What follows belongs to an exercise in optimizing a design on an open flow for small area, a short achievable clock period and few clock cycles; a production flow would make more cautious choices.
In this exercise RTL edits were held to simulation tests only and were not proved equivalent to the original.
The series may have gaps, and a smaller design here may also do less where the tests do not look.
Power is estimated from default activity; no workload was simulated.

### PDN straps and rails, run 1

The bar under the picture is 100 um long. Pins as bars on the die edge.
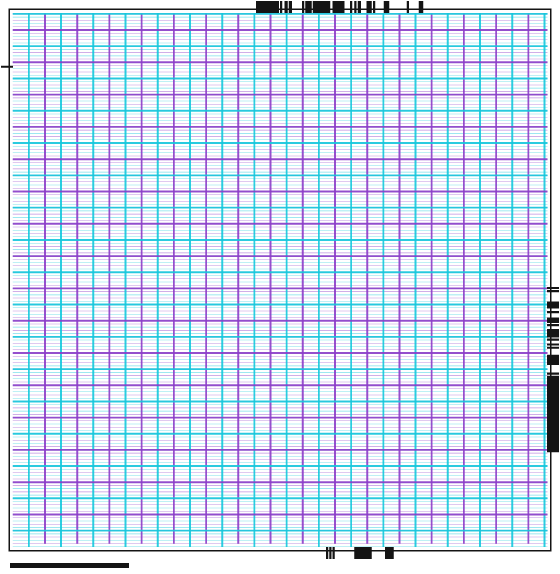
### Cells colored by class, run 1

Fill, decap, tap and diode cells in gray.
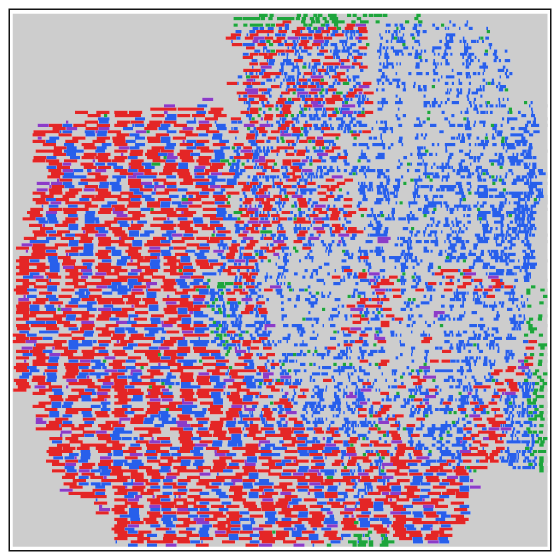
### Clock network drawn from the DEF, run 1

The bar under the picture is 100 um long.
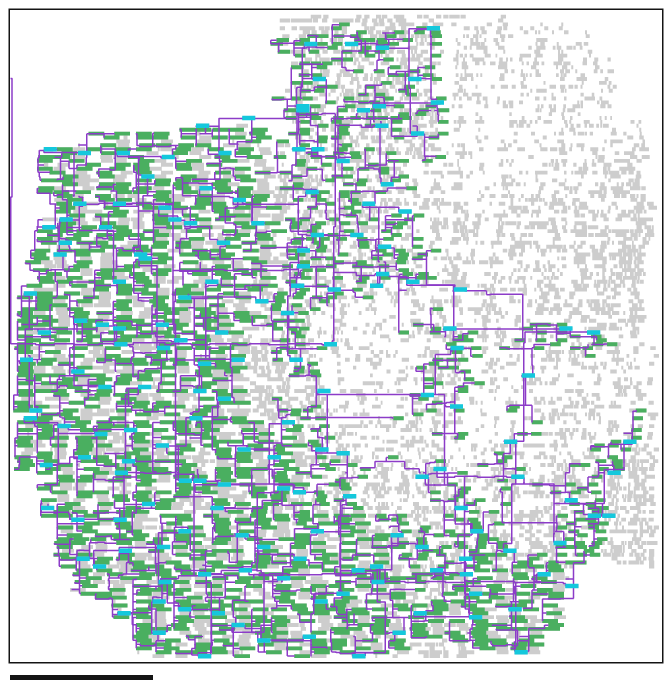
### Metal layers overlaid, run 1

The bar under the picture is 100 um long. Two of the layers only.
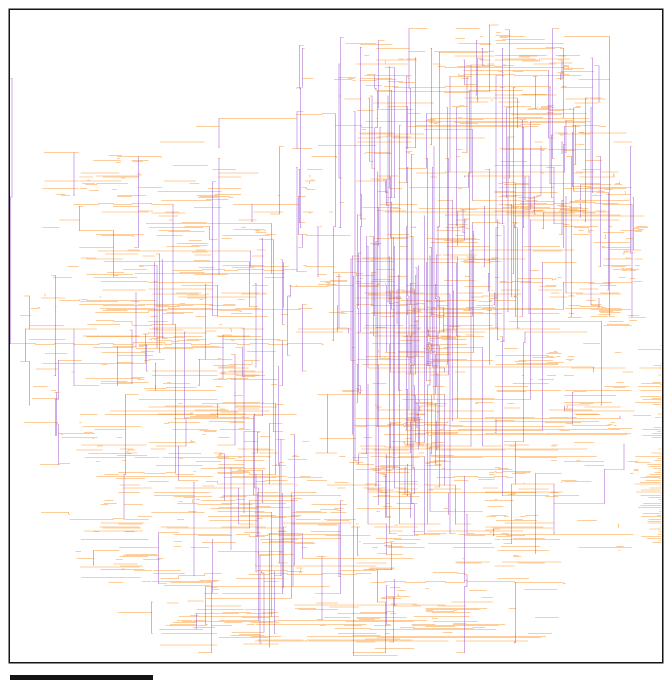
<file path="flow/config.mk">
export PLATFORM = sky130hd
export DESIGN_NAME = rv32i_pipe
export DESIGN_NICKNAME = rv32i_pipe
export VERILOG_FILES = /design/flow/design.v
export SDC_FILE = /design/flow/constraint.sdc
export NUM_CORES = 4
export LEC_CHECK = 0
export CAP_MARGIN = 20
export CORE_MARGIN = 2
export CORE_UTILIZATION = 40
export SLEW_MARGIN = 20
</file>
<file path="flow/constraint.sdc">
create_clock -name core_clock -period 10.0 [get_ports {clk}]
set_input_delay 2.0000 -clock core_clock [delete_from_list [all_inputs] [get_ports {clk}]]
set_output_delay 2.0000 -clock core_clock [all_outputs]
set_load 0.01 [all_outputs]
</file>
<file path="flow/design.v">
typedef enum logic [4-1:0] { 
    ALU_ADD       = 4'b0000,  
    ALU_SUB       = 4'b0001,  
    ALU_AND       = 4'b0010,  
    ALU_OR        = 4'b0011,  
    ALU_XOR       = 4'b0100,  
    ALU_SLL       = 4'b0101,  
    ALU_SRL       = 4'b0110,  
    ALU_SRA       = 4'b0111,  
    ALU_SLT       = 4'b1000,  
    ALU_SLTU      = 4'b1001,   
    ALU_UNDEFINED = 4'bx
} alu_t;
typedef enum logic [1:0] {
    ALUOP_ADD   = 2'b00,   
    ALUOP_SUB   = 2'b01,   
    ALUOP_RTYPE = 2'b10,   
    ALUOP_ITYPE = 2'b11    
} aluop_t;
module mux4 #(
    parameter WIDTH = 32
) (
    input logic [WIDTH-1:0] d0,
    input logic [WIDTH-1:0] d1,
    input logic [WIDTH-1:0] d2,
    input logic [WIDTH-1:0] d3,
    input logic [1:0] signal,
    output logic [WIDTH-1:0] out
);
  always_comb begin
    case (signal)
      2'd0:    out = d0;
      2'd1:    out = d1;
      2'd2:    out = d2;
      default: out = 'x;
    endcase
  end
endmodule
module mux8 #(
    parameter WIDTH = 32
) (
    input logic [WIDTH-1:0] d0,
    input logic [WIDTH-1:0] d1,
    input logic [WIDTH-1:0] d2,
    input logic [WIDTH-1:0] d3,
    input logic [WIDTH-1:0] d4,
    input logic [WIDTH-1:0] d5,
    input logic [WIDTH-1:0] d6,
    input logic [WIDTH-1:0] d7,
    input logic [2:0] signal,
    output logic [WIDTH-1:0] out
);
  always_comb begin
    case (signal)
      3'b000:  out = d0;
      3'b001:  out = d1;
      3'b010:  out = d2;
      3'b011:  out = d3;
      3'b100:  out = d4;
      3'b101:  out = d5;
      3'b110:  out = d6;
      3'b111:  out = d7;
      default: out = {WIDTH{1'bx}};
    endcase
  end
endmodule
module alu #(
    parameter WIDTH = 32
) (
    input alu_t op,
    input logic [WIDTH-1:0] opA,
    input logic [WIDTH-1:0] opB,
    output logic [WIDTH-1:0] out,
    output logic out_is_zero
);
  always_comb begin
    if (out == 0) out_is_zero = 1'b1;
    else out_is_zero = 1'b0;
  end
  always_comb begin
    case (op)
      ALU_ADD:  out = opA + opB;
      ALU_SUB:  out = opA - opB;
      ALU_AND:  out = opA & opB;
      ALU_OR:   out = opA | opB;
      ALU_XOR:  out = opA ^ opB;
      ALU_SLL:  out = opA << opB[4:0];
      ALU_SRL:  out = opA >> opB[4:0];
      ALU_SRA:  out = $signed(opA) >>> opB[4:0];
      ALU_SLT:  out = {{WIDTH - 1{1'b0}}, $signed(opA) < $signed(opB)};
      ALU_SLTU: out = {{WIDTH - 1{1'b0}}, opA < opB};
      default:  out = {WIDTH{1'b0}};
    endcase
  end
endmodule
module alu_control (
    input logic [2:0] func3,   
    input logic [6:0] func7,   
    input aluop_t aluop,
    output alu_t aluctr
);
  alu_t func_rtype;
  alu_t func_itype;
  alu_t default_func;
  alu_t alt_func;
  always_comb begin
    case (aluop)
      ALUOP_ADD:   aluctr = ALU_ADD;      
      ALUOP_SUB:   aluctr = ALU_SUB;      
      ALUOP_RTYPE: aluctr = func_rtype;   
      ALUOP_ITYPE: aluctr = func_itype;   
      default: aluctr = ALU_UNDEFINED;
    endcase
  end
  always_comb begin
    if (func7[5]) func_rtype = alt_func;
    else func_rtype = default_func;
  end
  always_comb begin
    if (func7[5] && func3 == 3'b101) func_itype = alt_func;
    else func_itype = default_func;
  end
  always_comb begin
    case (func3)
      3'b000: default_func = ALU_ADD;
      3'b101: default_func = ALU_SRL;
      3'b001:     default_func = ALU_SLL;
      3'b010:     default_func = ALU_SLT;
      3'b011:    default_func = ALU_SLTU;
      3'b100:     default_func = ALU_XOR;
      3'b110:      default_func = ALU_OR;
      3'b111:     default_func = ALU_AND;
      default:              default_func = ALU_UNDEFINED;
    endcase
  end
  always_comb begin
    case (func3)
      3'b000: alt_func = ALU_SUB;
      3'b101: alt_func = ALU_SRA;
      default:              alt_func = ALU_UNDEFINED;
    endcase
  end
endmodule
module immgen #(
    parameter WIDTH = 32
) (
    input  logic [WIDTH-1:0] instruction,
    output logic [WIDTH-1:0] imm_out
);
  logic [6:0] opc;
  logic sign_bit;
  logic [2:0] imm_sgnl;
  logic [4:0] shamt;
  assign opc = instruction[6:0];
  assign shamt = instruction[24:20];
  assign sign_bit = instruction[31];
  always_comb begin
    imm_sgnl = 3'b110;
    case (opc)
      7'b0110011: imm_sgnl = 3'b111;
      7'b0010011: begin
        imm_sgnl = 3'b000;   
        if (instruction[14:12] == 3'b101 || instruction[14:12] == 3'b001)
          imm_sgnl = 3'b101;
      end
      7'b1110011, 7'b1100111, 7'b0000011: imm_sgnl = 3'b000;
      7'b1100011: imm_sgnl = 3'b010;
      7'b0100011: imm_sgnl = 3'b001;
      7'b1101111: imm_sgnl = 3'b100;
      7'b0010111, 7'b0110111: imm_sgnl = 3'b011;
      default: imm_sgnl = 3'b110;
    endcase
  end
  mux8 #(
      .WIDTH(32)
  ) mux (
      .signal(imm_sgnl),
      .d0({{21{sign_bit}}, instruction[30:20]}),   
      .d1({{21{sign_bit}}, instruction[30:25], instruction[11:7]}),   
      .d2({{20{sign_bit}}, instruction[7], instruction[30:25], instruction[11:8], 1'b0}),   
      .d3({instruction[31:12], 12'b0}),   
      .d4({{12{sign_bit}}, instruction[19:12], instruction[20], instruction[30:21], 1'b0}),   
      .d5({27'b0, shamt}),   
      .d6({WIDTH{1'bx}}),      
      .d7({WIDTH{1'b0}}),   
      .out(imm_out)
  );
endmodule
module branch_unit (
    input logic [31:0] i_r1,   
    input logic [31:0] i_r2,   
    input logic [2:0] i_func3,
    input logic i_bren,
    output logic o_taken
);
  always_comb begin
    if (!i_bren) begin
      o_taken = 1'b0;
    end else begin
      case (i_func3)
        3'b000:  o_taken = (i_r1 == i_r2);   
        3'b001:  o_taken = (i_r1 != i_r2);   
        3'b100:  o_taken = ($signed(i_r1) < $signed(i_r2));   
        3'b101:  o_taken = ($signed(i_r1) >= $signed(i_r2));   
        3'b110: o_taken = (i_r1 < i_r2);   
        3'b111: o_taken = (i_r1 >= i_r2);   
        default:           o_taken = 1'b0;
      endcase
    end
  end
endmodule
module regfile #(
    parameter WIDTH = 32
) (
    input logic clk,
    input logic write_enable,
    input logic [4:0] r_reg1,
    input logic [4:0] r_reg2,
    input logic [4:0] w_reg,
    input logic [WIDTH-1:0] w_data,
    output logic [WIDTH-1:0] r_data1,
    output logic [WIDTH-1:0] r_data2
);
  logic [WIDTH-1:0] regs[0:31];
  assign r_data1 = (r_reg1 == 0) ? {WIDTH{1'b0}} :
                   (write_enable && (w_reg == r_reg1)) ? w_data : regs[r_reg1];
  assign r_data2 = (r_reg2 == 0) ? {WIDTH{1'b0}} :
                   (write_enable && (w_reg == r_reg2)) ? w_data : regs[r_reg2];
  always_ff @(posedge clk) begin
    if (write_enable && (w_reg != 0)) begin
      regs[w_reg] <= w_data;
    end
  end
endmodule
module dmem_interface #(
    parameter WIDTH = 32
) (
    input logic clk,
    input logic mem_read,
    input logic mem_write,
    input logic [2:0] func3,   
    input logic [WIDTH-1:0] address_in,
    input logic [WIDTH-1:0] data_in,
    input logic [WIDTH-1:0] bus_data_out,   
    output logic [WIDTH-1:0] data_out,
    output logic [WIDTH-1:0] bus_addr,   
    output logic [WIDTH-1:0] bus_data_in,   
    output logic [3:0] bus_byteen,   
    output logic bus_we,
    output logic bus_re
);
  assign bus_addr = address_in;
  assign bus_we = mem_write;
  assign bus_re = mem_read;
  assign bus_data_in = data_in << (8 * address_in[1:0]);
  logic [WIDTH-1:0] sz_ext;
  logic [WIDTH-1:0] ld_align_fix;
  assign data_out = sz_ext;
  always_comb begin
    bus_byteen = 4'b0000;
    case (func3[1:0])
      2'b00:   bus_byteen = 4'b0001 << address_in[1:0];   
      2'b01:   bus_byteen = 4'b0011 << address_in[1:0];   
      2'b10:   bus_byteen = 4'b1111;   
      default: bus_byteen = 4'b0000;
    endcase
  end
  always_comb begin
    ld_align_fix = bus_data_out >> (8 * address_in[1:0]);
  end
  always_comb begin
    case (func3[1:0])
      2'b00:   sz_ext = {{24{~func3[2] & ld_align_fix[7]}}, ld_align_fix[7:0]};   
      2'b01:   sz_ext = {{16{~func3[2] & ld_align_fix[15]}}, ld_align_fix[15:0]};   
      2'b10:   sz_ext = ld_align_fix[31:0];   
      default: sz_ext = {WIDTH{1'bx}};
    endcase
  end
endmodule
module hazard_detection_unit (
    input logic [4:0] i_id_rs1, 
    input logic [4:0] i_id_rs2,
    input logic [4:0] i_ex_rd,
    input logic i_ex_is_load,
    input logic i_branch_taken,
    input logic i_jump_taken,
    output logic o_stall,
    output logic o_flush
);    
    always_comb begin
        o_stall = 1'b0;
        o_flush = 1'b0;
        if (i_branch_taken || i_jump_taken) begin
            o_flush = 1'b1;
        end
        else if (i_ex_is_load && 
            ((i_ex_rd == i_id_rs1) || (i_ex_rd == i_id_rs2)) &&
            (i_ex_rd != 5'b0)) begin
            o_stall = 1'b1;
        end
    end
endmodule
module forwarding_unit (
    input logic [4:0] i_ex_rs1,
    input logic [4:0] i_ex_rs2,
    input logic [4:0] i_mem_rd,
    input logic i_mem_reg_write,
    input logic [4:0] i_wb_rd,
    input logic i_wb_reg_write,
    output logic [1:0] o_forward_a,
    output logic [1:0] o_forward_b
);
    always_comb begin
        o_forward_a = 2'b00;
        o_forward_b = 2'b00;
        if (i_mem_reg_write &&
            (i_mem_rd != 5'b0) &&
            (i_mem_rd == i_ex_rs1)) begin
            o_forward_a = 2'b01;
        end
        else if (i_wb_reg_write &&
                 (i_wb_rd != 5'b0) &&
                 (i_wb_rd == i_ex_rs1)) begin
            o_forward_a = 2'b10;
        end
        if (i_mem_reg_write &&
            (i_mem_rd != 5'b0) &&
            (i_mem_rd == i_ex_rs2)) begin
            o_forward_b = 2'b01;
        end
        else if (i_wb_reg_write &&
                 (i_wb_rd != 5'b0) &&
                 (i_wb_rd == i_ex_rs2)) begin
            o_forward_b = 2'b10;
        end
    end
endmodule
module pipelined_datapath #(
    parameter WIDTH = 32
)(
    input logic i_clk,
    input logic i_reset,
    input logic i_hazard_flush,
    input logic i_hazard_stall,
    input logic [1:0] i_CTL_if_pc_sel,
    input logic i_CTL_if_pc_write,
    input logic i_CTL_id_reg_write,
    input logic [1:0] i_CTL_id_reg_write_src,
    input logic [1:0] i_CTL_ex_alu_src_a,
    input logic [2:0] i_CTL_ex_alu_src_b,
    input aluop_t i_CTL_ex_alu_op,
    input logic i_CTL_ex_branch_enable,
    input logic i_CTL_mem_read,
    input logic i_CTL_mem_write,
    input logic i_CTL_wb_reg_write,
    input logic [2:0] i_CTL_wb_reg_write_src,
    input logic [1:0] i_ex_fwd_a,  
    input logic [1:0] i_ex_fwd_b,  
    input logic [WIDTH-1:0] i_instruction,
    output logic [WIDTH-1:0] o_pc_if,
    output logic [WIDTH-1:0] o_dmem_addr,
    output logic [WIDTH-1:0] o_dmem_write_data,
    output logic [3:0] o_dmem_byteen,
    output logic o_dmem_write_enable,
    output logic o_dmem_read_enable,
    input logic [WIDTH-1:0] i_dmem_read_data,
    output logic [6:0] o_id_opcode,
    output logic o_branch_taken,
    output logic o_jump_taken,
    output logic [WIDTH-1:0] o_pc_id,
    output logic [WIDTH-1:0] o_pc_ex,
    output logic [WIDTH-1:0] o_pc_mem,
    output logic [WIDTH-1:0] o_pc_wb,
    output logic [WIDTH-1:0] o_instruction_if,
    output logic [WIDTH-1:0] o_instruction_id,
    output logic [WIDTH-1:0] o_instruction_ex,
    output logic [WIDTH-1:0] o_instruction_mem,
    output logic [WIDTH-1:0] o_instruction_wb
);
    logic [WIDTH-1:0] ifid_pc, ifid_instruction;
    logic [WIDTH-1:0] idex_pc, idex_instruction;
    logic [WIDTH-1:0] idex_reg_data1, idex_reg_data2;
    logic [WIDTH-1:0] idex_immediate;
    logic [4:0] idex_rs1, idex_rs2, idex_rd;
    logic [2:0] idex_funct3;
    logic [6:0] idex_funct7;
    logic [WIDTH-1:0] exmem_pc, exmem_instruction;
    logic [WIDTH-1:0] exmem_alu_result;
    logic [WIDTH-1:0] exmem_reg_data2;
    logic [4:0] exmem_rd;
    logic exmem_zero_flag;
    logic [2:0] exmem_funct3;
    logic [WIDTH-1:0] memwb_pc, memwb_instruction;
    logic [WIDTH-1:0] memwb_alu_result;
    logic [WIDTH-1:0] memwb_mem_data;
    logic [4:0] memwb_rd;
    logic [WIDTH-1:0] pc_current, pc_next, pc_plus4;
    logic [WIDTH-1:0] reg_data1, reg_data2, reg_write_data;
    logic [WIDTH-1:0] immediate;
    logic [WIDTH-1:0] alu_srcA, alu_srcB, alu_result;
    logic alu_zero;
    logic branch_condition_met;
    alu_t alu_control;
    logic [4:0] rs1, rs2, rd;
    logic [2:0] funct3;
    logic [6:0] funct7, opcode;
    assign rs1 = ifid_instruction[19:15];
    assign rs2 = ifid_instruction[24:20];
    assign rd = ifid_instruction[11:7];
    assign funct3 = ifid_instruction[14:12];
    assign funct7 = ifid_instruction[31:25];
    assign opcode = ifid_instruction[6:0];
    assign o_pc_if = pc_current;
    assign o_pc_id = ifid_pc;
    assign o_pc_ex = idex_pc;
    assign o_pc_mem = exmem_pc;
    assign o_pc_wb = memwb_pc;
    assign o_instruction_if = i_instruction;
    assign o_instruction_id = ifid_instruction;
    assign o_instruction_ex = idex_instruction;
    assign o_instruction_mem = exmem_instruction;
    assign o_instruction_wb = memwb_instruction;
    assign o_id_opcode = ifid_instruction[6:0];
    assign o_branch_taken = branch_condition_met;
    assign o_jump_taken = (idex_instruction[6:0] == 7'b1101111) || (idex_instruction[6:0] == 7'b1100111);  
    assign pc_plus4 = pc_current + 32'd4;
    mux4 #(.WIDTH(WIDTH)) MUXPCSrc (
        .signal(i_CTL_if_pc_sel), 
        .d0(pc_plus4),
        .d1((idex_instruction[6:0] == 7'b1100111) ? {alu_result[31:1], 1'b0} : alu_result),
        .d2({alu_result[31:1], 1'b0}), 
        .d3(32'b0),
        .out(pc_next)
    );
    always_ff @(posedge i_clk) begin
        if (i_reset) begin
            pc_current <= 32'h00000000;
        end else if (i_CTL_if_pc_write) begin
            pc_current <= pc_next;
        end
    end
    always_ff @(posedge i_clk) begin
        if (i_reset || i_hazard_flush) begin
            ifid_pc <= 32'b0;
            ifid_instruction <= 32'h00000013;  
        end else if (!i_hazard_stall) begin
            ifid_pc <= pc_current;
            ifid_instruction <= i_instruction;  
        end
    end
    regfile #(
        .WIDTH(WIDTH)
    ) rf (
        .clk(i_clk),
        .write_enable(i_CTL_wb_reg_write),
        .r_reg1(rs1),
        .r_reg2(rs2),
        .w_reg(memwb_rd),
        .w_data(reg_write_data),
        .r_data1(reg_data1),
        .r_data2(reg_data2)
    );
    immgen #(
        .WIDTH(WIDTH)
    ) ig (
        .instruction(ifid_instruction),
        .imm_out(immediate)
    );
    always_ff @(posedge i_clk) begin
        if (i_reset || i_hazard_flush || i_hazard_stall) begin
            idex_pc <= 32'b0;
            idex_instruction <= 32'h00000013;  
            idex_reg_data1 <= 32'b0;
            idex_reg_data2 <= 32'b0;
            idex_immediate <= 32'b0;
            idex_rs1 <= 5'b0;
            idex_rs2 <= 5'b0;
            idex_rd <= 5'b0;
            idex_funct3 <= 3'b0;
            idex_funct7 <= 7'b0;
        end else begin
            idex_pc <= ifid_pc;
            idex_instruction <= ifid_instruction;
            idex_reg_data1 <= reg_data1;
            idex_reg_data2 <= reg_data2;
            idex_immediate <= immediate;
            idex_rs1 <= rs1;
            idex_rs2 <= rs2;
            idex_rd <= rd;
            idex_funct3 <= funct3;
            idex_funct7 <= funct7;
        end
    end
    logic [WIDTH-1:0] forward_srcA, forward_srcB;
    mux4 #(.WIDTH(WIDTH)) MUXForwardA (
        .signal(i_ex_fwd_a),
        .d0(idex_reg_data1),
        .d1(exmem_alu_result),  
        .d2(reg_write_data),    
        .d3(idex_reg_data1),
        .out(forward_srcA)
    );
    mux4 #(.WIDTH(WIDTH)) MUXForwardB (
        .signal(i_ex_fwd_b),
        .d0(idex_reg_data2),
        .d1(exmem_alu_result),  
        .d2(reg_write_data),    
        .d3(idex_reg_data2),
        .out(forward_srcB)
    );
    mux4 #(.WIDTH(WIDTH)) MUXALUSrcA (
        .signal(i_CTL_ex_alu_src_a),
        .d0(idex_pc),
        .d1(forward_srcA),
        .d2(32'b0),
        .d3(forward_srcA),
        .out(alu_srcA)
    );
    mux8 #(.WIDTH(WIDTH)) MUXALUSrcB (
        .signal(i_CTL_ex_alu_src_b),
        .d0(forward_srcB),
        .d1(32'h4),
        .d2(idex_immediate),
        .d3(idex_immediate << 1),
        .d4(32'b0),
        .d5(forward_srcB),
        .d6(forward_srcB),
        .d7(forward_srcB),
        .out(alu_srcB)
    );
    alu_control alu_ctrl (
        .func3(idex_funct3),
        .func7(idex_funct7),
        .aluop(i_CTL_ex_alu_op),
        .aluctr(alu_control)
    );
    alu #(
        .WIDTH(WIDTH)
    ) alu_inst (
        .op(alu_control),
        .opA(alu_srcA),
        .opB(alu_srcB),
        .out(alu_result),
        .out_is_zero(alu_zero)
    );
    branch_unit bu (
        .i_r1(forward_srcA),            
        .i_r2(forward_srcB),            
        .i_func3(idex_funct3),
        .i_bren(i_CTL_ex_branch_enable),
        .o_taken(branch_condition_met)
    );
    always_ff @(posedge i_clk) begin
        if (i_reset) begin
            exmem_pc <= 32'b0;
            exmem_instruction <= 32'h00000013;  
            exmem_alu_result <= 32'b0;
            exmem_reg_data2 <= 32'b0;
            exmem_rd <= 5'b0;
            exmem_zero_flag <= 1'b0;
            exmem_funct3 <= 3'b0;
        end else begin
            exmem_pc <= idex_pc;
            exmem_instruction <= idex_instruction;
            exmem_alu_result <= o_jump_taken ? (idex_pc + 32'd4) : alu_result;  
            exmem_reg_data2 <= forward_srcB;
            exmem_rd <= idex_rd;
            exmem_zero_flag <= alu_zero;
            exmem_funct3 <= idex_funct3;
        end
    end
    logic [WIDTH-1:0] dmem_data_out;
    dmem_interface #(
        .WIDTH(WIDTH)
    ) dmem_int (
        .clk(i_clk),
        .mem_read(i_CTL_mem_read),
        .mem_write(i_CTL_mem_write),
        .func3(exmem_funct3),
        .address_in(exmem_alu_result),
        .data_in(exmem_reg_data2),  
        .bus_data_out(i_dmem_read_data),  
        .data_out(dmem_data_out),  
        .bus_addr(o_dmem_addr),
        .bus_data_in(o_dmem_write_data),  
        .bus_byteen(o_dmem_byteen),
        .bus_we(o_dmem_write_enable),
        .bus_re(o_dmem_read_enable)
    );
    always_ff @(posedge i_clk) begin
        if (i_reset) begin
            memwb_pc <= 32'b0;
            memwb_instruction <= 32'h00000013;  
            memwb_alu_result <= 32'b0;
            memwb_mem_data <= 32'b0;
            memwb_rd <= 5'b0;
        end else begin
            memwb_pc <= exmem_pc;
            memwb_instruction <= exmem_instruction;
            memwb_alu_result <= exmem_alu_result;
            memwb_mem_data <= dmem_data_out;  
            memwb_rd <= exmem_rd;
        end
    end
    logic [WIDTH-1:0] pc_plus4_wb, lui_immediate, auipc_result;
    assign pc_plus4_wb = memwb_pc + 32'd4;
    assign lui_immediate = {memwb_instruction[31:12], 12'b0};
    assign auipc_result = memwb_pc + {memwb_instruction[31:12], 12'b0};
    mux8 #(.WIDTH(WIDTH)) MUXRegWrite (
        .signal(i_CTL_wb_reg_write_src),
        .d0(memwb_alu_result),
        .d1(memwb_mem_data),       
        .d2(pc_plus4_wb),          
        .d3(lui_immediate),        
        .d4(auipc_result),         
        .d5(memwb_alu_result),
        .d6(memwb_alu_result),
        .d7(memwb_alu_result),
        .out(reg_write_data)
    );
endmodule
module pipelined_control (
    input logic i_clk,
    input logic i_reset,
    input logic [6:0] i_id_opcode,
    input logic i_branch_taken,
    input logic i_jump_taken,
    input logic i_hazard_stall,
    input logic i_hazard_flush,
    output logic [1:0] o_CTL_if_pc_sel,
    output logic o_CTL_if_pc_write,
    output logic o_CTL_id_reg_write,
    output logic [1:0] o_CTL_id_reg_write_src,
    output logic [1:0] o_CTL_ex_alu_src_a,
    output logic [2:0] o_CTL_ex_alu_src_b,
    output aluop_t o_CTL_ex_alu_op,
    output logic o_CTL_ex_branch_enable,
    output logic o_CTL_mem_read,
    output logic o_CTL_mem_write,
    output logic o_CTL_wb_reg_write,
    output logic [2:0] o_CTL_wb_reg_write_src,
    output logic o_CTL_ex_is_load,
    output logic o_CTL_mem_reg_write
);
    logic [1:0] if_pc_sel_int;
    logic if_pc_write_int;
    logic id_reg_write_int;
    logic [1:0] id_reg_write_src_int;
    logic [1:0] ex_alu_src_a_int;
    logic [2:0] ex_alu_src_b_int;
    logic ex_branch_enable_int;
    aluop_t ex_alu_op_int;
    logic mem_read_int, mem_write_int;
    logic wb_reg_write_int;
    logic [2:0] wb_reg_write_src_int;
    logic [1:0] id_ex_reg_write_src;
    logic [1:0] id_ex_alu_src_a;
    logic [2:0] id_ex_alu_src_b;
    logic id_ex_branch_enable;
    aluop_t id_ex_alu_op;
    logic id_ex_mem_read, id_ex_mem_write;
    logic id_ex_wb_reg_write;
    logic [2:0] id_ex_wb_reg_write_src;
    logic ex_mem_mem_read, ex_mem_mem_write;
    logic ex_mem_wb_reg_write;
    logic [2:0] ex_mem_wb_reg_write_src;
    logic mem_wb_reg_write;
    logic [2:0] mem_wb_reg_write_src;
    always_comb begin
        if_pc_sel_int = 2'b00;
        if_pc_write_int = 1'b1;
        if (i_branch_taken || i_jump_taken) begin
            if_pc_sel_int = 2'b01;
        end
        if (i_hazard_stall) begin
            if_pc_write_int = 1'b0; 
        end
    end
    always_comb begin
        id_reg_write_int = 1'b0;
        id_reg_write_src_int = 2'b00;
        ex_alu_src_a_int = 2'b01;
        ex_alu_src_b_int = 3'b000;
        ex_alu_op_int = ALUOP_ADD;
        ex_branch_enable_int = 1'b0;
        mem_read_int = 1'b0;
        mem_write_int = 1'b0;
        wb_reg_write_int = 1'b0;
        wb_reg_write_src_int = 3'b000;
        case (i_id_opcode)
            7'b0110011: begin
                ex_alu_src_a_int = 2'b01;      
                ex_alu_src_b_int = 3'b000;     
                ex_alu_op_int = ALUOP_RTYPE;
                wb_reg_write_int = 1'b1;
                wb_reg_write_src_int = 3'b000;  
            end
            7'b0010011: begin
                ex_alu_src_a_int = 2'b01;      
                ex_alu_src_b_int = 3'b010;     
                ex_alu_op_int = ALUOP_ITYPE;
                wb_reg_write_int = 1'b1;
                wb_reg_write_src_int = 3'b000;  
            end
            7'b0000011: begin                
                ex_alu_src_a_int = 2'b01;      
                ex_alu_src_b_int = 3'b010;     
                ex_alu_op_int = ALUOP_ADD;
                mem_read_int = 1'b1;
                wb_reg_write_int = 1'b1;
                wb_reg_write_src_int = 3'b001;  
            end
            7'b0100011: begin                  
                ex_alu_src_a_int = 2'b01;      
                ex_alu_src_b_int = 3'b010;     
                ex_alu_op_int = ALUOP_ADD;
                mem_write_int = 1'b1;
                wb_reg_write_int = 1'b0;        
            end
            7'b1100011: begin                  
                ex_alu_src_a_int = 2'b00;      
                ex_alu_src_b_int = 3'b010;     
                ex_alu_op_int = ALUOP_ADD;     
                ex_branch_enable_int = 1'b1;
                wb_reg_write_int = 1'b0;        
            end
            7'b1101111: begin                  
                ex_alu_src_a_int = 2'b00;      
                ex_alu_src_b_int = 3'b010;     
                ex_alu_op_int = ALUOP_ADD;
                wb_reg_write_int = 1'b1;
                wb_reg_write_src_int = 3'b010;  
            end
            7'b1100111: begin                
                ex_alu_src_a_int = 2'b01;      
                ex_alu_src_b_int = 3'b010;     
                ex_alu_op_int = ALUOP_ADD;
                wb_reg_write_int = 1'b1;
                wb_reg_write_src_int = 3'b010;  
            end
            7'b0110111: begin                
                ex_alu_src_a_int = 2'b10;      
                ex_alu_src_b_int = 3'b010;     
                ex_alu_op_int = ALUOP_ADD;
                wb_reg_write_int = 1'b1;
                wb_reg_write_src_int = 3'b011;  
            end
            7'b0010111: begin                
                ex_alu_src_a_int = 2'b00;      
                ex_alu_src_b_int = 3'b010;     
                ex_alu_op_int = ALUOP_ADD;
                wb_reg_write_int = 1'b1;
                wb_reg_write_src_int = 3'b100;  
            end
            default: begin
                ex_alu_op_int = ALUOP_ADD;
                wb_reg_write_int = 1'b0;
            end
        endcase
    end
    always_ff @(posedge i_clk) begin
        if (i_reset || i_hazard_flush || i_hazard_stall) begin
            id_ex_alu_src_a <= 2'b01;
            id_ex_alu_src_b <= 3'b000;
            id_ex_alu_op <= ALUOP_ADD;
            id_ex_branch_enable <= 1'b0;
            id_ex_mem_read <= 1'b0;
            id_ex_mem_write <= 1'b0;
            id_ex_wb_reg_write <= 1'b0;
            id_ex_wb_reg_write_src <= 3'b000;
        end else begin
            id_ex_alu_src_a <= ex_alu_src_a_int;
            id_ex_alu_src_b <= ex_alu_src_b_int;
            id_ex_alu_op <= ex_alu_op_int;
            id_ex_branch_enable <= ex_branch_enable_int;
            id_ex_mem_read <= mem_read_int;
            id_ex_mem_write <= mem_write_int;
            id_ex_wb_reg_write <= wb_reg_write_int;
            id_ex_wb_reg_write_src <= wb_reg_write_src_int;
        end
    end
    always_ff @(posedge i_clk) begin
        if (i_reset) begin
            ex_mem_mem_read <= 1'b0;
            ex_mem_mem_write <= 1'b0;
            ex_mem_wb_reg_write <= 1'b0;
            ex_mem_wb_reg_write_src <= 3'b000;
        end else begin
            ex_mem_mem_read <= id_ex_mem_read;
            ex_mem_mem_write <= id_ex_mem_write;
            ex_mem_wb_reg_write <= id_ex_wb_reg_write;
            ex_mem_wb_reg_write_src <= id_ex_wb_reg_write_src;
        end
    end
    always_ff @(posedge i_clk) begin
        if (i_reset) begin
            mem_wb_reg_write <= 1'b0;
            mem_wb_reg_write_src <= 3'b000;
        end else begin
            mem_wb_reg_write <= ex_mem_wb_reg_write;
            mem_wb_reg_write_src <= ex_mem_wb_reg_write_src;
        end
    end
    assign o_CTL_if_pc_sel = if_pc_sel_int;
    assign o_CTL_if_pc_write = if_pc_write_int;
    assign o_CTL_id_reg_write = 1'b0;            
    assign o_CTL_id_reg_write_src = 2'b00;
    assign o_CTL_ex_alu_src_a = id_ex_alu_src_a;
    assign o_CTL_ex_alu_src_b = id_ex_alu_src_b;
    assign o_CTL_ex_alu_op = id_ex_alu_op;
    assign o_CTL_ex_branch_enable = id_ex_branch_enable;
    assign o_CTL_mem_read = ex_mem_mem_read;
    assign o_CTL_mem_write = ex_mem_mem_write;
    assign o_CTL_wb_reg_write = mem_wb_reg_write;
    assign o_CTL_wb_reg_write_src = mem_wb_reg_write_src;
    assign o_CTL_ex_is_load = id_ex_mem_read;
    assign o_CTL_mem_reg_write = ex_mem_wb_reg_write;
endmodule
module riscv_pipelined_core #(
    parameter WIDTH = 32
) (
    input logic i_clk,
    input logic i_reset,
    input logic [WIDTH-1:0] i_instruction,
    output logic [WIDTH-1:0] o_pc_if,
    input logic [WIDTH-1:0] i_dmem_read_data,
    output logic [WIDTH-1:0] o_dmem_addr,
    output logic [WIDTH-1:0] o_dmem_write_data,
    output logic [3:0] o_dmem_byteen,
    output logic o_dmem_write_en,
    output logic o_dmem_read_en,
    output logic [WIDTH-1:0] o_pc_id,
    output logic [WIDTH-1:0] o_pc_ex,
    output logic [WIDTH-1:0] o_pc_mem,
    output logic [WIDTH-1:0] o_pc_wb,
    output logic [WIDTH-1:0] o_instruction_if,
    output logic [WIDTH-1:0] o_instruction_id,
    output logic [WIDTH-1:0] o_instruction_ex,
    output logic [WIDTH-1:0] o_instruction_mem,
    output logic [WIDTH-1:0] o_instruction_wb
);
    logic [1:0] CTL_if_pc_sel;
    logic CTL_if_pc_write;
    logic CTL_id_reg_write;
    logic [1:0] CTL_id_reg_write_src;
    logic [1:0] CTL_ex_alu_src_a;
    logic [2:0] CTL_ex_alu_src_b;
    logic CTL_ex_branch_enable;
    aluop_t CTL_ex_alu_op;
    logic CTL_mem_read, CTL_mem_write;
    logic CTL_wb_reg_write;
    logic [2:0] CTL_wb_reg_write_src;
    logic CTL_ex_is_load;
    logic CTL_mem_reg_write;
    logic [6:0] id_opcode;
    logic branch_taken, jump_taken;
    logic hazard_stall, hazard_flush;
    logic [1:0] forwardA, forwardB;
    hazard_detection_unit hdu (
        .i_id_rs1(o_instruction_id[19:15]),
        .i_id_rs2(o_instruction_id[24:20]),
        .i_ex_rd(o_instruction_ex[11:7]),
        .i_ex_is_load(CTL_ex_is_load),
        .i_jump_taken(jump_taken),
        .i_branch_taken(branch_taken),
        .o_stall(hazard_stall),
        .o_flush(hazard_flush)
    );
    forwarding_unit fwdu (
        .i_ex_rs1(o_instruction_ex[19:15]),
        .i_ex_rs2(o_instruction_ex[24:20]),
        .i_mem_rd(o_instruction_mem[11:7]),
        .i_mem_reg_write(CTL_mem_reg_write),
        .i_wb_rd(o_instruction_wb[11:7]),
        .i_wb_reg_write(CTL_wb_reg_write),
        .o_forward_a(forwardA),
        .o_forward_b(forwardB)
    );
    pipelined_datapath #(
        .WIDTH(WIDTH)
    ) datapath (
        .i_clk(i_clk),
        .i_reset(i_reset),
        .i_hazard_flush(hazard_flush),
        .i_hazard_stall(hazard_stall),
        .i_CTL_if_pc_sel(CTL_if_pc_sel),
        .i_CTL_if_pc_write(CTL_if_pc_write),
        .i_CTL_id_reg_write(CTL_id_reg_write),
        .i_CTL_id_reg_write_src(CTL_id_reg_write_src),
        .i_CTL_ex_alu_src_a(CTL_ex_alu_src_a),
        .i_CTL_ex_alu_src_b(CTL_ex_alu_src_b),
        .i_CTL_ex_alu_op(CTL_ex_alu_op),
        .i_CTL_ex_branch_enable(CTL_ex_branch_enable),
        .i_CTL_mem_read(CTL_mem_read),
        .i_CTL_mem_write(CTL_mem_write),
        .i_CTL_wb_reg_write(CTL_wb_reg_write),
        .i_CTL_wb_reg_write_src(CTL_wb_reg_write_src),
        .i_ex_fwd_a(forwardA),
        .i_ex_fwd_b(forwardB),
        .i_instruction(i_instruction),
        .o_pc_if(o_pc_if),
        .o_dmem_addr(o_dmem_addr),
        .o_dmem_write_data(o_dmem_write_data),
        .o_dmem_byteen(o_dmem_byteen),
        .o_dmem_write_enable(o_dmem_write_en),
        .o_dmem_read_enable(o_dmem_read_en),
        .i_dmem_read_data(i_dmem_read_data),
        .o_id_opcode(id_opcode),
        .o_branch_taken(branch_taken),
        .o_jump_taken(jump_taken),
        .o_pc_id(o_pc_id),
        .o_pc_ex(o_pc_ex),
        .o_pc_mem(o_pc_mem),
        .o_pc_wb(o_pc_wb),
        .o_instruction_if(o_instruction_if),
        .o_instruction_id(o_instruction_id),
        .o_instruction_ex(o_instruction_ex),
        .o_instruction_mem(o_instruction_mem),
        .o_instruction_wb(o_instruction_wb)
    );
    pipelined_control control (
        .i_clk(i_clk),
        .i_reset(i_reset),
        .i_id_opcode(id_opcode),
        .i_branch_taken(branch_taken),
        .i_jump_taken(jump_taken),
        .i_hazard_stall(hazard_stall),
        .i_hazard_flush(hazard_flush),
        .o_CTL_if_pc_sel(CTL_if_pc_sel),
        .o_CTL_if_pc_write(CTL_if_pc_write),
        .o_CTL_id_reg_write(CTL_id_reg_write),
        .o_CTL_id_reg_write_src(CTL_id_reg_write_src),
        .o_CTL_ex_alu_src_a(CTL_ex_alu_src_a),
        .o_CTL_ex_alu_src_b(CTL_ex_alu_src_b),
        .o_CTL_ex_alu_op(CTL_ex_alu_op),
        .o_CTL_ex_branch_enable(CTL_ex_branch_enable),
        .o_CTL_mem_read(CTL_mem_read),
        .o_CTL_mem_write(CTL_mem_write),
        .o_CTL_wb_reg_write(CTL_wb_reg_write),
        .o_CTL_wb_reg_write_src(CTL_wb_reg_write_src),
        .o_CTL_ex_is_load(CTL_ex_is_load),
        .o_CTL_mem_reg_write(CTL_mem_reg_write)
    );
endmodule
module rv32i_pipe (
    input  logic        clk,
    input  logic        reset,
    output logic [31:0] imem_addr,
    input  logic [31:0] imem_rdata,
    output logic [31:0] dmem_addr,
    output logic [31:0] dmem_wdata,
    output logic [3:0]  dmem_byteen,
    output logic        dmem_we,
    input  logic [31:0] dmem_rdata
);
    logic        dmem_re_unused;
    logic [31:0] pc_id, pc_ex, pc_mem, pc_wb;
    logic [31:0] instr_if, instr_id, instr_ex, instr_mem, instr_wb;
    riscv_pipelined_core #(.WIDTH(32)) core (
        .i_clk(clk),
        .i_reset(reset),
        .i_instruction(imem_rdata),
        .o_pc_if(imem_addr),
        .i_dmem_read_data(dmem_rdata),
        .o_dmem_addr(dmem_addr),
        .o_dmem_write_data(dmem_wdata),
        .o_dmem_byteen(dmem_byteen),
        .o_dmem_write_en(dmem_we),
        .o_dmem_read_en(dmem_re_unused),
        .o_pc_id(pc_id),
        .o_pc_ex(pc_ex),
        .o_pc_mem(pc_mem),
        .o_pc_wb(pc_wb),
        .o_instruction_if(instr_if),
        .o_instruction_id(instr_id),
        .o_instruction_ex(instr_ex),
        .o_instruction_mem(instr_mem),
        .o_instruction_wb(instr_wb)
    );
endmodule
</file>
<file path="flow/run.sh">
#!/bin/bash
# synth_recipe.tcl (not shown) runs the flow's synth.tcl, then flattens the netlist and writes it again
# the make line also repeats each setting of config.mk as NAME=value (left out here)
make -C /OpenROAD-flow-scripts/flow DESIGN_CONFIG=/design/flow/config.mk WORK_HOME=/design/flow/orfs CLKGATE_MAP_FILE= SYNTH_SCRIPT=/design/flow/synth_recipe.tcl finish
</file>
==> results_dict.tcl, run 1 <==
set metrics [dict create \
    antenna_found_initial 21 \
    drtIter0Drc 8722 \
    use_met2 0.4779 \
    root_buffer "clkbuf_16" \
    grt_max_degree 96 \
    via_per_inst 6.445 \
    synth_compound_area_frac 0.1043 \
    synthCells 6348 \
    finalCritPeriodShare 0.8375 \
    worst_slew_pin_slew_ns 1.254 \
    regMostFlops "core.datapath.rf.regs" \
    grt.total_usage 0.3154 \
    fmax_mhz 119.4 \
    rows 165 \
    slew_headroom 0.1552 \
    slew_viol_final 0 \
    dr_total_vias 59880 \
    min_period_ns 8.375 \
    avgSynthCellArea_sq_um 12.80 \
    hp-class "reg -> reg" \
    routed_wirelength_um 331400 \
    grt_pass1_vias 57380 \
    setup_violations 0 \
    final_cell_mix "edfxtp_1, mux4_2, dfxtp_1" \
    synth_top_family_by_area "multiplexers" \
    synthMuxAreaShare 0.2179 \
    cpMostUsedCell "buf_4" \
    yosys.area_share.simple 0.1004 \
    cp_slowest_stage_delay_ns 0.96 \
    start_util 0.4022 \
    busiest_layer "met2" \
    cts.sinks 1547 \
    dpl.hpwl_um 230500 \
    finalInstanceArea_sq_um 92370 \
    timing.final.hold_violations 0 \
    cts_inserted_buffers 169 \
    final.setup.worst_slack_ns 1.625 \
    cp-start-kind "flip-flop" \
    synth_seq_area_share 0.5071 \
    worstSetupPathType "reg -> reg" \
    synthDistinctLibCells 113 \
    synthArstFlopShare 0 \
    final_common_cell "edfxtp_1" \
    drtPass1Iterations 5 \
    finalNonFillerCells 9291 \
    drive_above_1_share 0.1991 \
    synth_top_cell_by_area "edfxtp_1" \
    met3_usage 0.06413 \
    gr-total-overflow 0 \
    netlist_area_sq_um 81280 \
    cts-resized-gates 0 \
    fin_hold_ws_ns 0.4081 \
    status "timing/DRC/antenna clean" \
    ctsLongestPathBuffers 3 \
    largest_register_ffs 1024 \
    dp_cells 8960 \
    crit_slowest_cell "o21ai_0" \
    finalClockSkew_ns 0.06924 \
    endpoint_kind "flip-flop" \
    drv_cap 0 \
    worstPathArrival_ns 9.08 \
    dp_slack_ns 1.867 \
    synth.area.top_cells "edfxtp_1, mux4_2, dfxtp_1" \
    post-route-util 0.4570 \
    synth-seq-cells 1547 \
    antenna_left 0 \
    ctsHtreeMaxLevel 4 \
    clk_pin_slew_ns 0.06 \
    ios 167 \
    gr-usage-met1 0.4312 \
    grt_pass1_wl_um 457600 \
    power-per-cell-area_nw_per_um2 177.7 \
    setup-tns-final_ns 0 \
    finalNetCount 6683 \
    worstSkewPairLatency_ns 0.85 \
    synth_fa_ha_area_frac 0.02444 \
    cts_tree "built" \
    critical_path_buf_inv_count 8 \
    drc 0 \
    synth_top_area_share 0.3783 \
]
Testbench counts for the RTL of run 1, summed over its fixed seeds: cycles 67,165.
Notes on 'PDN straps and rails' above:
net	color
VSS	cyan
VDD	purple
met5 straps	33
met1 rails	166
met4 straps	33
Max IR drop VDD: 0.1450 mV
die span in y: 454.8 um
core box area: 202100 sq um
die width: 454.8 um

Notes on 'Cells colored by class' above:
class	color	cells	share of their area
all other logic	blue	4345	43%
clock drivers and dummy loads	purple	312	6.3%
flops	red	1547	46%
other buffers and delay cells	green	397	3.9%

Notes on 'Clock network drawn from the DEF' above:
[clock wires] purple | length: 19300 um
[cells driving clock nets] cyan | count: 169
[flip-flops] green | count: 1547
flops lie	spread over the die

Notes on 'Metal layers overlaid' above:
layer	color	wire length
met3	orange	30.5 mm
met4	purple	19400 um

## run 1: cell type report
cell class | count | area (sq um)
Antenna cell | 18 | 45.04
Clock buffer | 214 | 4619
Fill cell | 18020 | 109700
Tap cell | 2672 | 3343
Clock inverter | 98 | 945.9
Timing Repair Buffer | 397 | 3481
Sequential cell | 1547 | 41270
Multi-Input combinational cell | 4202 | 38130
Inverter | 143 | 539.3
## run 1: Yosys cell counts (all sizes together) (15+ instances only)
library cell and n:
nand4 54, nor3 118, o221ai 16, a21o 35, a211o 17, o31ai 39
o22ai 44, nor2b 184, or3 24, inv 143, and3 34, a21oi 279
o21a 48, buf 133, mux2 40, nand2 384, a31oi 47, o21bai 28
a211oi 183, or4 15, o211ai 46, ha 154, a22oi 41, nor2 524
nand2b 30, nand3 109, mux2i 277, nor4 43, and2 96, dfxtp 523
xnor2 97, edfxtp 1024, o21ai 190, mux4 643, clkbuf 354, or2 17
xor2 41, a221oi 42
## run 1: worst register-to-register path: cells and delay by family (launching register included)
family          cells  cell delay, ns
flops               1            0.48
simple gates        6            1.47
buf+inv             8            1.60
xor+xnor            1            0.15
fa+ha+maj           3            0.95
compound gates     13            3.57
## run 1: power breakdown
| group | switching [mW] | internal (mW) | leakage [nW] |
|---|---|---|---|
| sequential | 0.294 | 7.01 | 13.7 |
| combinational | 1.84 | 1.00 | 14.3 |
| clock | 2.67 | 3.60 | 2.74 |
| total | 4.81 | 11.6 | 30.7 |
## run 1: worst paths after layout
kind | start | end | slack, ns | cells past startpoint
max | core.datapath.memwb_pc[12]$_SDFF_PP0_ | core.datapath.exmem_alu_result[25]$_SDFF_PP0_ | 1.63 | 31
min | core.datapath.exmem_instruction[29]$_SDFF_PP0_ | core.datapath.memwb_instruction[29]$_SDFF_PP0_ | 0.41 | 1
max reg2reg | core.datapath.memwb_pc[12]$_SDFF_PP0_ | core.datapath.exmem_alu_result[25]$_SDFF_PP0_ | 1.63 | 31
min reg2reg | core.datapath.exmem_instruction[29]$_SDFF_PP0_ | core.datapath.memwb_instruction[29]$_SDFF_PP0_ | 0.41 | 1
## run 1: layer usage
layer	vias up	wire length [um]
li1	24990	-
met5	-	71
met3	759	30500
met4	10	19360
met1	30660	133900
met2	3462	147500
### Wires after detailed routing, run 1

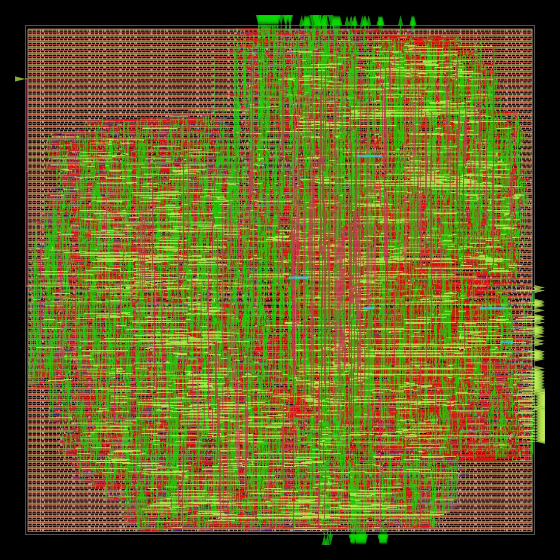

==> run 2: a larger rewrite; changed files in full <==
==> flow/design.v <==
module rv32i_pipe (
    input  logic        clk,
    input  logic        reset,
    output logic [31:0] imem_addr,
    input  logic [31:0] imem_rdata,
    output logic [31:0] dmem_addr,
    output logic [31:0] dmem_wdata,
    output logic [3:0]  dmem_byteen,
    output logic        dmem_we,
    input  logic [31:0] dmem_rdata
);
    localparam logic [6:0] OP_LUI    = 7'b0110111;
    localparam logic [6:0] OP_AUIPC  = 7'b0010111;
    localparam logic [6:0] OP_JAL    = 7'b1101111;
    localparam logic [6:0] OP_JALR   = 7'b1100111;
    localparam logic [6:0] OP_BRANCH = 7'b1100011;
    localparam logic [6:0] OP_LOAD   = 7'b0000011;
    localparam logic [6:0] OP_STORE  = 7'b0100011;
    localparam logic [6:0] OP_IMM    = 7'b0010011;
    localparam logic [6:0] OP_REG    = 7'b0110011;
    logic [31:0] pc_f;
    logic        id_v;
    logic        id_pred;
    logic [31:0] id_inst, id_pc;
    logic [31:0] ex_a, ex_b, ex_alt;
    logic [4:0]  ex_rd;
    logic        ex_wr, ex_load, ex_store, ex_br, ex_jalr, ex_pred;
    logic        ex_sub, ex_sadd, ex_sslt, ex_ssltu, ex_sxor, ex_sor, ex_sand,
                 ex_ssll, ex_ssr, ex_sra, ex_salt;
    logic [2:0]  ex_f3;
    logic        ex_fa_m, ex_fa_w, ex_fb_m, ex_fb_w, ex_fs_m, ex_fs_w;
    logic [31:0] mem_res, mem_wdata;
    logic [3:0]  mem_be;
    logic        mem_we, mem_load, mem_wr;
    logic [2:0]  mem_f3;
    logic [4:0]  mem_rd;
    logic [31:0] wb_val;
    logic [4:0]  wb_rd;
    logic        wb_we;
    logic [31:1][31:0] rf;
    logic        redirect, stall;
    logic [31:0] redirect_pc;
    assign imem_addr = pc_f;
    logic        f_jal, f_bback, f_pred;
    logic [31:0] f_imm, f_target;
    assign f_jal   = imem_rdata[6:0] == OP_JAL;
    assign f_bback = imem_rdata[6:0] == OP_BRANCH && imem_rdata[31];
    assign f_pred  = f_jal | f_bback;
    assign f_imm   = f_jal ? {{12{imem_rdata[31]}}, imem_rdata[19:12], imem_rdata[20], imem_rdata[30:21], 1'b0}
                           : {{20{imem_rdata[31]}}, imem_rdata[7], imem_rdata[30:25], imem_rdata[11:8], 1'b0};
    assign f_target = pc_f + (f_pred ? f_imm : 32'd4);
    always_ff @(posedge clk) begin
        if (reset)
            pc_f <= 32'd0;
        else if (redirect)
            pc_f <= redirect_pc;
        else if (!stall)
            pc_f <= f_target;
    end
    always_ff @(posedge clk) begin
        if (reset || redirect)
            id_v <= 1'b0;
        else if (!stall)
            id_v <= 1'b1;
    end
    always_ff @(posedge clk) begin
        if (!stall) begin
            id_inst <= imem_rdata;
            id_pc   <= pc_f;
            id_pred <= f_bback;
        end
    end
    logic [6:0]  op;
    logic [4:0]  rs1, rs2, rd;
    logic [2:0]  f3;
    logic        d_lui, d_auipc, d_jal, d_jalr, d_br, d_load, d_store, d_imm, d_reg;
    logic        use1, use2, d_wr;
    logic [31:0] imm, pc_imm, pc_4;
    assign op  = id_inst[6:0];
    assign rd  = id_inst[11:7];
    assign f3  = id_inst[14:12];
    assign rs1 = id_inst[19:15];
    assign rs2 = id_inst[24:20];
    assign d_lui   = op == OP_LUI;
    assign d_auipc = op == OP_AUIPC;
    assign d_jal   = op == OP_JAL;
    assign d_jalr  = op == OP_JALR;
    assign d_br    = op == OP_BRANCH;
    assign d_load  = op == OP_LOAD;
    assign d_store = op == OP_STORE;
    assign d_imm   = op == OP_IMM;
    assign d_reg   = op == OP_REG;
    assign use1 = d_jalr | d_br | d_load | d_store | d_imm | d_reg;
    assign use2 = d_br | d_store | d_reg;
    assign d_wr = (d_lui | d_auipc | d_jal | d_jalr | d_load | d_imm | d_reg) && rd != 5'd0;
    always_comb begin
        if (d_store)
            imm = {{20{id_inst[31]}}, id_inst[31:25], id_inst[11:7]};
        else if (d_br)
            imm = {{20{id_inst[31]}}, id_inst[7], id_inst[30:25], id_inst[11:8], 1'b0};
        else if (d_lui | d_auipc)
            imm = {id_inst[31:12], 12'b0};
        else
            imm = {{20{id_inst[31]}}, id_inst[31:20]};
    end
    assign pc_imm = id_pc + imm;
    assign pc_4   = id_pc + 32'd4;
    logic [31:0] rv1, rv2, r1, r2;
    always_comb begin
        rv1 = 32'd0;
        rv2 = 32'd0;
        for (int i = 1; i < 32; i++) begin
            rv1 = rv1 | ({32{rs1 == 5'(i)}} & rf[i]);
            rv2 = rv2 | ({32{rs2 == 5'(i)}} & rf[i]);
        end
    end
    assign r1 = (wb_we && wb_rd == rs1) ? wb_val : rv1;
    assign r2 = (wb_we && wb_rd == rs2) ? wb_val : rv2;
    assign stall = id_v && ex_load &&
                   ((use1 && rs1 == ex_rd) || (use2 && rs2 == ex_rd));
    logic go;
    assign go = id_v && !stall && !redirect;
    logic f1m, f1w, f2m, f2w;
    assign f1m = ex_wr && ex_rd == rs1;
    assign f1w = mem_wr && mem_rd == rs1;
    assign f2m = ex_wr && ex_rd == rs2;
    assign f2w = mem_wr && mem_rd == rs2;
    always_ff @(posedge clk) begin
        if (reset || !go) begin
            ex_wr    <= 1'b0;
            ex_load  <= 1'b0;
            ex_store <= 1'b0;
            ex_br    <= 1'b0;
            ex_jalr  <= 1'b0;
        end else begin
            ex_wr    <= d_wr;
            ex_load  <= d_load;
            ex_store <= d_store;
            ex_br    <= d_br;
            ex_jalr  <= d_jalr;
        end
    end
    always_ff @(posedge clk) begin
        ex_a    <= r1;
        ex_b    <= (d_br | d_reg) ? r2 : imm;
        ex_alt  <= d_store ? r2 :
                   d_lui ? imm :
                   (d_auipc | (d_br & ~id_pred)) ? pc_imm : pc_4;
        ex_rd   <= rd;
        ex_pred <= id_pred;
        ex_f3   <= f3;
        ex_fa_m <= use1 && f1m;
        ex_fa_w <= use1 && !f1m && f1w;
        ex_fb_m <= (d_br | d_reg) && f2m;
        ex_fb_w <= (d_br | d_reg) && !f2m && f2w;
        ex_fs_m <= d_store && f2m;
        ex_fs_w <= d_store && !f2m && f2w;
        ex_sub   <= d_br | (d_reg & (f3 == 3'd0) & id_inst[30]) |
                    ((d_reg | d_imm) & (f3 == 3'd2 || f3 == 3'd3));
        ex_sadd  <= ~((d_reg | d_imm) & (f3 != 3'd0));
        ex_sslt  <= (d_reg | d_imm) & (f3 == 3'd2);
        ex_ssltu <= (d_reg | d_imm) & (f3 == 3'd3);
        ex_sxor  <= (d_reg | d_imm) & (f3 == 3'd4);
        ex_sor   <= (d_reg | d_imm) & (f3 == 3'd6);
        ex_sand  <= (d_reg | d_imm) & (f3 == 3'd7);
        ex_ssll  <= (d_reg | d_imm) & (f3 == 3'd1);
        ex_ssr   <= (d_reg | d_imm) & (f3 == 3'd5);
        ex_sra   <= id_inst[30];
        ex_salt  <= d_lui | d_auipc | d_jal | d_jalr;
    end
    logic [31:0] a, b, sd;
    assign a  = ex_fa_m ? mem_res : ex_fa_w ? wb_val : ex_a;
    assign b  = ex_fb_m ? mem_res : ex_fb_w ? wb_val : ex_b;
    assign sd = ex_fs_m ? mem_res : ex_fs_w ? wb_val : ex_alt;
    logic [32:0] sum;
    logic        lt_u, lt_s, eq, taken;
    assign sum  = {1'b0, a} + {1'b0, b ^ {32{ex_sub}}} + {32'd0, ex_sub};
    assign lt_u = ~sum[32];
    assign lt_s = (a[31] ^ b[31]) ? a[31] : sum[31];
    assign eq   = a == b;
    logic [31:0] sh_in, sh_out, sh_res;
    logic [32:0] sh_tmp;
    always_comb begin
        for (int i = 0; i < 32; i++) sh_in[i] = ex_ssll ? a[31 - i] : a[i];
        sh_tmp = $signed({ex_ssr & ex_sra & a[31], sh_in}) >>> b[4:0];
        sh_out = sh_tmp[31:0];
        for (int i = 0; i < 32; i++) sh_res[i] = ex_ssll ? sh_out[31 - i] : sh_out[i];
    end
    logic [31:0] res;
    assign res = ({32{ex_sadd}}  & sum[31:0]) |
                 ({32{ex_sslt}}  & {31'd0, lt_s}) |
                 ({32{ex_ssltu}} & {31'd0, lt_u}) |
                 ({32{ex_sxor}}  & (a ^ b)) |
                 ({32{ex_sor}}   & (a | b)) |
                 ({32{ex_sand}}  & (a & b)) |
                 ({32{ex_ssll | ex_ssr}} & sh_res);
    always_comb begin
        case (ex_f3)
            3'd0, 3'd1: taken = eq;
            3'd4, 3'd5: taken = lt_s;
            default:    taken = lt_u;
        endcase
        taken = taken ^ ex_f3[0];
    end
    assign redirect    = (ex_br && (taken != ex_pred)) || ex_jalr;
    assign redirect_pc = ex_jalr ? {sum[31:1], 1'b0} : ex_alt;
    logic [3:0] be;
    always_comb begin
        case (ex_f3[1:0])
            2'd0:    be = 4'b0001 << sum[1:0];
            2'd1:    be = sum[1] ? 4'b1100 : 4'b0011;
            default: be = 4'b1111;
        endcase
    end
    always_ff @(posedge clk) begin
        if (reset) begin
            mem_we   <= 1'b0;
            mem_wr   <= 1'b0;
            mem_load <= 1'b0;
        end else begin
            mem_we   <= ex_store;
            mem_wr   <= ex_wr;
            mem_load <= ex_load;
        end
    end
    always_ff @(posedge clk) begin
        mem_res   <= ex_salt ? ex_alt : res;
        mem_wdata <= (ex_f3[1:0] == 2'd0) ? {4{sd[7:0]}} :
                     (ex_f3[1:0] == 2'd1) ? {2{sd[15:0]}} : sd;
        mem_be    <= be;
        mem_f3    <= ex_f3;
        mem_rd    <= ex_rd;
    end
    assign dmem_addr   = mem_res;
    assign dmem_wdata  = mem_wdata;
    assign dmem_byteen = mem_be;
    assign dmem_we     = mem_we;
    logic [31:0] ld_sh, ld_val;
    assign ld_sh = dmem_rdata >> {mem_res[1:0], 3'b000};
    always_comb begin
        case (mem_f3[1:0])
            2'd0:    ld_val = {{24{~mem_f3[2] & ld_sh[7]}}, ld_sh[7:0]};
            2'd1:    ld_val = {{16{~mem_f3[2] & ld_sh[15]}}, ld_sh[15:0]};
            default: ld_val = ld_sh;
        endcase
    end
    always_ff @(posedge clk) begin
        if (reset)
            wb_we <= 1'b0;
        else
            wb_we <= mem_wr;
    end
    always_ff @(posedge clk) begin
        wb_val <= mem_load ? ld_val : mem_res;
        wb_rd  <= mem_rd;
    end
    always_ff @(posedge clk) begin
        for (int i = 1; i < 32; i++)
            if (wb_we && wb_rd == 5'(i))
                rf[i] <= wb_val;
    end
endmodule
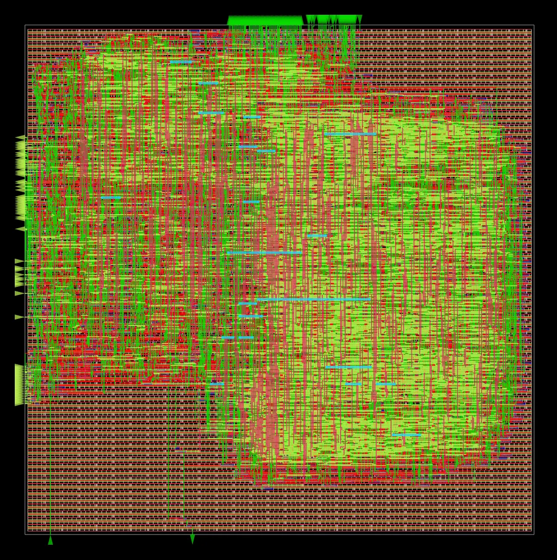
*Wires after detailed routing, run 2*
DR WL met3: 58980 um
routed vias: 58.52k
wire length on met1: 111400 um

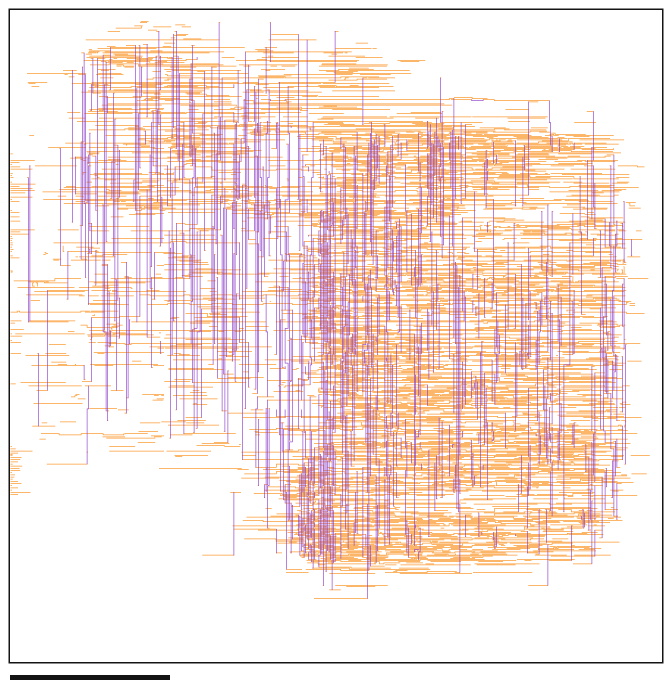
*Metal layers overlaid, run 2*
The bar under the picture is 100 um long. Two of the layers only.
WL/cell: 40.86 um
GRT Util Overall: 0.3755
drt total wl: 326300 um

==> run 2 against run 1 <==
Against the previous run:
- clock-buffer cell count shrank 25
- utilization is 0.73 points higher
- worst setup slack better by 1.9 ns
- first-iteration DRC count rose by 57%
- clock power is 11% lower
- clock skew up 0.017 ns
- final cell count fell by 14%
- area after synthesis down 19%
- power fell by 5.7%
- synthesized cell count fell by 13%
- critical path type unchanged
==> results_dict.tcl, run 2 <==
set metrics [dict create \
    die_w_um 408.8 \
    synth-seq-cells 1334 \
    cp-start-kind "flip-flop" \
    drc 0 \
    drtPass1Iterations 21 \
    largest_register_ffs 992 \
    worst_slew_pin_slew_ns 1.316 \
    slew_headroom 0.1160 \
    cts-resized-gates 0 \
    rsz0062_at_grt "false" \
    ios 167 \
    worstPathArrival_ns 7.11 \
    power-per-cell-area_nw_per_um2 204.7 \
    slew_viol_final 0 \
    timing.final.hold_violations 0 \
    ctsHtreeMaxLevel 4 \
    post-cts-setup-buffer-count 0 \
    finalNetCount 5893 \
    final.setup.worst_slack_ns 3.567 \
    path_max_fanout 44 \
    drive_above_1_share 0.1148 \
    dp_slack_ns 3.025 \
    antenna_found_initial 38 \
    synth_warnings 1 \
    root_buffer "clkbuf_16" \
    netlist_top_cells_count "edfxtp_1, a22oi_1, nor2_1" \
    gr-total-overflow 0 \
    synth_top_area_share 0.4843 \
    synth.area.top_cells "edfxtp_1, dfxtp_1, a22oi_1" \
    finalNonFillerCells 7985 \
    cp.required_ns 10.67 \
    yosys_most_used_dff "edfxtp_1" \
    rows 148 \
    clk_pin_slew_ns 0.06 \
    drtIter0Drc 13710 \
    synthToLayoutAreaGrowth_pct 15.33 \
    gp_congestion 1.021 \
    hold_buffers 0 \
    synthDistinctLibCells 95 \
    io_buffer_count 166 \
    min_period_ns 6.433 \
    antenna_left 0 \
    power_leakage_nw 25.92 \
    die_y_um 408.8 \
    irDropWorstVdd_mv 0.2033 \
    synthArstFlopShare 0 \
    start_util 0.4026 \
    core-area_sq_um 162800 \
    setup-tns-final_ns 0 \
    hp-class "reg -> reg" \
    final_common_cell "edfxtp_1" \
    dp_cells 7696 \
    grt_pass1_wl_um 437300 \
    finalInstanceArea_sq_um 75590 \
    synthCells 5548 \
    cts.sinks 1334 \
    regMostFlops "rf" \
    setup_violations 0 \
    netlist_area_sq_um 65540 \
    final_cell_mix "edfxtp_1, a22oi_1, a21oi_1" \
    worstSetupPathType "reg -> reg" \
    grt_pass1_vias 54270 \
    n_fill_cell 14580 \
    synth_seq_area_share 0.5689 \
    synth_top_cell_by_area "edfxtp_1" \
    synth_edf_count 1057 \
    fmax_mhz 155.4 \
    fp.dieArea_sq_um 167100 \
    finalCritPeriodShare 0.6433 \
    via_per_inst 7.328 \
    placed_area_sq_um 70640 \
    dpl.hpwl_um 193800 \
    cts_inserted_buffers 144 \
    synth.most_common_cell "edfxtp_1" \
    endpoint_kind "flip-flop" \
    cts_tree "built" \
    grt_max_degree 65 \
    status "timing/DRC/antenna clean" \
    drv_cap 0 \
    ctsLongestPathBuffers 3 \
    avgSynthCellArea_sq_um 11.81 \
]
Testbench counts for the RTL of run 2, summed over its fixed seeds: cycles 60,711.
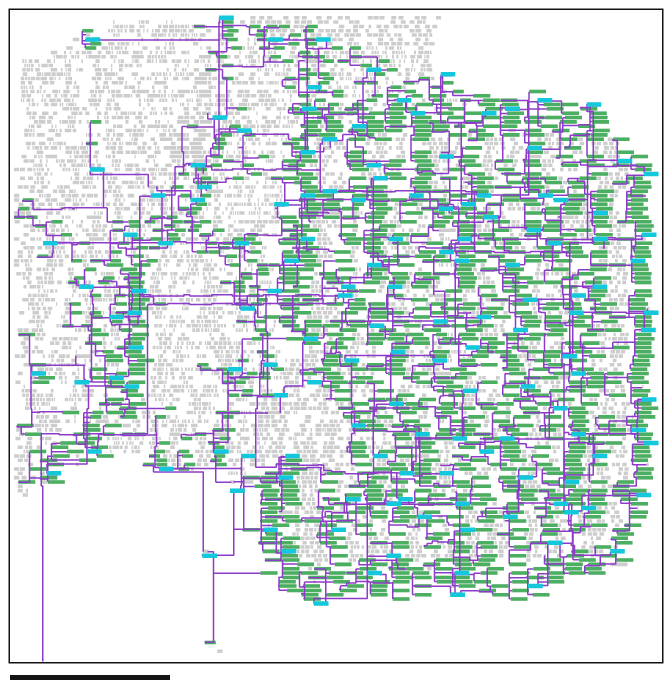
*Clock network drawn from the DEF, run 2*
The bar under the picture is 100 um long.
[cells driving clock nets] cyan | count: 144
[clock wires] purple | length: 16700 um
[flip-flops] green | count: 1334
flops lie	spread over the die
Clk Latency, worst-skew pair: 0.86 ns
clock skew: 0.08665 ns

run 2: worst paths after layout:
check / startpoint / to / slack, ns / cells past startpoint
worst max-delay path: ex_fa_m$_DFF_P_ / pc_f[13]$_SDFFE_PP0P_ / 3.57 / 16
worst min-delay path: ex_rd[2]$_DFF_P_ / mem_rd[2]$_DFF_P_ / 0.39 / 0
worst max register to register: ex_fa_m$_DFF_P_ / pc_f[13]$_SDFFE_PP0P_ / 3.57 / 16
worst min register to register: ex_rd[2]$_DFF_P_ / mem_rd[2]$_DFF_P_ / 0.39 / 0
run 2: cell type report:
class | count | area [sq um] | share of cell area
antenna | 24 | 60.06 | 0.0007946
clock buffer | 189 | 3950 | 0.05226
clock inverter | 76 | 893.4 | 0.01182
inverter | 134 | 504.2 | 0.006671
multi-input combinational | 3690 | 27010 | 0.3574
sequential | 1334 | 37300 | 0.4935
tap | 2175 | 2721 | 0.03600
timing repair buffer | 363 | 3141 | 0.04155
run 2: logic make-up after synthesis:
group | count (synthesis) | synth area share
AOI/OAI and AO/OA | 1865 | 0.2098
xor gates and xnor gates | 166 | 0.02218
adders and majority gates | 160 | 0.03089
buffers and inverters | 524 | 0.03127
DFF | 1334 | 0.5689
muxes | 266 | 0.04779
and+or+nand+nor | 1233 | 0.08914
run 2: where the power goes:
part	switching (mW)	internal (mW)	total [mW]
clock	2.39	3.15	5.55
combinational	1.90	0.774	2.67
sequential	0.536	6.72	7.25
total	4.83	10.6	15.5
run 2: metrics by stage:
stage	hold WS [ns]	utilization	power, mW
3_5_place_dp	0.3855	0.4340	9.824
6_report	0.3917	0.4644	15.47
3_3_place_gp	0.3835	0.4339	9.800
5_1_grt	0.4066	0.4640	15.67
4_1_cts	0.3947	0.4637	15.24
2_1_floorplan	0.3290	-	8.278
run 2: routing by layer:
metal  vias up  GRT usage  wire length, um
met3      1674     0.1835            58980
met2      6283     0.5086           127000
met5         -   0.002586              449
li1      22420          -                -
met4        43     0.2543            28420
met1     28090     0.4667           111400
run 2: worst max-delay path: stages, from the launching register on:
cell and delay [ns]:
dfxtp_2 0.31, buf_4 0.39, clkinv_1 0.64, mux2i_1 0.74
inv_1 0.15, ha_1 0.36, o21a_1 0.20, o31a_1 0.13
o41a_1 0.38, o21ai_1 0.40, o21ai_1 0.21, a41o_1 0.34
and2_1 0.26, a221o_1 0.65, nor4_4 0.73, nor2_1 0.10
a32o_1 0.23
### PDN straps and rails, run 2

The bar under the picture is 100 um long. Pins as bars on the die edge.
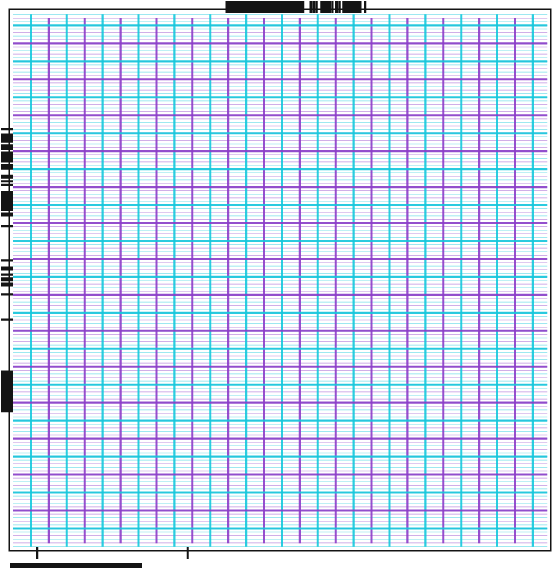

==> inputs of run 3 (changes only) <==
--- a/flow/design.v
+++ b/flow/design.v
@@ -41,11 +41,11 @@
     logic        redirect, stall;
     logic [31:0] redirect_pc;
     assign imem_addr = pc_f;
-    logic        f_jal, f_bback, f_pred;
+    logic        f_jal, f_btaken, f_pred;
     logic [31:0] f_imm, f_target;
     assign f_jal   = imem_rdata[6:0] == OP_JAL;
-    assign f_bback = imem_rdata[6:0] == OP_BRANCH && imem_rdata[31];
-    assign f_pred  = f_jal | f_bback;
+    assign f_btaken = imem_rdata[6:0] == OP_BRANCH && (imem_rdata[31] || imem_rdata[14:12] == 3'b001);
+    assign f_pred  = f_jal | f_btaken;
     assign f_imm   = f_jal ? {{12{imem_rdata[31]}}, imem_rdata[19:12], imem_rdata[20], imem_rdata[30:21], 1'b0}
                            : {{20{imem_rdata[31]}}, imem_rdata[7], imem_rdata[30:25], imem_rdata[11:8], 1'b0};
     assign f_target = pc_f + (f_pred ? f_imm : 32'd4);
@@ -67,7 +67,7 @@
         if (!stall) begin
             id_inst <= imem_rdata;
             id_pc   <= pc_f;
-            id_pred <= f_bback;
+            id_pred <= f_btaken;
         end
     end
     logic [6:0]  op;
--- a/flow/config.mk
+++ b/flow/config.mk
@@ -7,5 +7,6 @@
 export LEC_CHECK = 0
 export CAP_MARGIN = 20
 export CORE_MARGIN = 2
-export CORE_UTILIZATION = 40
+export CORE_UTILIZATION = 55
+export SETUP_SLACK_MARGIN = 5
 export SLEW_MARGIN = 20
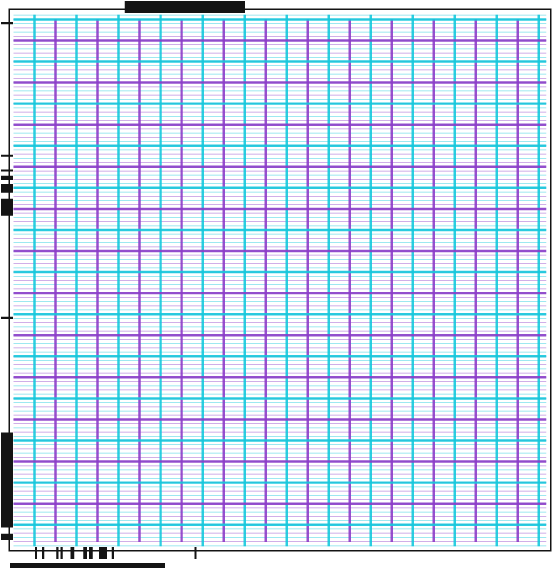
*PDN straps and rails, run 3*
The bar under the picture is 100 um long. Pins as bars on the die edge.
net	color
VSS	cyan
VDD	purple
rows	126
met1 rails	127
signal pins	167
Max IR drop VDD: 0.1774 mV
core box area: 117900 sq um
die span in y: 348.8 um
die width: 348.8 um

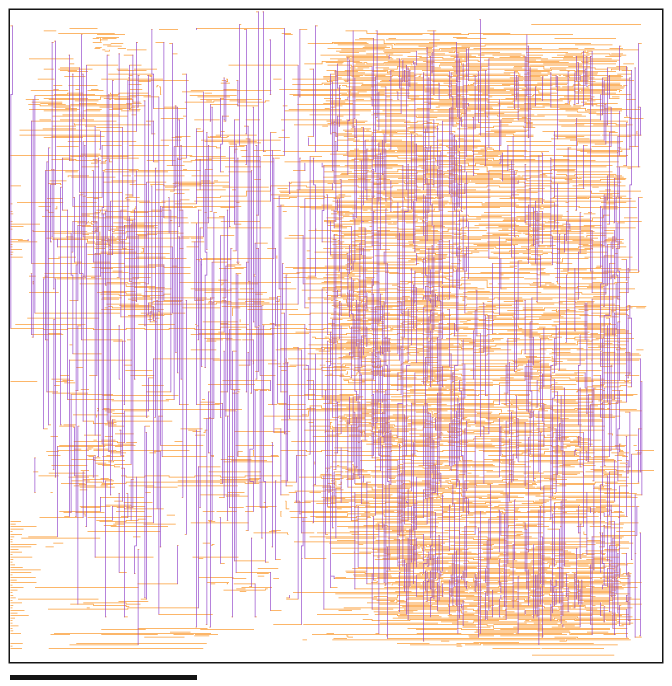
*Metal layers overlaid, run 3*
The bar under the picture is 100 um long. Two of the layers only.
layer	color	wire length
met3	orange	52.8 mm
met4	purple	35.6 mm

==> run 3 against run 2 <==
Against the previous run:
- critical path type is now in -> reg
- maximum frequency grew 29%
- clock power shrank 3%
- critical path depth grew 4
- highest routed layer unchanged
- power shrank 1.5%
==> results_dict.tcl, run 3 <==
set metrics [dict create \
    status "timing/DRC/antenna clean" \
    r2r_setup_slack_ns 5.09 \
    netlist_top_cells_count "edfxtp_1, a22oi_1, nor2_1" \
    grt.total_usage 0.5120 \
    grt_pass1_wl_um 428700 \
    worstSetupPathType "in -> reg" \
    rr_worst_depth 16 \
    synth_seq_area_share 0.5702 \
    io_buffer_count 166 \
    slew_headroom 0.1479 \
    pg_comb_mw 2.76 \
    wire_per_inst_um 43.78 \
    gr-total-overflow 0 \
    worstSkewPairLatency_ns 0.83 \
    synthArstFlopShare 0 \
    cp.required_ns 10.69 \
    final.setup.worst_slack_ns 5.028 \
    dpl.hpwl_um 193900 \
    power_leader "registers" \
    clk_pin_slew_ns 0.06 \
    synth-seq-cells 1334 \
    worstPathArrival_ns 5.66 \
    total_power_mw 15.25 \
    setup-tns-final_ns 0 \
    finalNonFillerCells 7325 \
    ctsLongestPathBuffers 3 \
    largest_register_ffs 992 \
    drtPass1Iterations 11 \
    grt_pass1_vias 54200 \
    via_per_inst 7.937 \
    yosys_most_used_dff "edfxtp_1" \
    timing.final.hold_violations 0 \
    internal_power_mw 10.60 \
    dp_slack_ns 3.367 \
    synthDistinctLibCells 91 \
    r2r_start "ex_fa_w$_DFF_P_" \
    dr_wl_met2_um 129400 \
    reg2reg_to "pc_f[31]$_SDFFE_PP0P_" \
    path_max_fanout 6 \
    antenna_found_initial 21 \
    hold_start "mem_rd[4]$_DFF_P_" \
    worst_slew_pin_slew_ns 1.278 \
    rsz0062_at_grt "true" \
    dr_total_vias 58140 \
    drive_above_1_share 0.1399 \
    hold_buffers 0 \
    cp-start-kind "primary input" \
    switching_share 0.3050 \
    final_cell_mix "edfxtp_1, a22oi_1, a21oi_1" \
    power_leakage_nw 26.25 \
    switchingPower_mw 4.651 \
    p_clk_mw 5.40 \
    dp_cells 7013 \
    setup_violations 0 \
    drtIter0Drc 12590 \
    avgSynthCellArea_sq_um 11.88 \
    final_common_cell "edfxtp_1" \
    wl_met1_um 102500 \
    netlist_area_sq_um 65390 \
    drv_cap 0 \
    antenna_left 0 \
    synth_warnings 1 \
    ios 167 \
    power-per-cell-area_nw_per_um2 201.5 \
    cts_tree "built" \
    whs_endpoint "wb_rd[4]$_DFF_P_" \
    slew_viol_final 0 \
    cts.sinks 1334 \
    placed_area_sq_um 69790 \
    synth_top_area_share 0.4854 \
    cts_inserted_buffers 143 \
    combPwrFrac 0.181 \
    drc 0 \
    seqCellArea_sq_um 37300 \
    route.met3.wl_um 52810 \
    seq_power_share 0.465 \
]
Testbench counts for the RTL of run 3, summed over its fixed seeds: cycles 59,499.
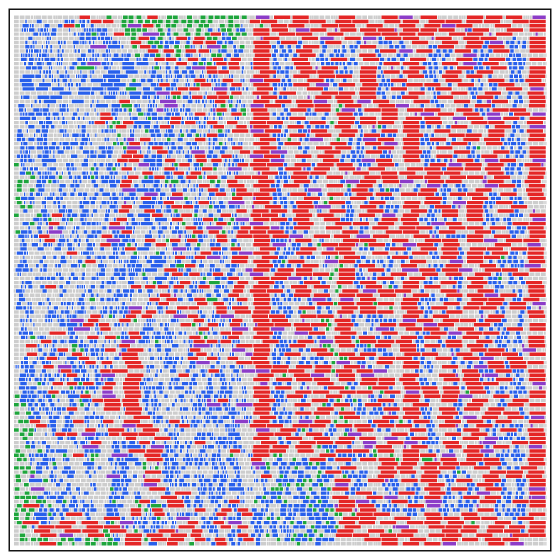
*Cells colored by class, run 3*
Fill, decap, tap and diode cells in gray.
Core Rows: 126
fin area: 75650 sq um
fin util: 0.6415

[run 3: changes by cell type after synthesis, moves of 11 or more]
cell,change
o21ai_0,-27
mux2_2,+20
nand3_1,+20
nor3_1,-14
a21oi_1,-13
a221oi_1,+11
nor2_1,-11
[run 3: layer usage]
layer	vias up	global-route usage
li1	22340	-
met1	27470	0.5987
met3	2011	0.2133
met4	25	0.4313
met2	6284	0.7287
met5	-	0.01561
[run 3: cells by family after synthesis]
group	count (synthesis)	share of synthesized area
muxes	281	0.05042
adders and majority gates	160	0.03096
and+or+nand+nor	1217	0.08817
buffers and inverters	526	0.03098
AOI/OAI and AO/OA	1816	0.2062
xor gates and xnor gates	172	0.02304
DFF	1334	0.5702
[run 3: timing repair]
item | in CTS | in global routing
resized for setup | 119 | 59
setup buffers | 11 | 25
setup endpoints to repair | 58 | 49
pin swaps | 28 | 28
gates cloned | 3 | 2
[run 3: per-stage QoR]
step                      hold WS, ns  utilization
after global placement         0.3836       0.5918
after detailed placement       0.3858       0.5918
final                          0.3941       0.6415
after floorplan                0.3616            -
after global routing           0.4049       0.6414
after CTS                      0.3949       0.6367
[run 3: worst max path at each step]
stage	to
CTS	pc_f[18]$_SDFFE_PP0P_
global placement	pc_f[31]$_SDFFE_PP0P_
finish	pc_f[31]$_SDFFE_PP0P_
global route	pc_f[31]$_SDFFE_PP0P_
detailed placement	pc_f[31]$_SDFFE_PP0P_
floorplan	pc_f[31]$_SDFFE_PP0P_
[run 3: cell type report]
class	instances	share of cell area
Antenna cell	7	0.0002315
Clock buffer	181	0.05054
Clock inverter	81	0.01199
Inverter	139	0.007261
Multi-Input combinational cell	3649	0.3649
Sequential cell	1334	0.4931
Tap cell	1536	0.02540
Timing Repair Buffer	398	0.04662
[run 3: worst max-delay path, stage by stage]
cell	delay, ns
buf_6	0.09
nor2b_4	0.12
nand4_1	0.10
buf_6	0.14
nor4_4	0.05
buf_6	0.14
a22o_1	0.21
ha_2	0.19
fa_2	0.39
a211oi_2	0.30
o21ai_2	0.14
a31oi_4	0.25
o31ai_4	0.09
o31a_1	0.28
a221o_1	0.36
a211o_1	0.29
a21oi_2	0.13
xnor2_1	0.08
a211oi_1	0.23
o22ai_1	0.09
### Wires after detailed routing, run 3

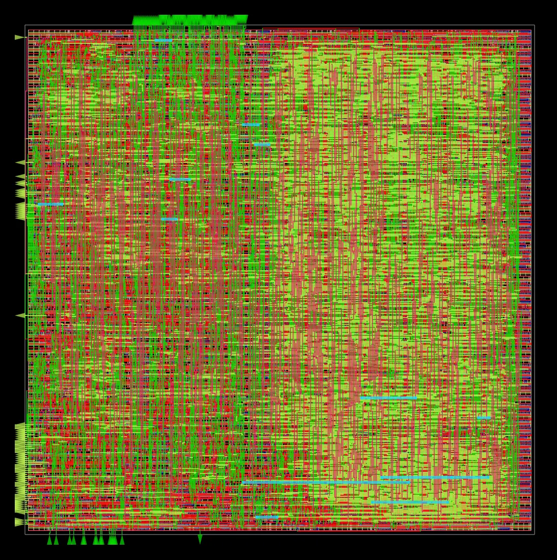

==> inputs of run 4 (changes only) <==
--- a/flow/design.v
+++ b/flow/design.v
@@ -24,7 +24,7 @@
     logic [31:0] id_inst, id_pc;
     logic [31:0] ex_a, ex_b, ex_alt;
     logic [4:0]  ex_rd;
-    logic        ex_wr, ex_load, ex_store, ex_br, ex_jalr, ex_pred;
+    logic        ex_wr, ex_load, ex_store, ex_br, ex_jalr, ex_pred, ex_kill;
     logic        ex_sub, ex_sadd, ex_sslt, ex_ssltu, ex_sxor, ex_sor, ex_sand,
                  ex_ssll, ex_ssr, ex_sra, ex_salt;
     logic [2:0]  ex_f3;
@@ -41,21 +41,22 @@
     logic        redirect, stall;
     logic [31:0] redirect_pc;
     assign imem_addr = pc_f;
-    logic        f_jal, f_btaken, f_pred;
-    logic [31:0] f_imm, f_target;
-    assign f_jal   = imem_rdata[6:0] == OP_JAL;
+    logic        f_jal, f_btaken;
+    logic [31:0] f_imm, f_target, pc_4f, f_next;
+    assign f_jal    = imem_rdata[6:0] == OP_JAL;
     assign f_btaken = imem_rdata[6:0] == OP_BRANCH && (imem_rdata[31] || imem_rdata[14:12] == 3'b001);
-    assign f_pred  = f_jal | f_btaken;
-    assign f_imm   = f_jal ? {{12{imem_rdata[31]}}, imem_rdata[19:12], imem_rdata[20], imem_rdata[30:21], 1'b0}
-                           : {{20{imem_rdata[31]}}, imem_rdata[7], imem_rdata[30:25], imem_rdata[11:8], 1'b0};
-    assign f_target = pc_f + (f_pred ? f_imm : 32'd4);
+    assign f_imm    = f_jal ? {{12{imem_rdata[31]}}, imem_rdata[19:12], imem_rdata[20], imem_rdata[30:21], 1'b0}
+                            : {{20{imem_rdata[31]}}, imem_rdata[7], imem_rdata[30:25], imem_rdata[11:8], 1'b0};
+    assign f_target = pc_f + f_imm;
+    assign pc_4f    = pc_f + 32'd4;
+    assign f_next   = (f_jal | f_btaken) ? f_target : pc_4f;
     always_ff @(posedge clk) begin
         if (reset)
             pc_f <= 32'd0;
         else if (redirect)
             pc_f <= redirect_pc;
         else if (!stall)
-            pc_f <= f_target;
+            pc_f <= f_next;
     end
     always_ff @(posedge clk) begin
         if (reset || redirect)
@@ -75,7 +76,7 @@
     logic [2:0]  f3;
     logic        d_lui, d_auipc, d_jal, d_jalr, d_br, d_load, d_store, d_imm, d_reg;
     logic        use1, use2, d_wr;
-    logic [31:0] imm, pc_imm, pc_4;
+    logic [31:0] imm, pc_sum;
     assign op  = id_inst[6:0];
     assign rd  = id_inst[11:7];
     assign f3  = id_inst[14:12];
@@ -103,8 +104,7 @@
         else
             imm = {{20{id_inst[31]}}, id_inst[31:20]};
     end
-    assign pc_imm = id_pc + imm;
-    assign pc_4   = id_pc + 32'd4;
+    assign pc_sum = id_pc + ((d_auipc | (d_br & ~id_pred)) ? imm : 32'd4);
     logic [31:0] rv1, rv2, r1, r2;
     always_comb begin
         rv1 = 32'd0;
@@ -119,7 +119,7 @@
     assign stall = id_v && ex_load &&
                    ((use1 && rs1 == ex_rd) || (use2 && rs2 == ex_rd));
     logic go;
-    assign go = id_v && !stall && !redirect;
+    assign go = id_v && !stall;
     logic f1m, f1w, f2m, f2w;
     assign f1m = ex_wr && ex_rd == rs1;
     assign f1w = mem_wr && mem_rd == rs1;
@@ -141,11 +141,15 @@
         end
     end
     always_ff @(posedge clk) begin
+        if (reset)
+            ex_kill <= 1'b0;
+        else
+            ex_kill <= redirect;
+    end
+    always_ff @(posedge clk) begin
         ex_a    <= r1;
         ex_b    <= (d_br | d_reg) ? r2 : imm;
-        ex_alt  <= d_store ? r2 :
-                   d_lui ? imm :
-                   (d_auipc | (d_br & ~id_pred)) ? pc_imm : pc_4;
+        ex_alt  <= d_store ? r2 : d_lui ? imm : pc_sum;
         ex_rd   <= rd;
         ex_pred <= id_pred;
         ex_f3   <= f3;
@@ -202,7 +206,7 @@
         endcase
         taken = taken ^ ex_f3[0];
     end
-    assign redirect    = (ex_br && (taken != ex_pred)) || ex_jalr;
+    assign redirect    = ((ex_br && (taken != ex_pred)) || ex_jalr) && !ex_kill;
     assign redirect_pc = ex_jalr ? {sum[31:1], 1'b0} : ex_alt;
     logic [3:0] be;
     always_comb begin
@@ -218,8 +222,8 @@
             mem_wr   <= 1'b0;
             mem_load <= 1'b0;
         end else begin
-            mem_we   <= ex_store;
-            mem_wr   <= ex_wr;
+            mem_we   <= ex_store && !ex_kill;
+            mem_wr   <= ex_wr && !ex_kill;
             mem_load <= ex_load;
         end
     end
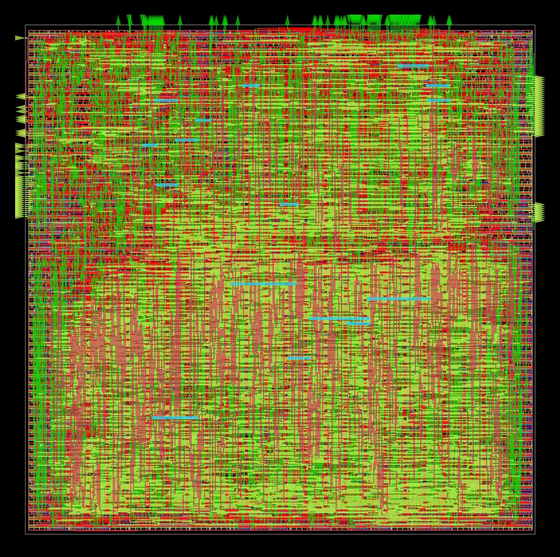
*Wires after detailed routing, run 4*
WL/cell: 43.37 um
GRT Util Overall: 0.5133
drt total wl: 321600 um

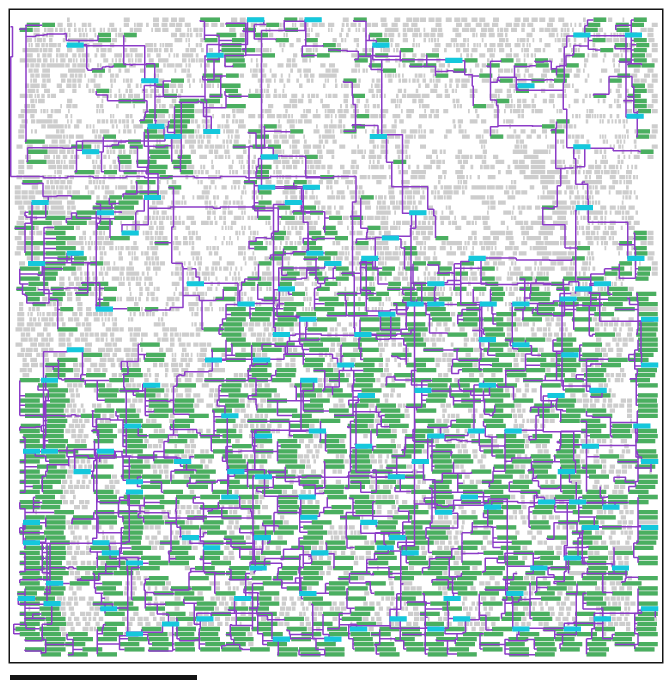
*Clock network drawn from the DEF, run 4*
The bar under the picture is 100 um long.
clock skew: 0.05001 ns
Clk Latency, worst-skew pair: 0.82 ns
clock network power: 5.30 mW
Clk pwr share: 0.352

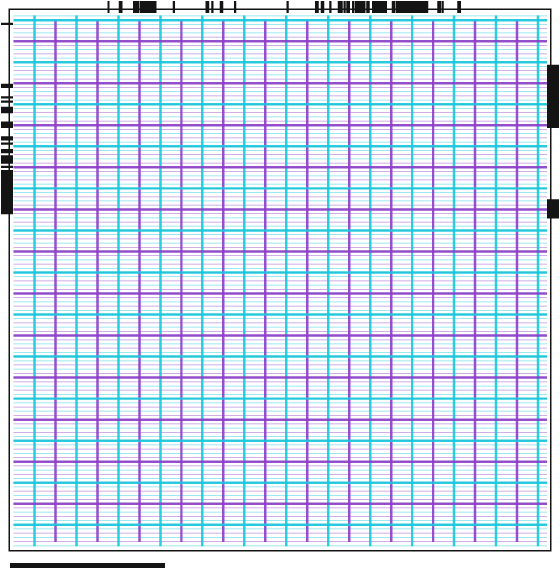
*PDN straps and rails, run 4*
The bar under the picture is 100 um long. Pins as bars on the die edge.
net	color
VDD	purple
VSS	cyan
rows	126
met1 rails	127
met4 straps	25
signal pins	167

==> run 4 against run 3 <==
Against the previous run:
- critical endpoint is now ex_alt[16]$_DFF_P_
- sequential cell count is 1 higher
- utilization fell by 0.29 points
- via count up 2.4%
- maximum frequency grew 0.90%
- largest power group unchanged
- cell area decreased by 0.18%
- final cell count up 1.2%
==> results_dict.tcl, run 4 <==
set metrics [dict create \
    power-per-cell-area_nw_per_um2 199.2 \
    seq_power_share 0.464 \
    crit_chain "nand3b_1 -> or3_4 -> and2_1 -> a21oi_1 -> nor2_1 -> ha_1 -> a211o_1 -> or3_1 -> or2_2 -> a31o_2 -> a21oi_1 -> xor2_1 -> nand2_1 -> o21ai_0 -> a21oi_1" \
    yosys.area_share.simple 0.09202 \
    power_leakage_nw 26.06 \
    combPwrFrac 0.184 \
    r2r_setup_slack_ns 5.07 \
    dp_slack_ns 3.578 \
    synth-seq-cells 1335 \
    synth_compound_area_frac 0.2090 \
    rows 126 \
    synthDistinctLibCells 92 \
    ctsLongestPathBuffers 3 \
    cpMostUsedCell "a21oi_1" \
    synth_xor_area_frac 0.01749 \
    synth_seq_area_share 0.5688 \
    synthCells 5608 \
    switching_share 0.3060 \
    synth_warnings 1 \
    setup_violations 0 \
    hold_depth 0 \
    antenna_found_initial 18 \
    slew_viol_final 0 \
    irDropWorstVdd_mv 0.2213 \
    rsz0062_at_grt "true" \
    fmax_mhz 202.9 \
    total_power_mw 15.04 \
    pg_seq_mw 6.98 \
    critPathTopFamily "simple AND/OR/NAND/NOR gates" \
    cp_slowest_stage_delay_ns 0.52 \
    io_buffer_count 166 \
    switchingPower_mw 4.604 \
    fp.dieArea_sq_um 122000 \
    ios 167 \
    cp-start-kind "flip-flop" \
    die_w_um 349.3 \
    synthToLayoutAreaGrowth_pct 15.15 \
    netlist_area_sq_um 65580 \
    cp.required_ns 10.64 \
    synth_top_cell_by_area "edfxtp_1" \
    min_period_ns 4.927 \
    finalCritPeriodShare 0.4927 \
    critical_path_buf_inv_count 0 \
    finalNetCount 5984 \
    r2r_start "id_inst[3]$_DFFE_PN_" \
    root_buffer "clkbuf_16" \
    worst_slew_pin_slew_ns 1.292 \
    final.setup.worst_slack_ns 5.073 \
    finalInstanceArea_sq_um 75510 \
    internal_power_mw 10.44 \
    regMostFlops "rf" \
    power_leader "registers" \
    path_max_fanout 10 \
    timing.final.hold_violations 0 \
    worstSetupPathType "reg -> reg" \
    drive_above_1_share 0.1274 \
    synth_fa_ha_area_frac 0.03087 \
    synth_top_family_by_area "compound AO/OA/AOI/OAI gates" \
    drtIter0Drc 15400 \
    cts_inserted_buffers 140 \
    synth_top_area_share 0.4840 \
    ctsHtreeMaxLevel 4 \
    worstPathArrival_ns 5.56 \
    avgSynthCellArea_sq_um 11.69 \
    gp_congestion 1.084 \
    status "timing/DRC/antenna clean" \
    slew_headroom 0.1366 \
    whs_endpoint "mem_rd[1]$_DFF_P_" \
    netlist_top_cells_count "edfxtp_1, a22oi_1, nor2_1" \
    largest_register_ffs 992 \
    final_cell_mix "edfxtp_1, a22oi_1, a21oi_1" \
    grt_max_degree 68 \
    antenna_left 0 \
    hold_buffers 0 \
    via_per_inst 8.027 \
    start_util 0.5547 \
    synthMuxAreaShare 0.05115 \
    cts_tree "built" \
    grt_pass1_vias 54450 \
    drtPass1Iterations 11 \
    rr_worst_depth 15 \
    die_y_um 349.3 \
    hold_start "ex_rd[1]$_DFF_P_" \
]
Testbench counts for the RTL of run 4, summed over its fixed seeds: cycles 59,499.
## run 4: cell types whose count changed in the layout (fill, tap and decap cells not counted), sizes merged, moves of 14 or more
cell    previous run  this run
xnor2            113        84
a22oi            420       457
nand3            132       118
a21o              58        40
mux2i            176       196
a211oi            42        26
o21ai            151       181
nor2             393       436
nand2            275       314
mux2              74        60
a21oi            321       356
o22ai              6        23
## run 4: final cells by class
| cell class | count | area (sq um) |
|---|---|---|
| diodes | 10 | 25.02 |
| clock buffers | 174 | 3745 |
| clock inverters | 80 | 829.5 |
| fillers | 9157 | 42720 |
| inverters | 131 | 491.7 |
| multi-input cells | 3751 | 27620 |
| flip-flops and latches | 1335 | 37320 |
| well taps | 1536 | 1922 |
| repair buffers | 399 | 3562 |
## run 4: logic make-up (layout without fill, tap and decap cells)
kind of cell / after synthesis / count (layout)
flops: 1335 / 1335
mux: 287 / 287
buf+inv: 523 / 784
compound gates: 1877 / 1877
xor+xnor: 131 / 131
other cells: 1 / 11
simple gates: 1294 / 1295
fa+ha+maj: 160 / 160
## run 4: metal layers
metal	GRT usage	vias up	part of all wire
met3	0.2665	1706	0.20
met2	0.6669	6830	0.38
li1	-	22670	-
met4	0.3053	32	0.080
met1	0.6743	28300	0.35
met5	0	-	0.00095
## run 4: through the flow
step / hold WS, ns / instances
finish: 0.3916 / 7416
global placement: 0.3839 / 7101
CTS: 0.3895 / 7379
floorplan: 0.3290 / 5608
detailed placement: 0.3845 / 7102
global route: 0.3991 / 7406
## run 4: worst max path at each step
stage	startpoint	endpoint	slack (ns)	depth (start not counted)
after floorplan	imem_rdata[6]	pc_f[28]$_SDFFE_PP0P_	4.83	18
after global placement	imem_rdata[31]	pc_f[28]$_SDFFE_PP0P_	3.62	15
after detailed placement	imem_rdata[31]	pc_f[28]$_SDFFE_PP0P_	3.58	15
after CTS	imem_rdata[1]	pc_f[30]$_SDFFE_PP0P_	5.01	17
after global routing	imem_rdata[4]	pc_f[30]$_SDFFE_PP0P_	4.96	19
final	id_inst[3]$_DFFE_PN_	ex_alt[16]$_DFF_P_	5.07	15
## run 4: what timing repair did
item,in CTS,in global routing
gates resized for setup,49,81
pin swaps,19,25
setup buffers,23,23
hold endpoints to repair,0,0
endpoints found under the setup margin,52,40
cloned,0,4
### Metal layers overlaid, run 4

The bar under the picture is 100 um long. Two of the layers only.
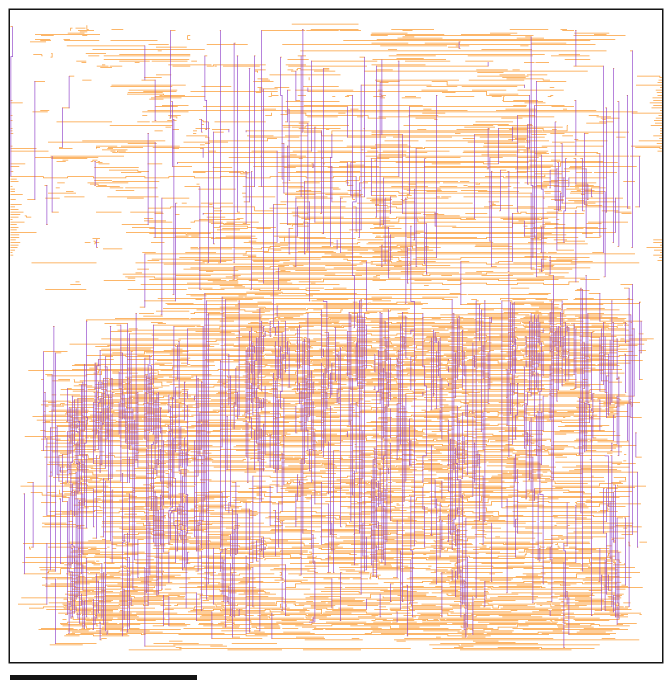

==> inputs of run 5 (changes only) <==
==> flow/flow/run.sh (new file) <==
#!/bin/bash
set -euo pipefail
bash standard.sh SETUP_SLACK_MARGIN=5.5 finish > standard.log 2>&1
==> flow/standard.sh (new file) <==
#!/bin/bash
# synth_recipe.tcl (not shown) runs the flow's synth.tcl, then flattens the netlist and writes it again
# the make line also repeats each setting of config.mk as NAME=value (left out here)
make -C /OpenROAD-flow-scripts/flow DESIGN_CONFIG=/design/flow/config.mk WORK_HOME=/design/flow/orfs CLKGATE_MAP_FILE= SYNTH_SCRIPT=/design/flow/synth_recipe.tcl "${@:-finish}"
removed: flow/run.sh
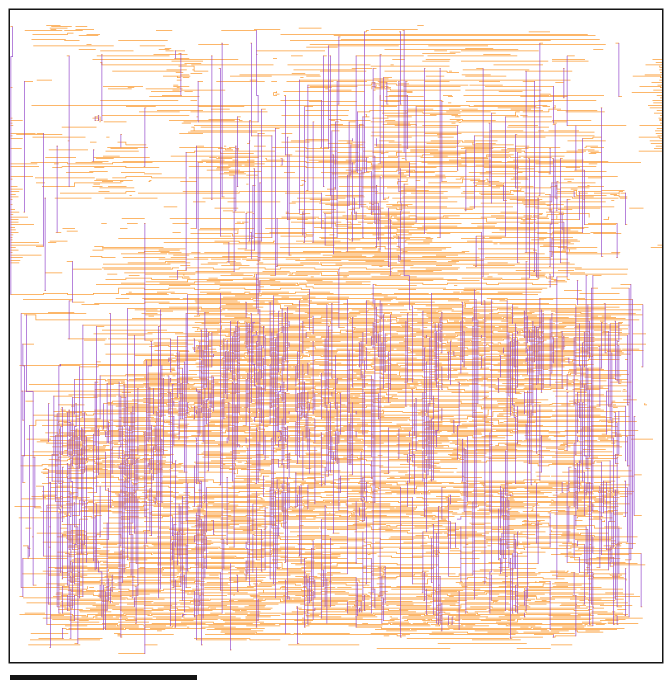
*Metal layers overlaid, run 5*
The bar under the picture is 100 um long. Two of the layers only.
layer	color	wire length
met4	purple	26.3 mm
met3	orange	64.9 mm
GRT Util Overall: 0.5213
drt total wl: 327400 um
WL/cell: 43.65 um
routed vias: 60.31k

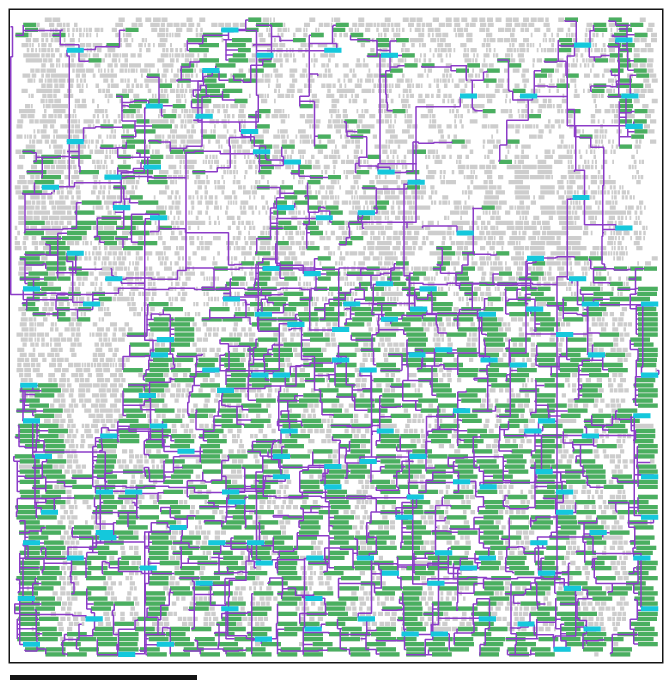
*Clock network drawn from the DEF, run 5*
The bar under the picture is 100 um long.
Clk pwr share: 0.354
clock network power: 5.40 mW
clock skew: 0.03905 ns

==> run 5 against run 4 <==
Against the previous run:
- hold slack improved by 0.0019 ns
- die area did not move
- combinational power rose by 4%
- sequential cell count did not move
- final cell count rose by 1.2%
- clock power rose by 2%
- non-clock buffer count rose by 93
- first-iteration DRC count fell by 3.2%
- highest routed layer unchanged
==> results_dict.tcl, run 5 <==
set metrics [dict create \
    grt_pass1_wl_um 437700 \
    switchingPower_mw 4.645 \
    largest_register_ffs 992 \
    synth_warnings 1 \
    hold_depth 0 \
    rsz0062_at_grt "true" \
    grt_pass1_vias 54980 \
    use_met2 0.6797 \
    worst_slew_pin_slew_ns 1.383 \
    synthArstFlopShare 0 \
    core-area_sq_um 118200 \
    combPwrFrac 0.189 \
    n_fill_cell 9110 \
    hp-class "reg -> reg" \
    met3_usage 0.2542 \
    drtIter0Drc 14910 \
    gp_congestion 1.056 \
    root_buffer "clkbuf_16" \
    timing.final.hold_violations 0 \
    io_buffer_count 166 \
    synthToLayoutAreaGrowth_pct 17.78 \
    antenna_found_initial 15 \
    cts.sinks 1335 \
    pg_comb_mw 2.89 \
    status "timing/DRC/antenna clean" \
    fin_hold_ws_ns 0.3934 \
    final_cell_mix "edfxtp_1, a22oi_1, nor2_1" \
    switching_share 0.3040 \
    drtPass1Iterations 17 \
    synth_compound_area_frac 0.2090 \
    critical_path.endpoint "pc_f[29]$_SDFFE_PP0P_" \
    rows 126 \
    setup_violations 0 \
    min_period_ns 4.776 \
    start_util 0.5547 \
    hold_buffers 0 \
    synthCells 5608 \
    synth_seq_area_share 0.5688 \
    via_per_inst 8.039 \
    synthDistinctLibCells 92 \
    ctsHtreeMaxLevel 4 \
    power_leader "registers" \
    synth.most_common_cell "edfxtp_1" \
    drv_cap 0 \
    avgSynthCellArea_sq_um 11.69 \
    busiest_layer "met1" \
    internal_power_mw 10.63 \
    die_y_um 349.3 \
    synth_xor_area_frac 0.01749 \
    worstSkewPairLatency_ns 0.82 \
    finalNetCount 6077 \
    ctsLongestPathBuffers 3 \
    synth_top_area_share 0.4840 \
    antenna_left 0 \
    synthMuxAreaShare 0.05115 \
    slew_viol_final 0 \
    path_max_fanout 3 \
    worstPathArrival_ns 5.44 \
    hold_start "mem_rd[3]$_DFF_P_" \
    netlist_area_sq_um 65580 \
    whs_endpoint "wb_rd[3]$_DFF_P_" \
    irDropWorstVdd_mv 0.2133 \
    ios 167 \
    synth_top_cell_by_area "edfxtp_1" \
    r2r_setup_slack_ns 5.33 \
    seq_power_share 0.457 \
    clk_pin_slew_ns 0.06 \
    cts_inserted_buffers 140 \
    power-per-cell-area_nw_per_um2 197.8 \
    crit_path_start "imem_rdata[4]" \
    regMostFlops "rf" \
    drive_above_1_share 0.1566 \
    cp-start-kind "primary input" \
    worstSetupPathType "in -> reg" \
    synth-seq-cells 1335 \
    cp.required_ns 10.66 \
    pg_seq_mw 6.99 \
    gr-usage-met1 0.6971 \
    setup-tns-final_ns 0 \
    power_leakage_nw 26.77 \
    netlist_top_cells_count "edfxtp_1, a22oi_1, nor2_1" \
    slew_headroom 0.07094 \
    drc 0 \
    cts_tree "built" \
    reg2reg_to "ex_b[15]$_DFF_P_" \
    fmax_mhz 209.4 \
    synth_fa_ha_area_frac 0.03087 \
]
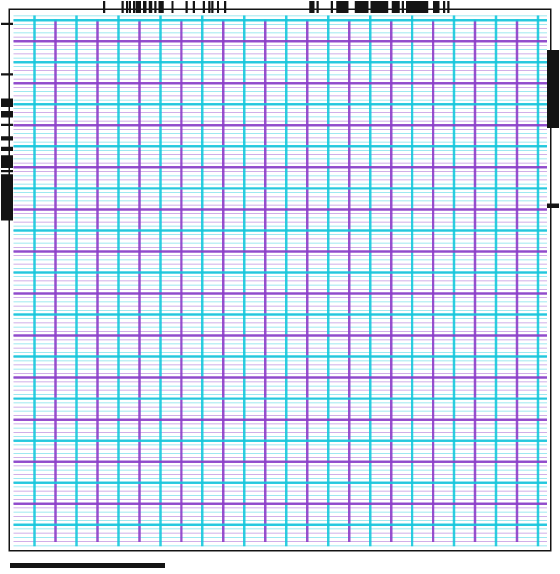
*PDN straps and rails, run 5*
The bar under the picture is 100 um long. Pins as bars on the die edge.
net	color
VDD	purple
VSS	cyan
signal pins	167
met5 straps	25

## run 5: cell count changes in the layout (fill, tap and decap cells not counted), moves of 8 or more
cell and change:
a21oi_1 -12, buf_12 +10, buf_4 +65, buf_6 +13, clkinv_1 -16, clkinvlp_4 +8, ha_1 -9, mux2i_1 -8
mux2i_4 +13, o21ai_0 -9
## run 5: cells by family after synthesis
logic type                 Yosys count
other                                1
and+or+nand+nor                   1294
buffers and inverters              523
muxes                              287
AOI/OAI and AO/OA                 1877
adders and majority gates          160
DFF                               1335
xor gates and xnor gates           131
## run 5: final cells by class
type                       instances  area (sq um)  share of cell area
tap                             1536          1922             0.02488
inverter                         131         491.7            0.006366
clock inverter                    75         833.3             0.01079
clock buffer                     179          3836             0.04967
timing repair buffer             492          4592             0.05945
antenna                            3         7.507          0.00009719
sequential                      1335         37340              0.4834
multi-input combinational       3751         28220              0.3654
## run 5: per-stage QoR
step | total power, mW | instance area [sq um] | instances | utilization | setup slack (ns)
2_1_floorplan | 8.242 | 65810 | 5608 | - | 4.831
3_3_place_gp | 9.575 | 70100 | 7117 | 0.5929 | 3.617
3_5_place_dp | 9.601 | 70130 | 7118 | 0.5931 | 3.671
4_1_cts | 14.96 | 76240 | 7449 | 0.6448 | 5.303
5_1_grt | 15.46 | 77230 | 7499 | 0.6532 | 5.097
6_report | 15.28 | 77240 | 7502 | 0.6533 | 5.224
## run 5: what timing repair did
| action | in CTS | in global routing |
|---|---|---|
| pin swaps | 60 | 62 |
| gates resized for setup | 160 | 114 |
| gates cloned | 8 | 3 |
| setup endpoints to repair | 65 | 59 |
| buffers inserted | 69 | 47 |
## run 5: per-layer routing
| layer | up-vias | routed length, um |
|---|---|---|
| li1 | 22840 | - |
| met1 | 28710 | 112800 |
| met2 | 6929 | 123100 |
| met3 | 1803 | 64940 |
| met4 | 24 | 26330 |
| met5 | - | 279 |
## run 5: worst max-delay path, stage by stage
cell and delay, ns:
buf_6 0.09, nor2b_1 0.09, nand4_1 0.16, nor2_4 0.15, buf_6 0.12, buf_6 0.09, mux2_4 0.30, ha_4 0.18
fa_2 0.34, a21o_1 0.19, nand4_1 0.18, a21oi_4 0.11, o2111ai_2 0.22, a21boi_2 0.09, buf_4 0.15, o2111ai_4 0.23
a21boi_4 0.11, o41ai_4 0.31, nand2_1 0.11, o2111ai_2 0.08, o221ai_1 0.13
### Cells colored by class, run 5

Fill, decap, tap and diode cells in gray.
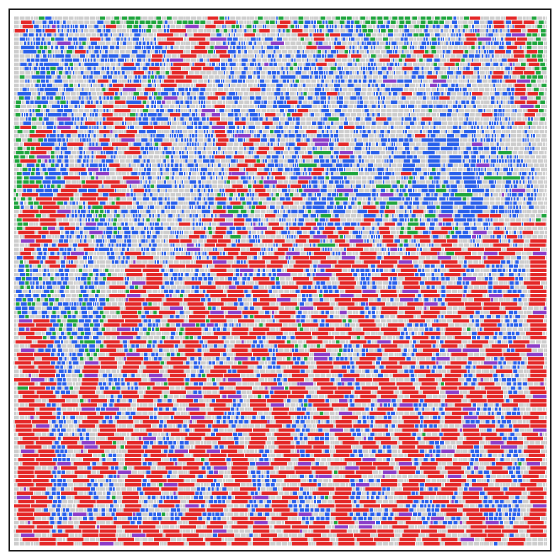

==> inputs of run 6 (changes only) <==
--- a/flow/design.v
+++ b/flow/design.v
@@ -28,7 +28,6 @@
     logic        ex_sub, ex_sadd, ex_sslt, ex_ssltu, ex_sxor, ex_sor, ex_sand,
                  ex_ssll, ex_ssr, ex_sra, ex_salt;
     logic [2:0]  ex_f3;
-    logic        ex_fa_m, ex_fa_w, ex_fb_m, ex_fb_w, ex_fs_m, ex_fs_w;
     logic [31:0] mem_res, mem_wdata;
     logic [3:0]  mem_be;
     logic        mem_we, mem_load, mem_wr;
@@ -42,14 +41,13 @@
     logic [31:0] redirect_pc;
     assign imem_addr = pc_f;
     logic        f_jal, f_btaken;
-    logic [31:0] f_imm, f_target, pc_4f, f_next;
-    assign f_jal    = imem_rdata[6:0] == OP_JAL;
-    assign f_btaken = imem_rdata[6:0] == OP_BRANCH && (imem_rdata[31] || imem_rdata[14:12] == 3'b001);
-    assign f_imm    = f_jal ? {{12{imem_rdata[31]}}, imem_rdata[19:12], imem_rdata[20], imem_rdata[30:21], 1'b0}
-                            : {{20{imem_rdata[31]}}, imem_rdata[7], imem_rdata[30:25], imem_rdata[11:8], 1'b0};
-    assign f_target = pc_f + f_imm;
-    assign pc_4f    = pc_f + 32'd4;
-    assign f_next   = (f_jal | f_btaken) ? f_target : pc_4f;
+    logic [31:0] f_jtarget, f_btarget, pc_4f, f_next;
+    assign f_jal     = imem_rdata[6:0] == OP_JAL;
+    assign f_btaken  = imem_rdata[6:0] == OP_BRANCH && (imem_rdata[31] || imem_rdata[14:12] == 3'b001);
+    assign f_jtarget = pc_f + {{12{imem_rdata[31]}}, imem_rdata[19:12], imem_rdata[20], imem_rdata[30:21], 1'b0};
+    assign f_btarget = pc_f + {{20{imem_rdata[31]}}, imem_rdata[7], imem_rdata[30:25], imem_rdata[11:8], 1'b0};
+    assign pc_4f     = pc_f + 32'd4;
+    assign f_next    = f_jal ? f_jtarget : f_btaken ? f_btarget : pc_4f;
     always_ff @(posedge clk) begin
         if (reset)
             pc_f <= 32'd0;
@@ -120,11 +118,14 @@
                    ((use1 && rs1 == ex_rd) || (use2 && rs2 == ex_rd));
     logic go;
     assign go = id_v && !stall;
-    logic f1m, f1w, f2m, f2w;
+    logic        f1m, f1w, f2m, f2w;
+    logic [31:0] ex_out, m_out, r1f, r2f;
     assign f1m = ex_wr && ex_rd == rs1;
     assign f1w = mem_wr && mem_rd == rs1;
     assign f2m = ex_wr && ex_rd == rs2;
     assign f2w = mem_wr && mem_rd == rs2;
+    assign r1f = f1m ? ex_out : f1w ? m_out : r1;
+    assign r2f = f2m ? ex_out : f2w ? m_out : r2;
     always_ff @(posedge clk) begin
         if (reset || !go) begin
             ex_wr    <= 1'b0;
@@ -147,18 +148,12 @@
             ex_kill <= redirect;
     end
     always_ff @(posedge clk) begin
-        ex_a    <= r1;
-        ex_b    <= (d_br | d_reg) ? r2 : imm;
-        ex_alt  <= d_store ? r2 : d_lui ? imm : pc_sum;
+        ex_a    <= r1f;
+        ex_b    <= (d_br | d_reg) ? r2f : imm;
+        ex_alt  <= d_store ? r2f : d_lui ? imm : pc_sum;
         ex_rd   <= rd;
         ex_pred <= id_pred;
         ex_f3   <= f3;
-        ex_fa_m <= use1 && f1m;
-        ex_fa_w <= use1 && !f1m && f1w;
-        ex_fb_m <= (d_br | d_reg) && f2m;
-        ex_fb_w <= (d_br | d_reg) && !f2m && f2w;
-        ex_fs_m <= d_store && f2m;
-        ex_fs_w <= d_store && !f2m && f2w;
         ex_sub   <= d_br | (d_reg & (f3 == 3'd0) & id_inst[30]) |
                     ((d_reg | d_imm) & (f3 == 3'd2 || f3 == 3'd3));
         ex_sadd  <= ~((d_reg | d_imm) & (f3 != 3'd0));
@@ -173,9 +168,9 @@
         ex_salt  <= d_lui | d_auipc | d_jal | d_jalr;
     end
     logic [31:0] a, b, sd;
-    assign a  = ex_fa_m ? mem_res : ex_fa_w ? wb_val : ex_a;
-    assign b  = ex_fb_m ? mem_res : ex_fb_w ? wb_val : ex_b;
-    assign sd = ex_fs_m ? mem_res : ex_fs_w ? wb_val : ex_alt;
+    assign a  = ex_a;
+    assign b  = ex_b;
+    assign sd = ex_alt;
     logic [32:0] sum;
     logic        lt_u, lt_s, eq, taken;
     assign sum  = {1'b0, a} + {1'b0, b ^ {32{ex_sub}}} + {32'd0, ex_sub};
@@ -216,6 +211,7 @@
             default: be = 4'b1111;
         endcase
     end
+    assign ex_out = ex_salt ? ex_alt : res;
     always_ff @(posedge clk) begin
         if (reset) begin
             mem_we   <= 1'b0;
@@ -228,7 +224,7 @@
         end
     end
     always_ff @(posedge clk) begin
-        mem_res   <= ex_salt ? ex_alt : res;
+        mem_res   <= ex_out;
         mem_wdata <= (ex_f3[1:0] == 2'd0) ? {4{sd[7:0]}} :
                      (ex_f3[1:0] == 2'd1) ? {2{sd[15:0]}} : sd;
         mem_be    <= be;
@@ -248,6 +244,7 @@
             default: ld_val = ld_sh;
         endcase
     end
+    assign m_out = mem_load ? ld_val : mem_res;
     always_ff @(posedge clk) begin
         if (reset)
             wb_we <= 1'b0;
@@ -255,7 +252,7 @@
             wb_we <= mem_wr;
     end
     always_ff @(posedge clk) begin
-        wb_val <= mem_load ? ld_val : mem_res;
+        wb_val <= m_out;
         wb_rd  <= mem_rd;
     end
     always_ff @(posedge clk) begin
==> flow/flow/run.sh (replaced) <==
#!/bin/bash
set -euo pipefail
bash standard.sh SETUP_SLACK_MARGIN=6 finish > standard.log 2>&1
--- a/flow/config.mk
+++ b/flow/config.mk
@@ -8,5 +8,7 @@
 export CAP_MARGIN = 20
 export CORE_MARGIN = 2
 export CORE_UTILIZATION = 55
+export CTS_CLUSTER_DIAMETER = 100
+export CTS_CLUSTER_SIZE = 20
 export SETUP_SLACK_MARGIN = 5
 export SLEW_MARGIN = 20
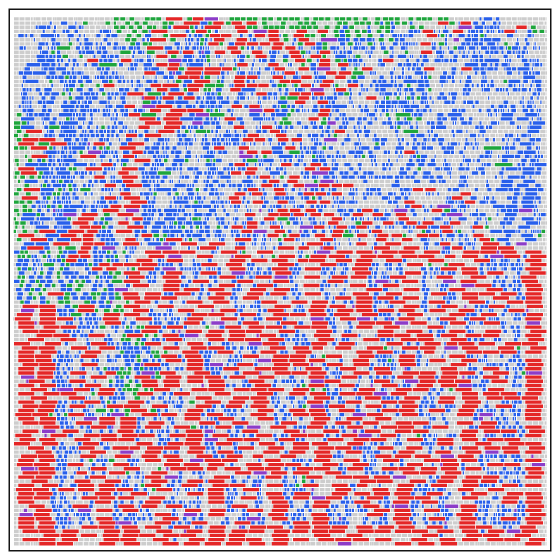
*Cells colored by class, run 6*
Fill, decap, tap and diode cells in gray.
class	color	cells	share of their area
other buffers and delay cells	green	491	6.2%
flops	red	1329	49%
all other logic	blue	4240	41%
clock drivers and dummy loads	purple	145	3.2%
Core Rows: 127
fin util: 0.6430
fin area: 77350 sq um
core box area: 120300 sq um

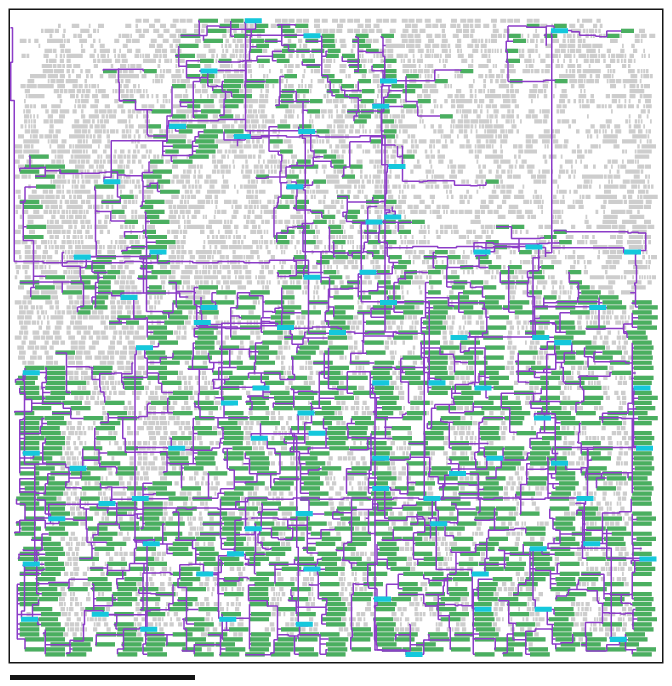
*Clock network drawn from the DEF, run 6*
The bar under the picture is 100 um long.
[flip-flops] green | count: 1329
[cells driving clock nets] cyan | count: 79
[clock wires] purple | length: 14500 um
flops lie	spread over the die

==> run 6 against run 5 <==
Against the previous run:
- die area rose by 1.9%
- critical path depth is 7 lower
- sequential power rose by 5.2%
- critical endpoint is now pc_f[27]$_SDFFE_PP0P_
- largest cell class unchanged
- highest routed layer unchanged
==> results_dict.tcl, run 6 <==
set metrics [dict create \
    status "timing/DRC/antenna clean" \
    drc 0 \
    power_leader "registers" \
    synth_top_family_by_area "compound AO/OA/AOI/OAI gates" \
    fp.dieArea_sq_um 124300 \
    fmax_mhz 232.6 \
    synthToLayoutAreaGrowth_pct 15.72 \
    fin_hold_ws_ns 0.3971 \
    netlist_top_cells_count "edfxtp_1, a22oi_1, nand2_1" \
    synthCells 5970 \
    antenna_left 0 \
    crit_chain "ha_1 -> a211o_1 -> a2111o_1 -> nor3_4 -> buf_6 -> nor3_4 -> or3_1 -> o21a_1 -> o211ai_1 -> a211oi_4 -> buf_6 -> buf_12 -> a311oi_4 -> a311oi_1" \
    grt_max_degree 65 \
    largest_register_ffs 992 \
    drtPass1Iterations 13 \
    ctsLongestPathBuffers 3 \
    via_per_inst 7.998 \
    drive_above_1_share 0.1621 \
    slew_headroom 0.1625 \
    cts_inserted_buffers 79 \
    n_fill_cell 9498 \
    gr-total-overflow 0 \
    grt_pass1_vias 57110 \
    netlist_area_sq_um 66840 \
    regMostFlops "rf" \
    hold_depth 0 \
    timing.final.hold_violations 0 \
    synth_xor_area_frac 0.02123 \
    pg_comb_mw 2.54 \
    synth_seq_area_share 0.5563 \
    routed_wirelength_um 338500 \
    synth_compound_area_frac 0.2102 \
    synthArstFlopShare 0 \
    worstSetupPathType "reg -> reg" \
    finalNetCount 6381 \
    ctsHtreeMaxLevel 3 \
    synthDistinctLibCells 87 \
    critPathTopFamily "compound AO/OA/AOI/OAI gates" \
    placed_area_sq_um 71120 \
    grt_pass1_wl_um 453800 \
    dpl.hpwl_um 196900 \
    synth_top_cell_by_area "edfxtp_1" \
    r2r_setup_slack_ns 5.70 \
    ios 167 \
    setup-tns-final_ns 0 \
    synth_top_area_share 0.4749 \
    dr_total_vias 62630 \
    cp.required_ns 10.63 \
    clk_pin_slew_ns 0.09 \
    reg2reg_to "pc_f[27]$_SDFFE_PP0P_" \
    finalCritPeriodShare 0.4300 \
    seq_power_share 0.547 \
    final_common_cell "edfxtp_1" \
]
Testbench counts for the RTL of run 6, summed over its fixed seeds: cycles 59,499.
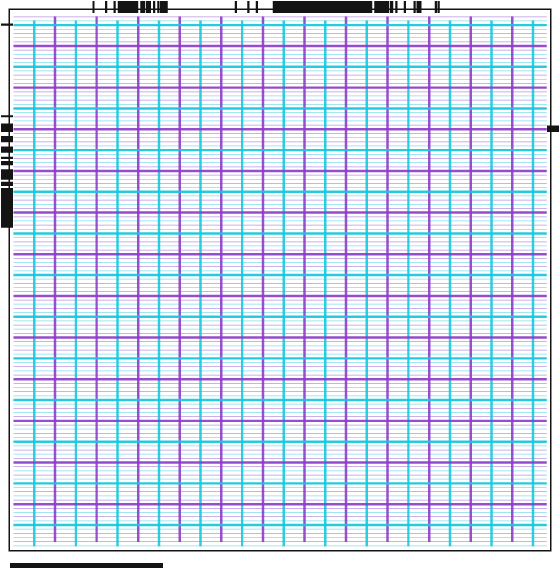
*PDN straps and rails, run 6*
The bar under the picture is 100 um long. Pins as bars on the die edge.
net	color
VSS	cyan
VDD	purple
met5 straps	25
rows	127
met4 straps	25
signal pins	167
met1 rails	128
die width: 352.6 um
Max IR drop VDD: 0.1722 mV
die span in y: 352.6 um

## run 6: cell count changes after synthesis, sizes merged, moves of 53 or more
cell / delta
a221oi: -245
mux2i: -89
a22o: -219
nand2: +140
clkbuf: +53
a21oi: -63
a22oi: +432
a211oi: +68
## run 6: final cells by class
class,count,share of cell area
inverters,144,0.007101
clock buffers,129,0.02798
clock inverters,16,0.003348
multi-input cells,4095,0.3930
flip-flops and latches,1329,0.4814
well taps,1612,0.02608
repair inverters,1,0.00006471
diodes,13,0.0004206
repair buffers,491,0.06053
## run 6: stage by stage
stage          instances  power (mW)  worst slack, ns    util
5_1_grt             7819       13.61            5.732  0.6428
4_1_cts             7751       13.04            5.944  0.6284
3_3_place_gp        7506       9.558            4.492  0.5908
6_report            7830       13.43            5.700  0.6430
3_5_place_dp        7508       9.568            4.460  0.5912
2_1_floorplan       5970       8.206            5.759       -
## run 6: worst reg2reg max path: cells and delay by family, from the launching register on
family                     cells  cell delay, ns
AOI/OAI and AO/OA              7            2.04
buffers and inverters          3            0.46
DFF                            1            0.71
adders and majority gates      1            0.35
and+or+nand+nor                3            0.62
## run 6: what timing repair did
action	in CTS	in global routing
hold buffers	0	0
cloned	10	7
pin swaps	68	104
endpoints found under the setup margin	182	129
buffers inserted	88	58
gates resized for setup	258	285
## run 6: layer usage
metal,vias to the layer above,GRT usage,share of wire,wire (um)
li1,23820,-,-,-
met1,29800,0.6906,0.34,113500
met2,7167,0.6845,0.38,127900
met3,1816,0.2394,0.20,66180
met4,22,0.3431,0.091,30690
met5,-,0.006538,0.00067,228
## run 6: worst max-delay path by stage
| stage | start | end | slack [ns] | depth (start not counted) |
|---|---|---|---|---|
| floorplan | imem_rdata[8] | pc_f[29]$_SDFFE_PP0P_ | 5.76 | 13 |
| finish | ex_a[8]$_DFF_P_ | pc_f[27]$_SDFFE_PP0P_ | 5.70 | 14 |
| global placement | dmem_rdata[31] | ex_b[26]$_DFF_P_ | 4.49 | 10 |
| CTS | pc_f[11]$_SDFFE_PP0P_ | imem_addr[11] | 5.94 | 1 |
| detailed placement | imem_rdata[9] | pc_f[22]$_SDFFE_PP0P_ | 4.46 | 12 |
| global route | ex_sub$_DFF_P_ | pc_f[27]$_SDFFE_PP0P_ | 5.73 | 16 |

port drivers added, routing unchanged:
The results above use ideal ports. As a check the final layouts listed here were re-extracted and re-timed, cells and wires unchanged. Step 1, drivers: a clkbuf_16 drives clk and a buf_2 each remaining input, both assumed. Step 2, shift: input delay + t, output delay - t, t = (earliest + latest rising clock arrival at the registers) / 2. This alone moves slack from input paths to output paths. Slacks: ideal ports / drivers / drivers and shift; pairs: ideal ports / drivers.
run | shift t [ns] | slack for setup (ns) | worst setup path at the end | clock arrival spread, ns
run 1 | 0.901 | 1.625 / 1.625 / 1.625 | register to register | 0.070 / 0.069
run 2 | 0.901 | 3.567 / 3.567 / 2.960 | input to register | 0.092 / 0.092
run 3 | 0.890 | 5.028 / 5.080 / 4.190 | input to register | 0.047 / 0.048
run 4 | 0.875 | 5.073 / 5.073 / 4.338 | input to register | 0.050 / 0.050
run 5 | 0.881 | 5.224 / 5.266 / 4.385 | input to register | 0.040 / 0.040
run 6 | 0.827 | 5.700 / 5.700 / 5.194 | input to register | 0.064 / 0.065
After both steps setup and hold are still met in every run listed. The setup slack of run 5, which loses most, moves by +0.042 ns with the drivers and by -0.839 ns with both steps.
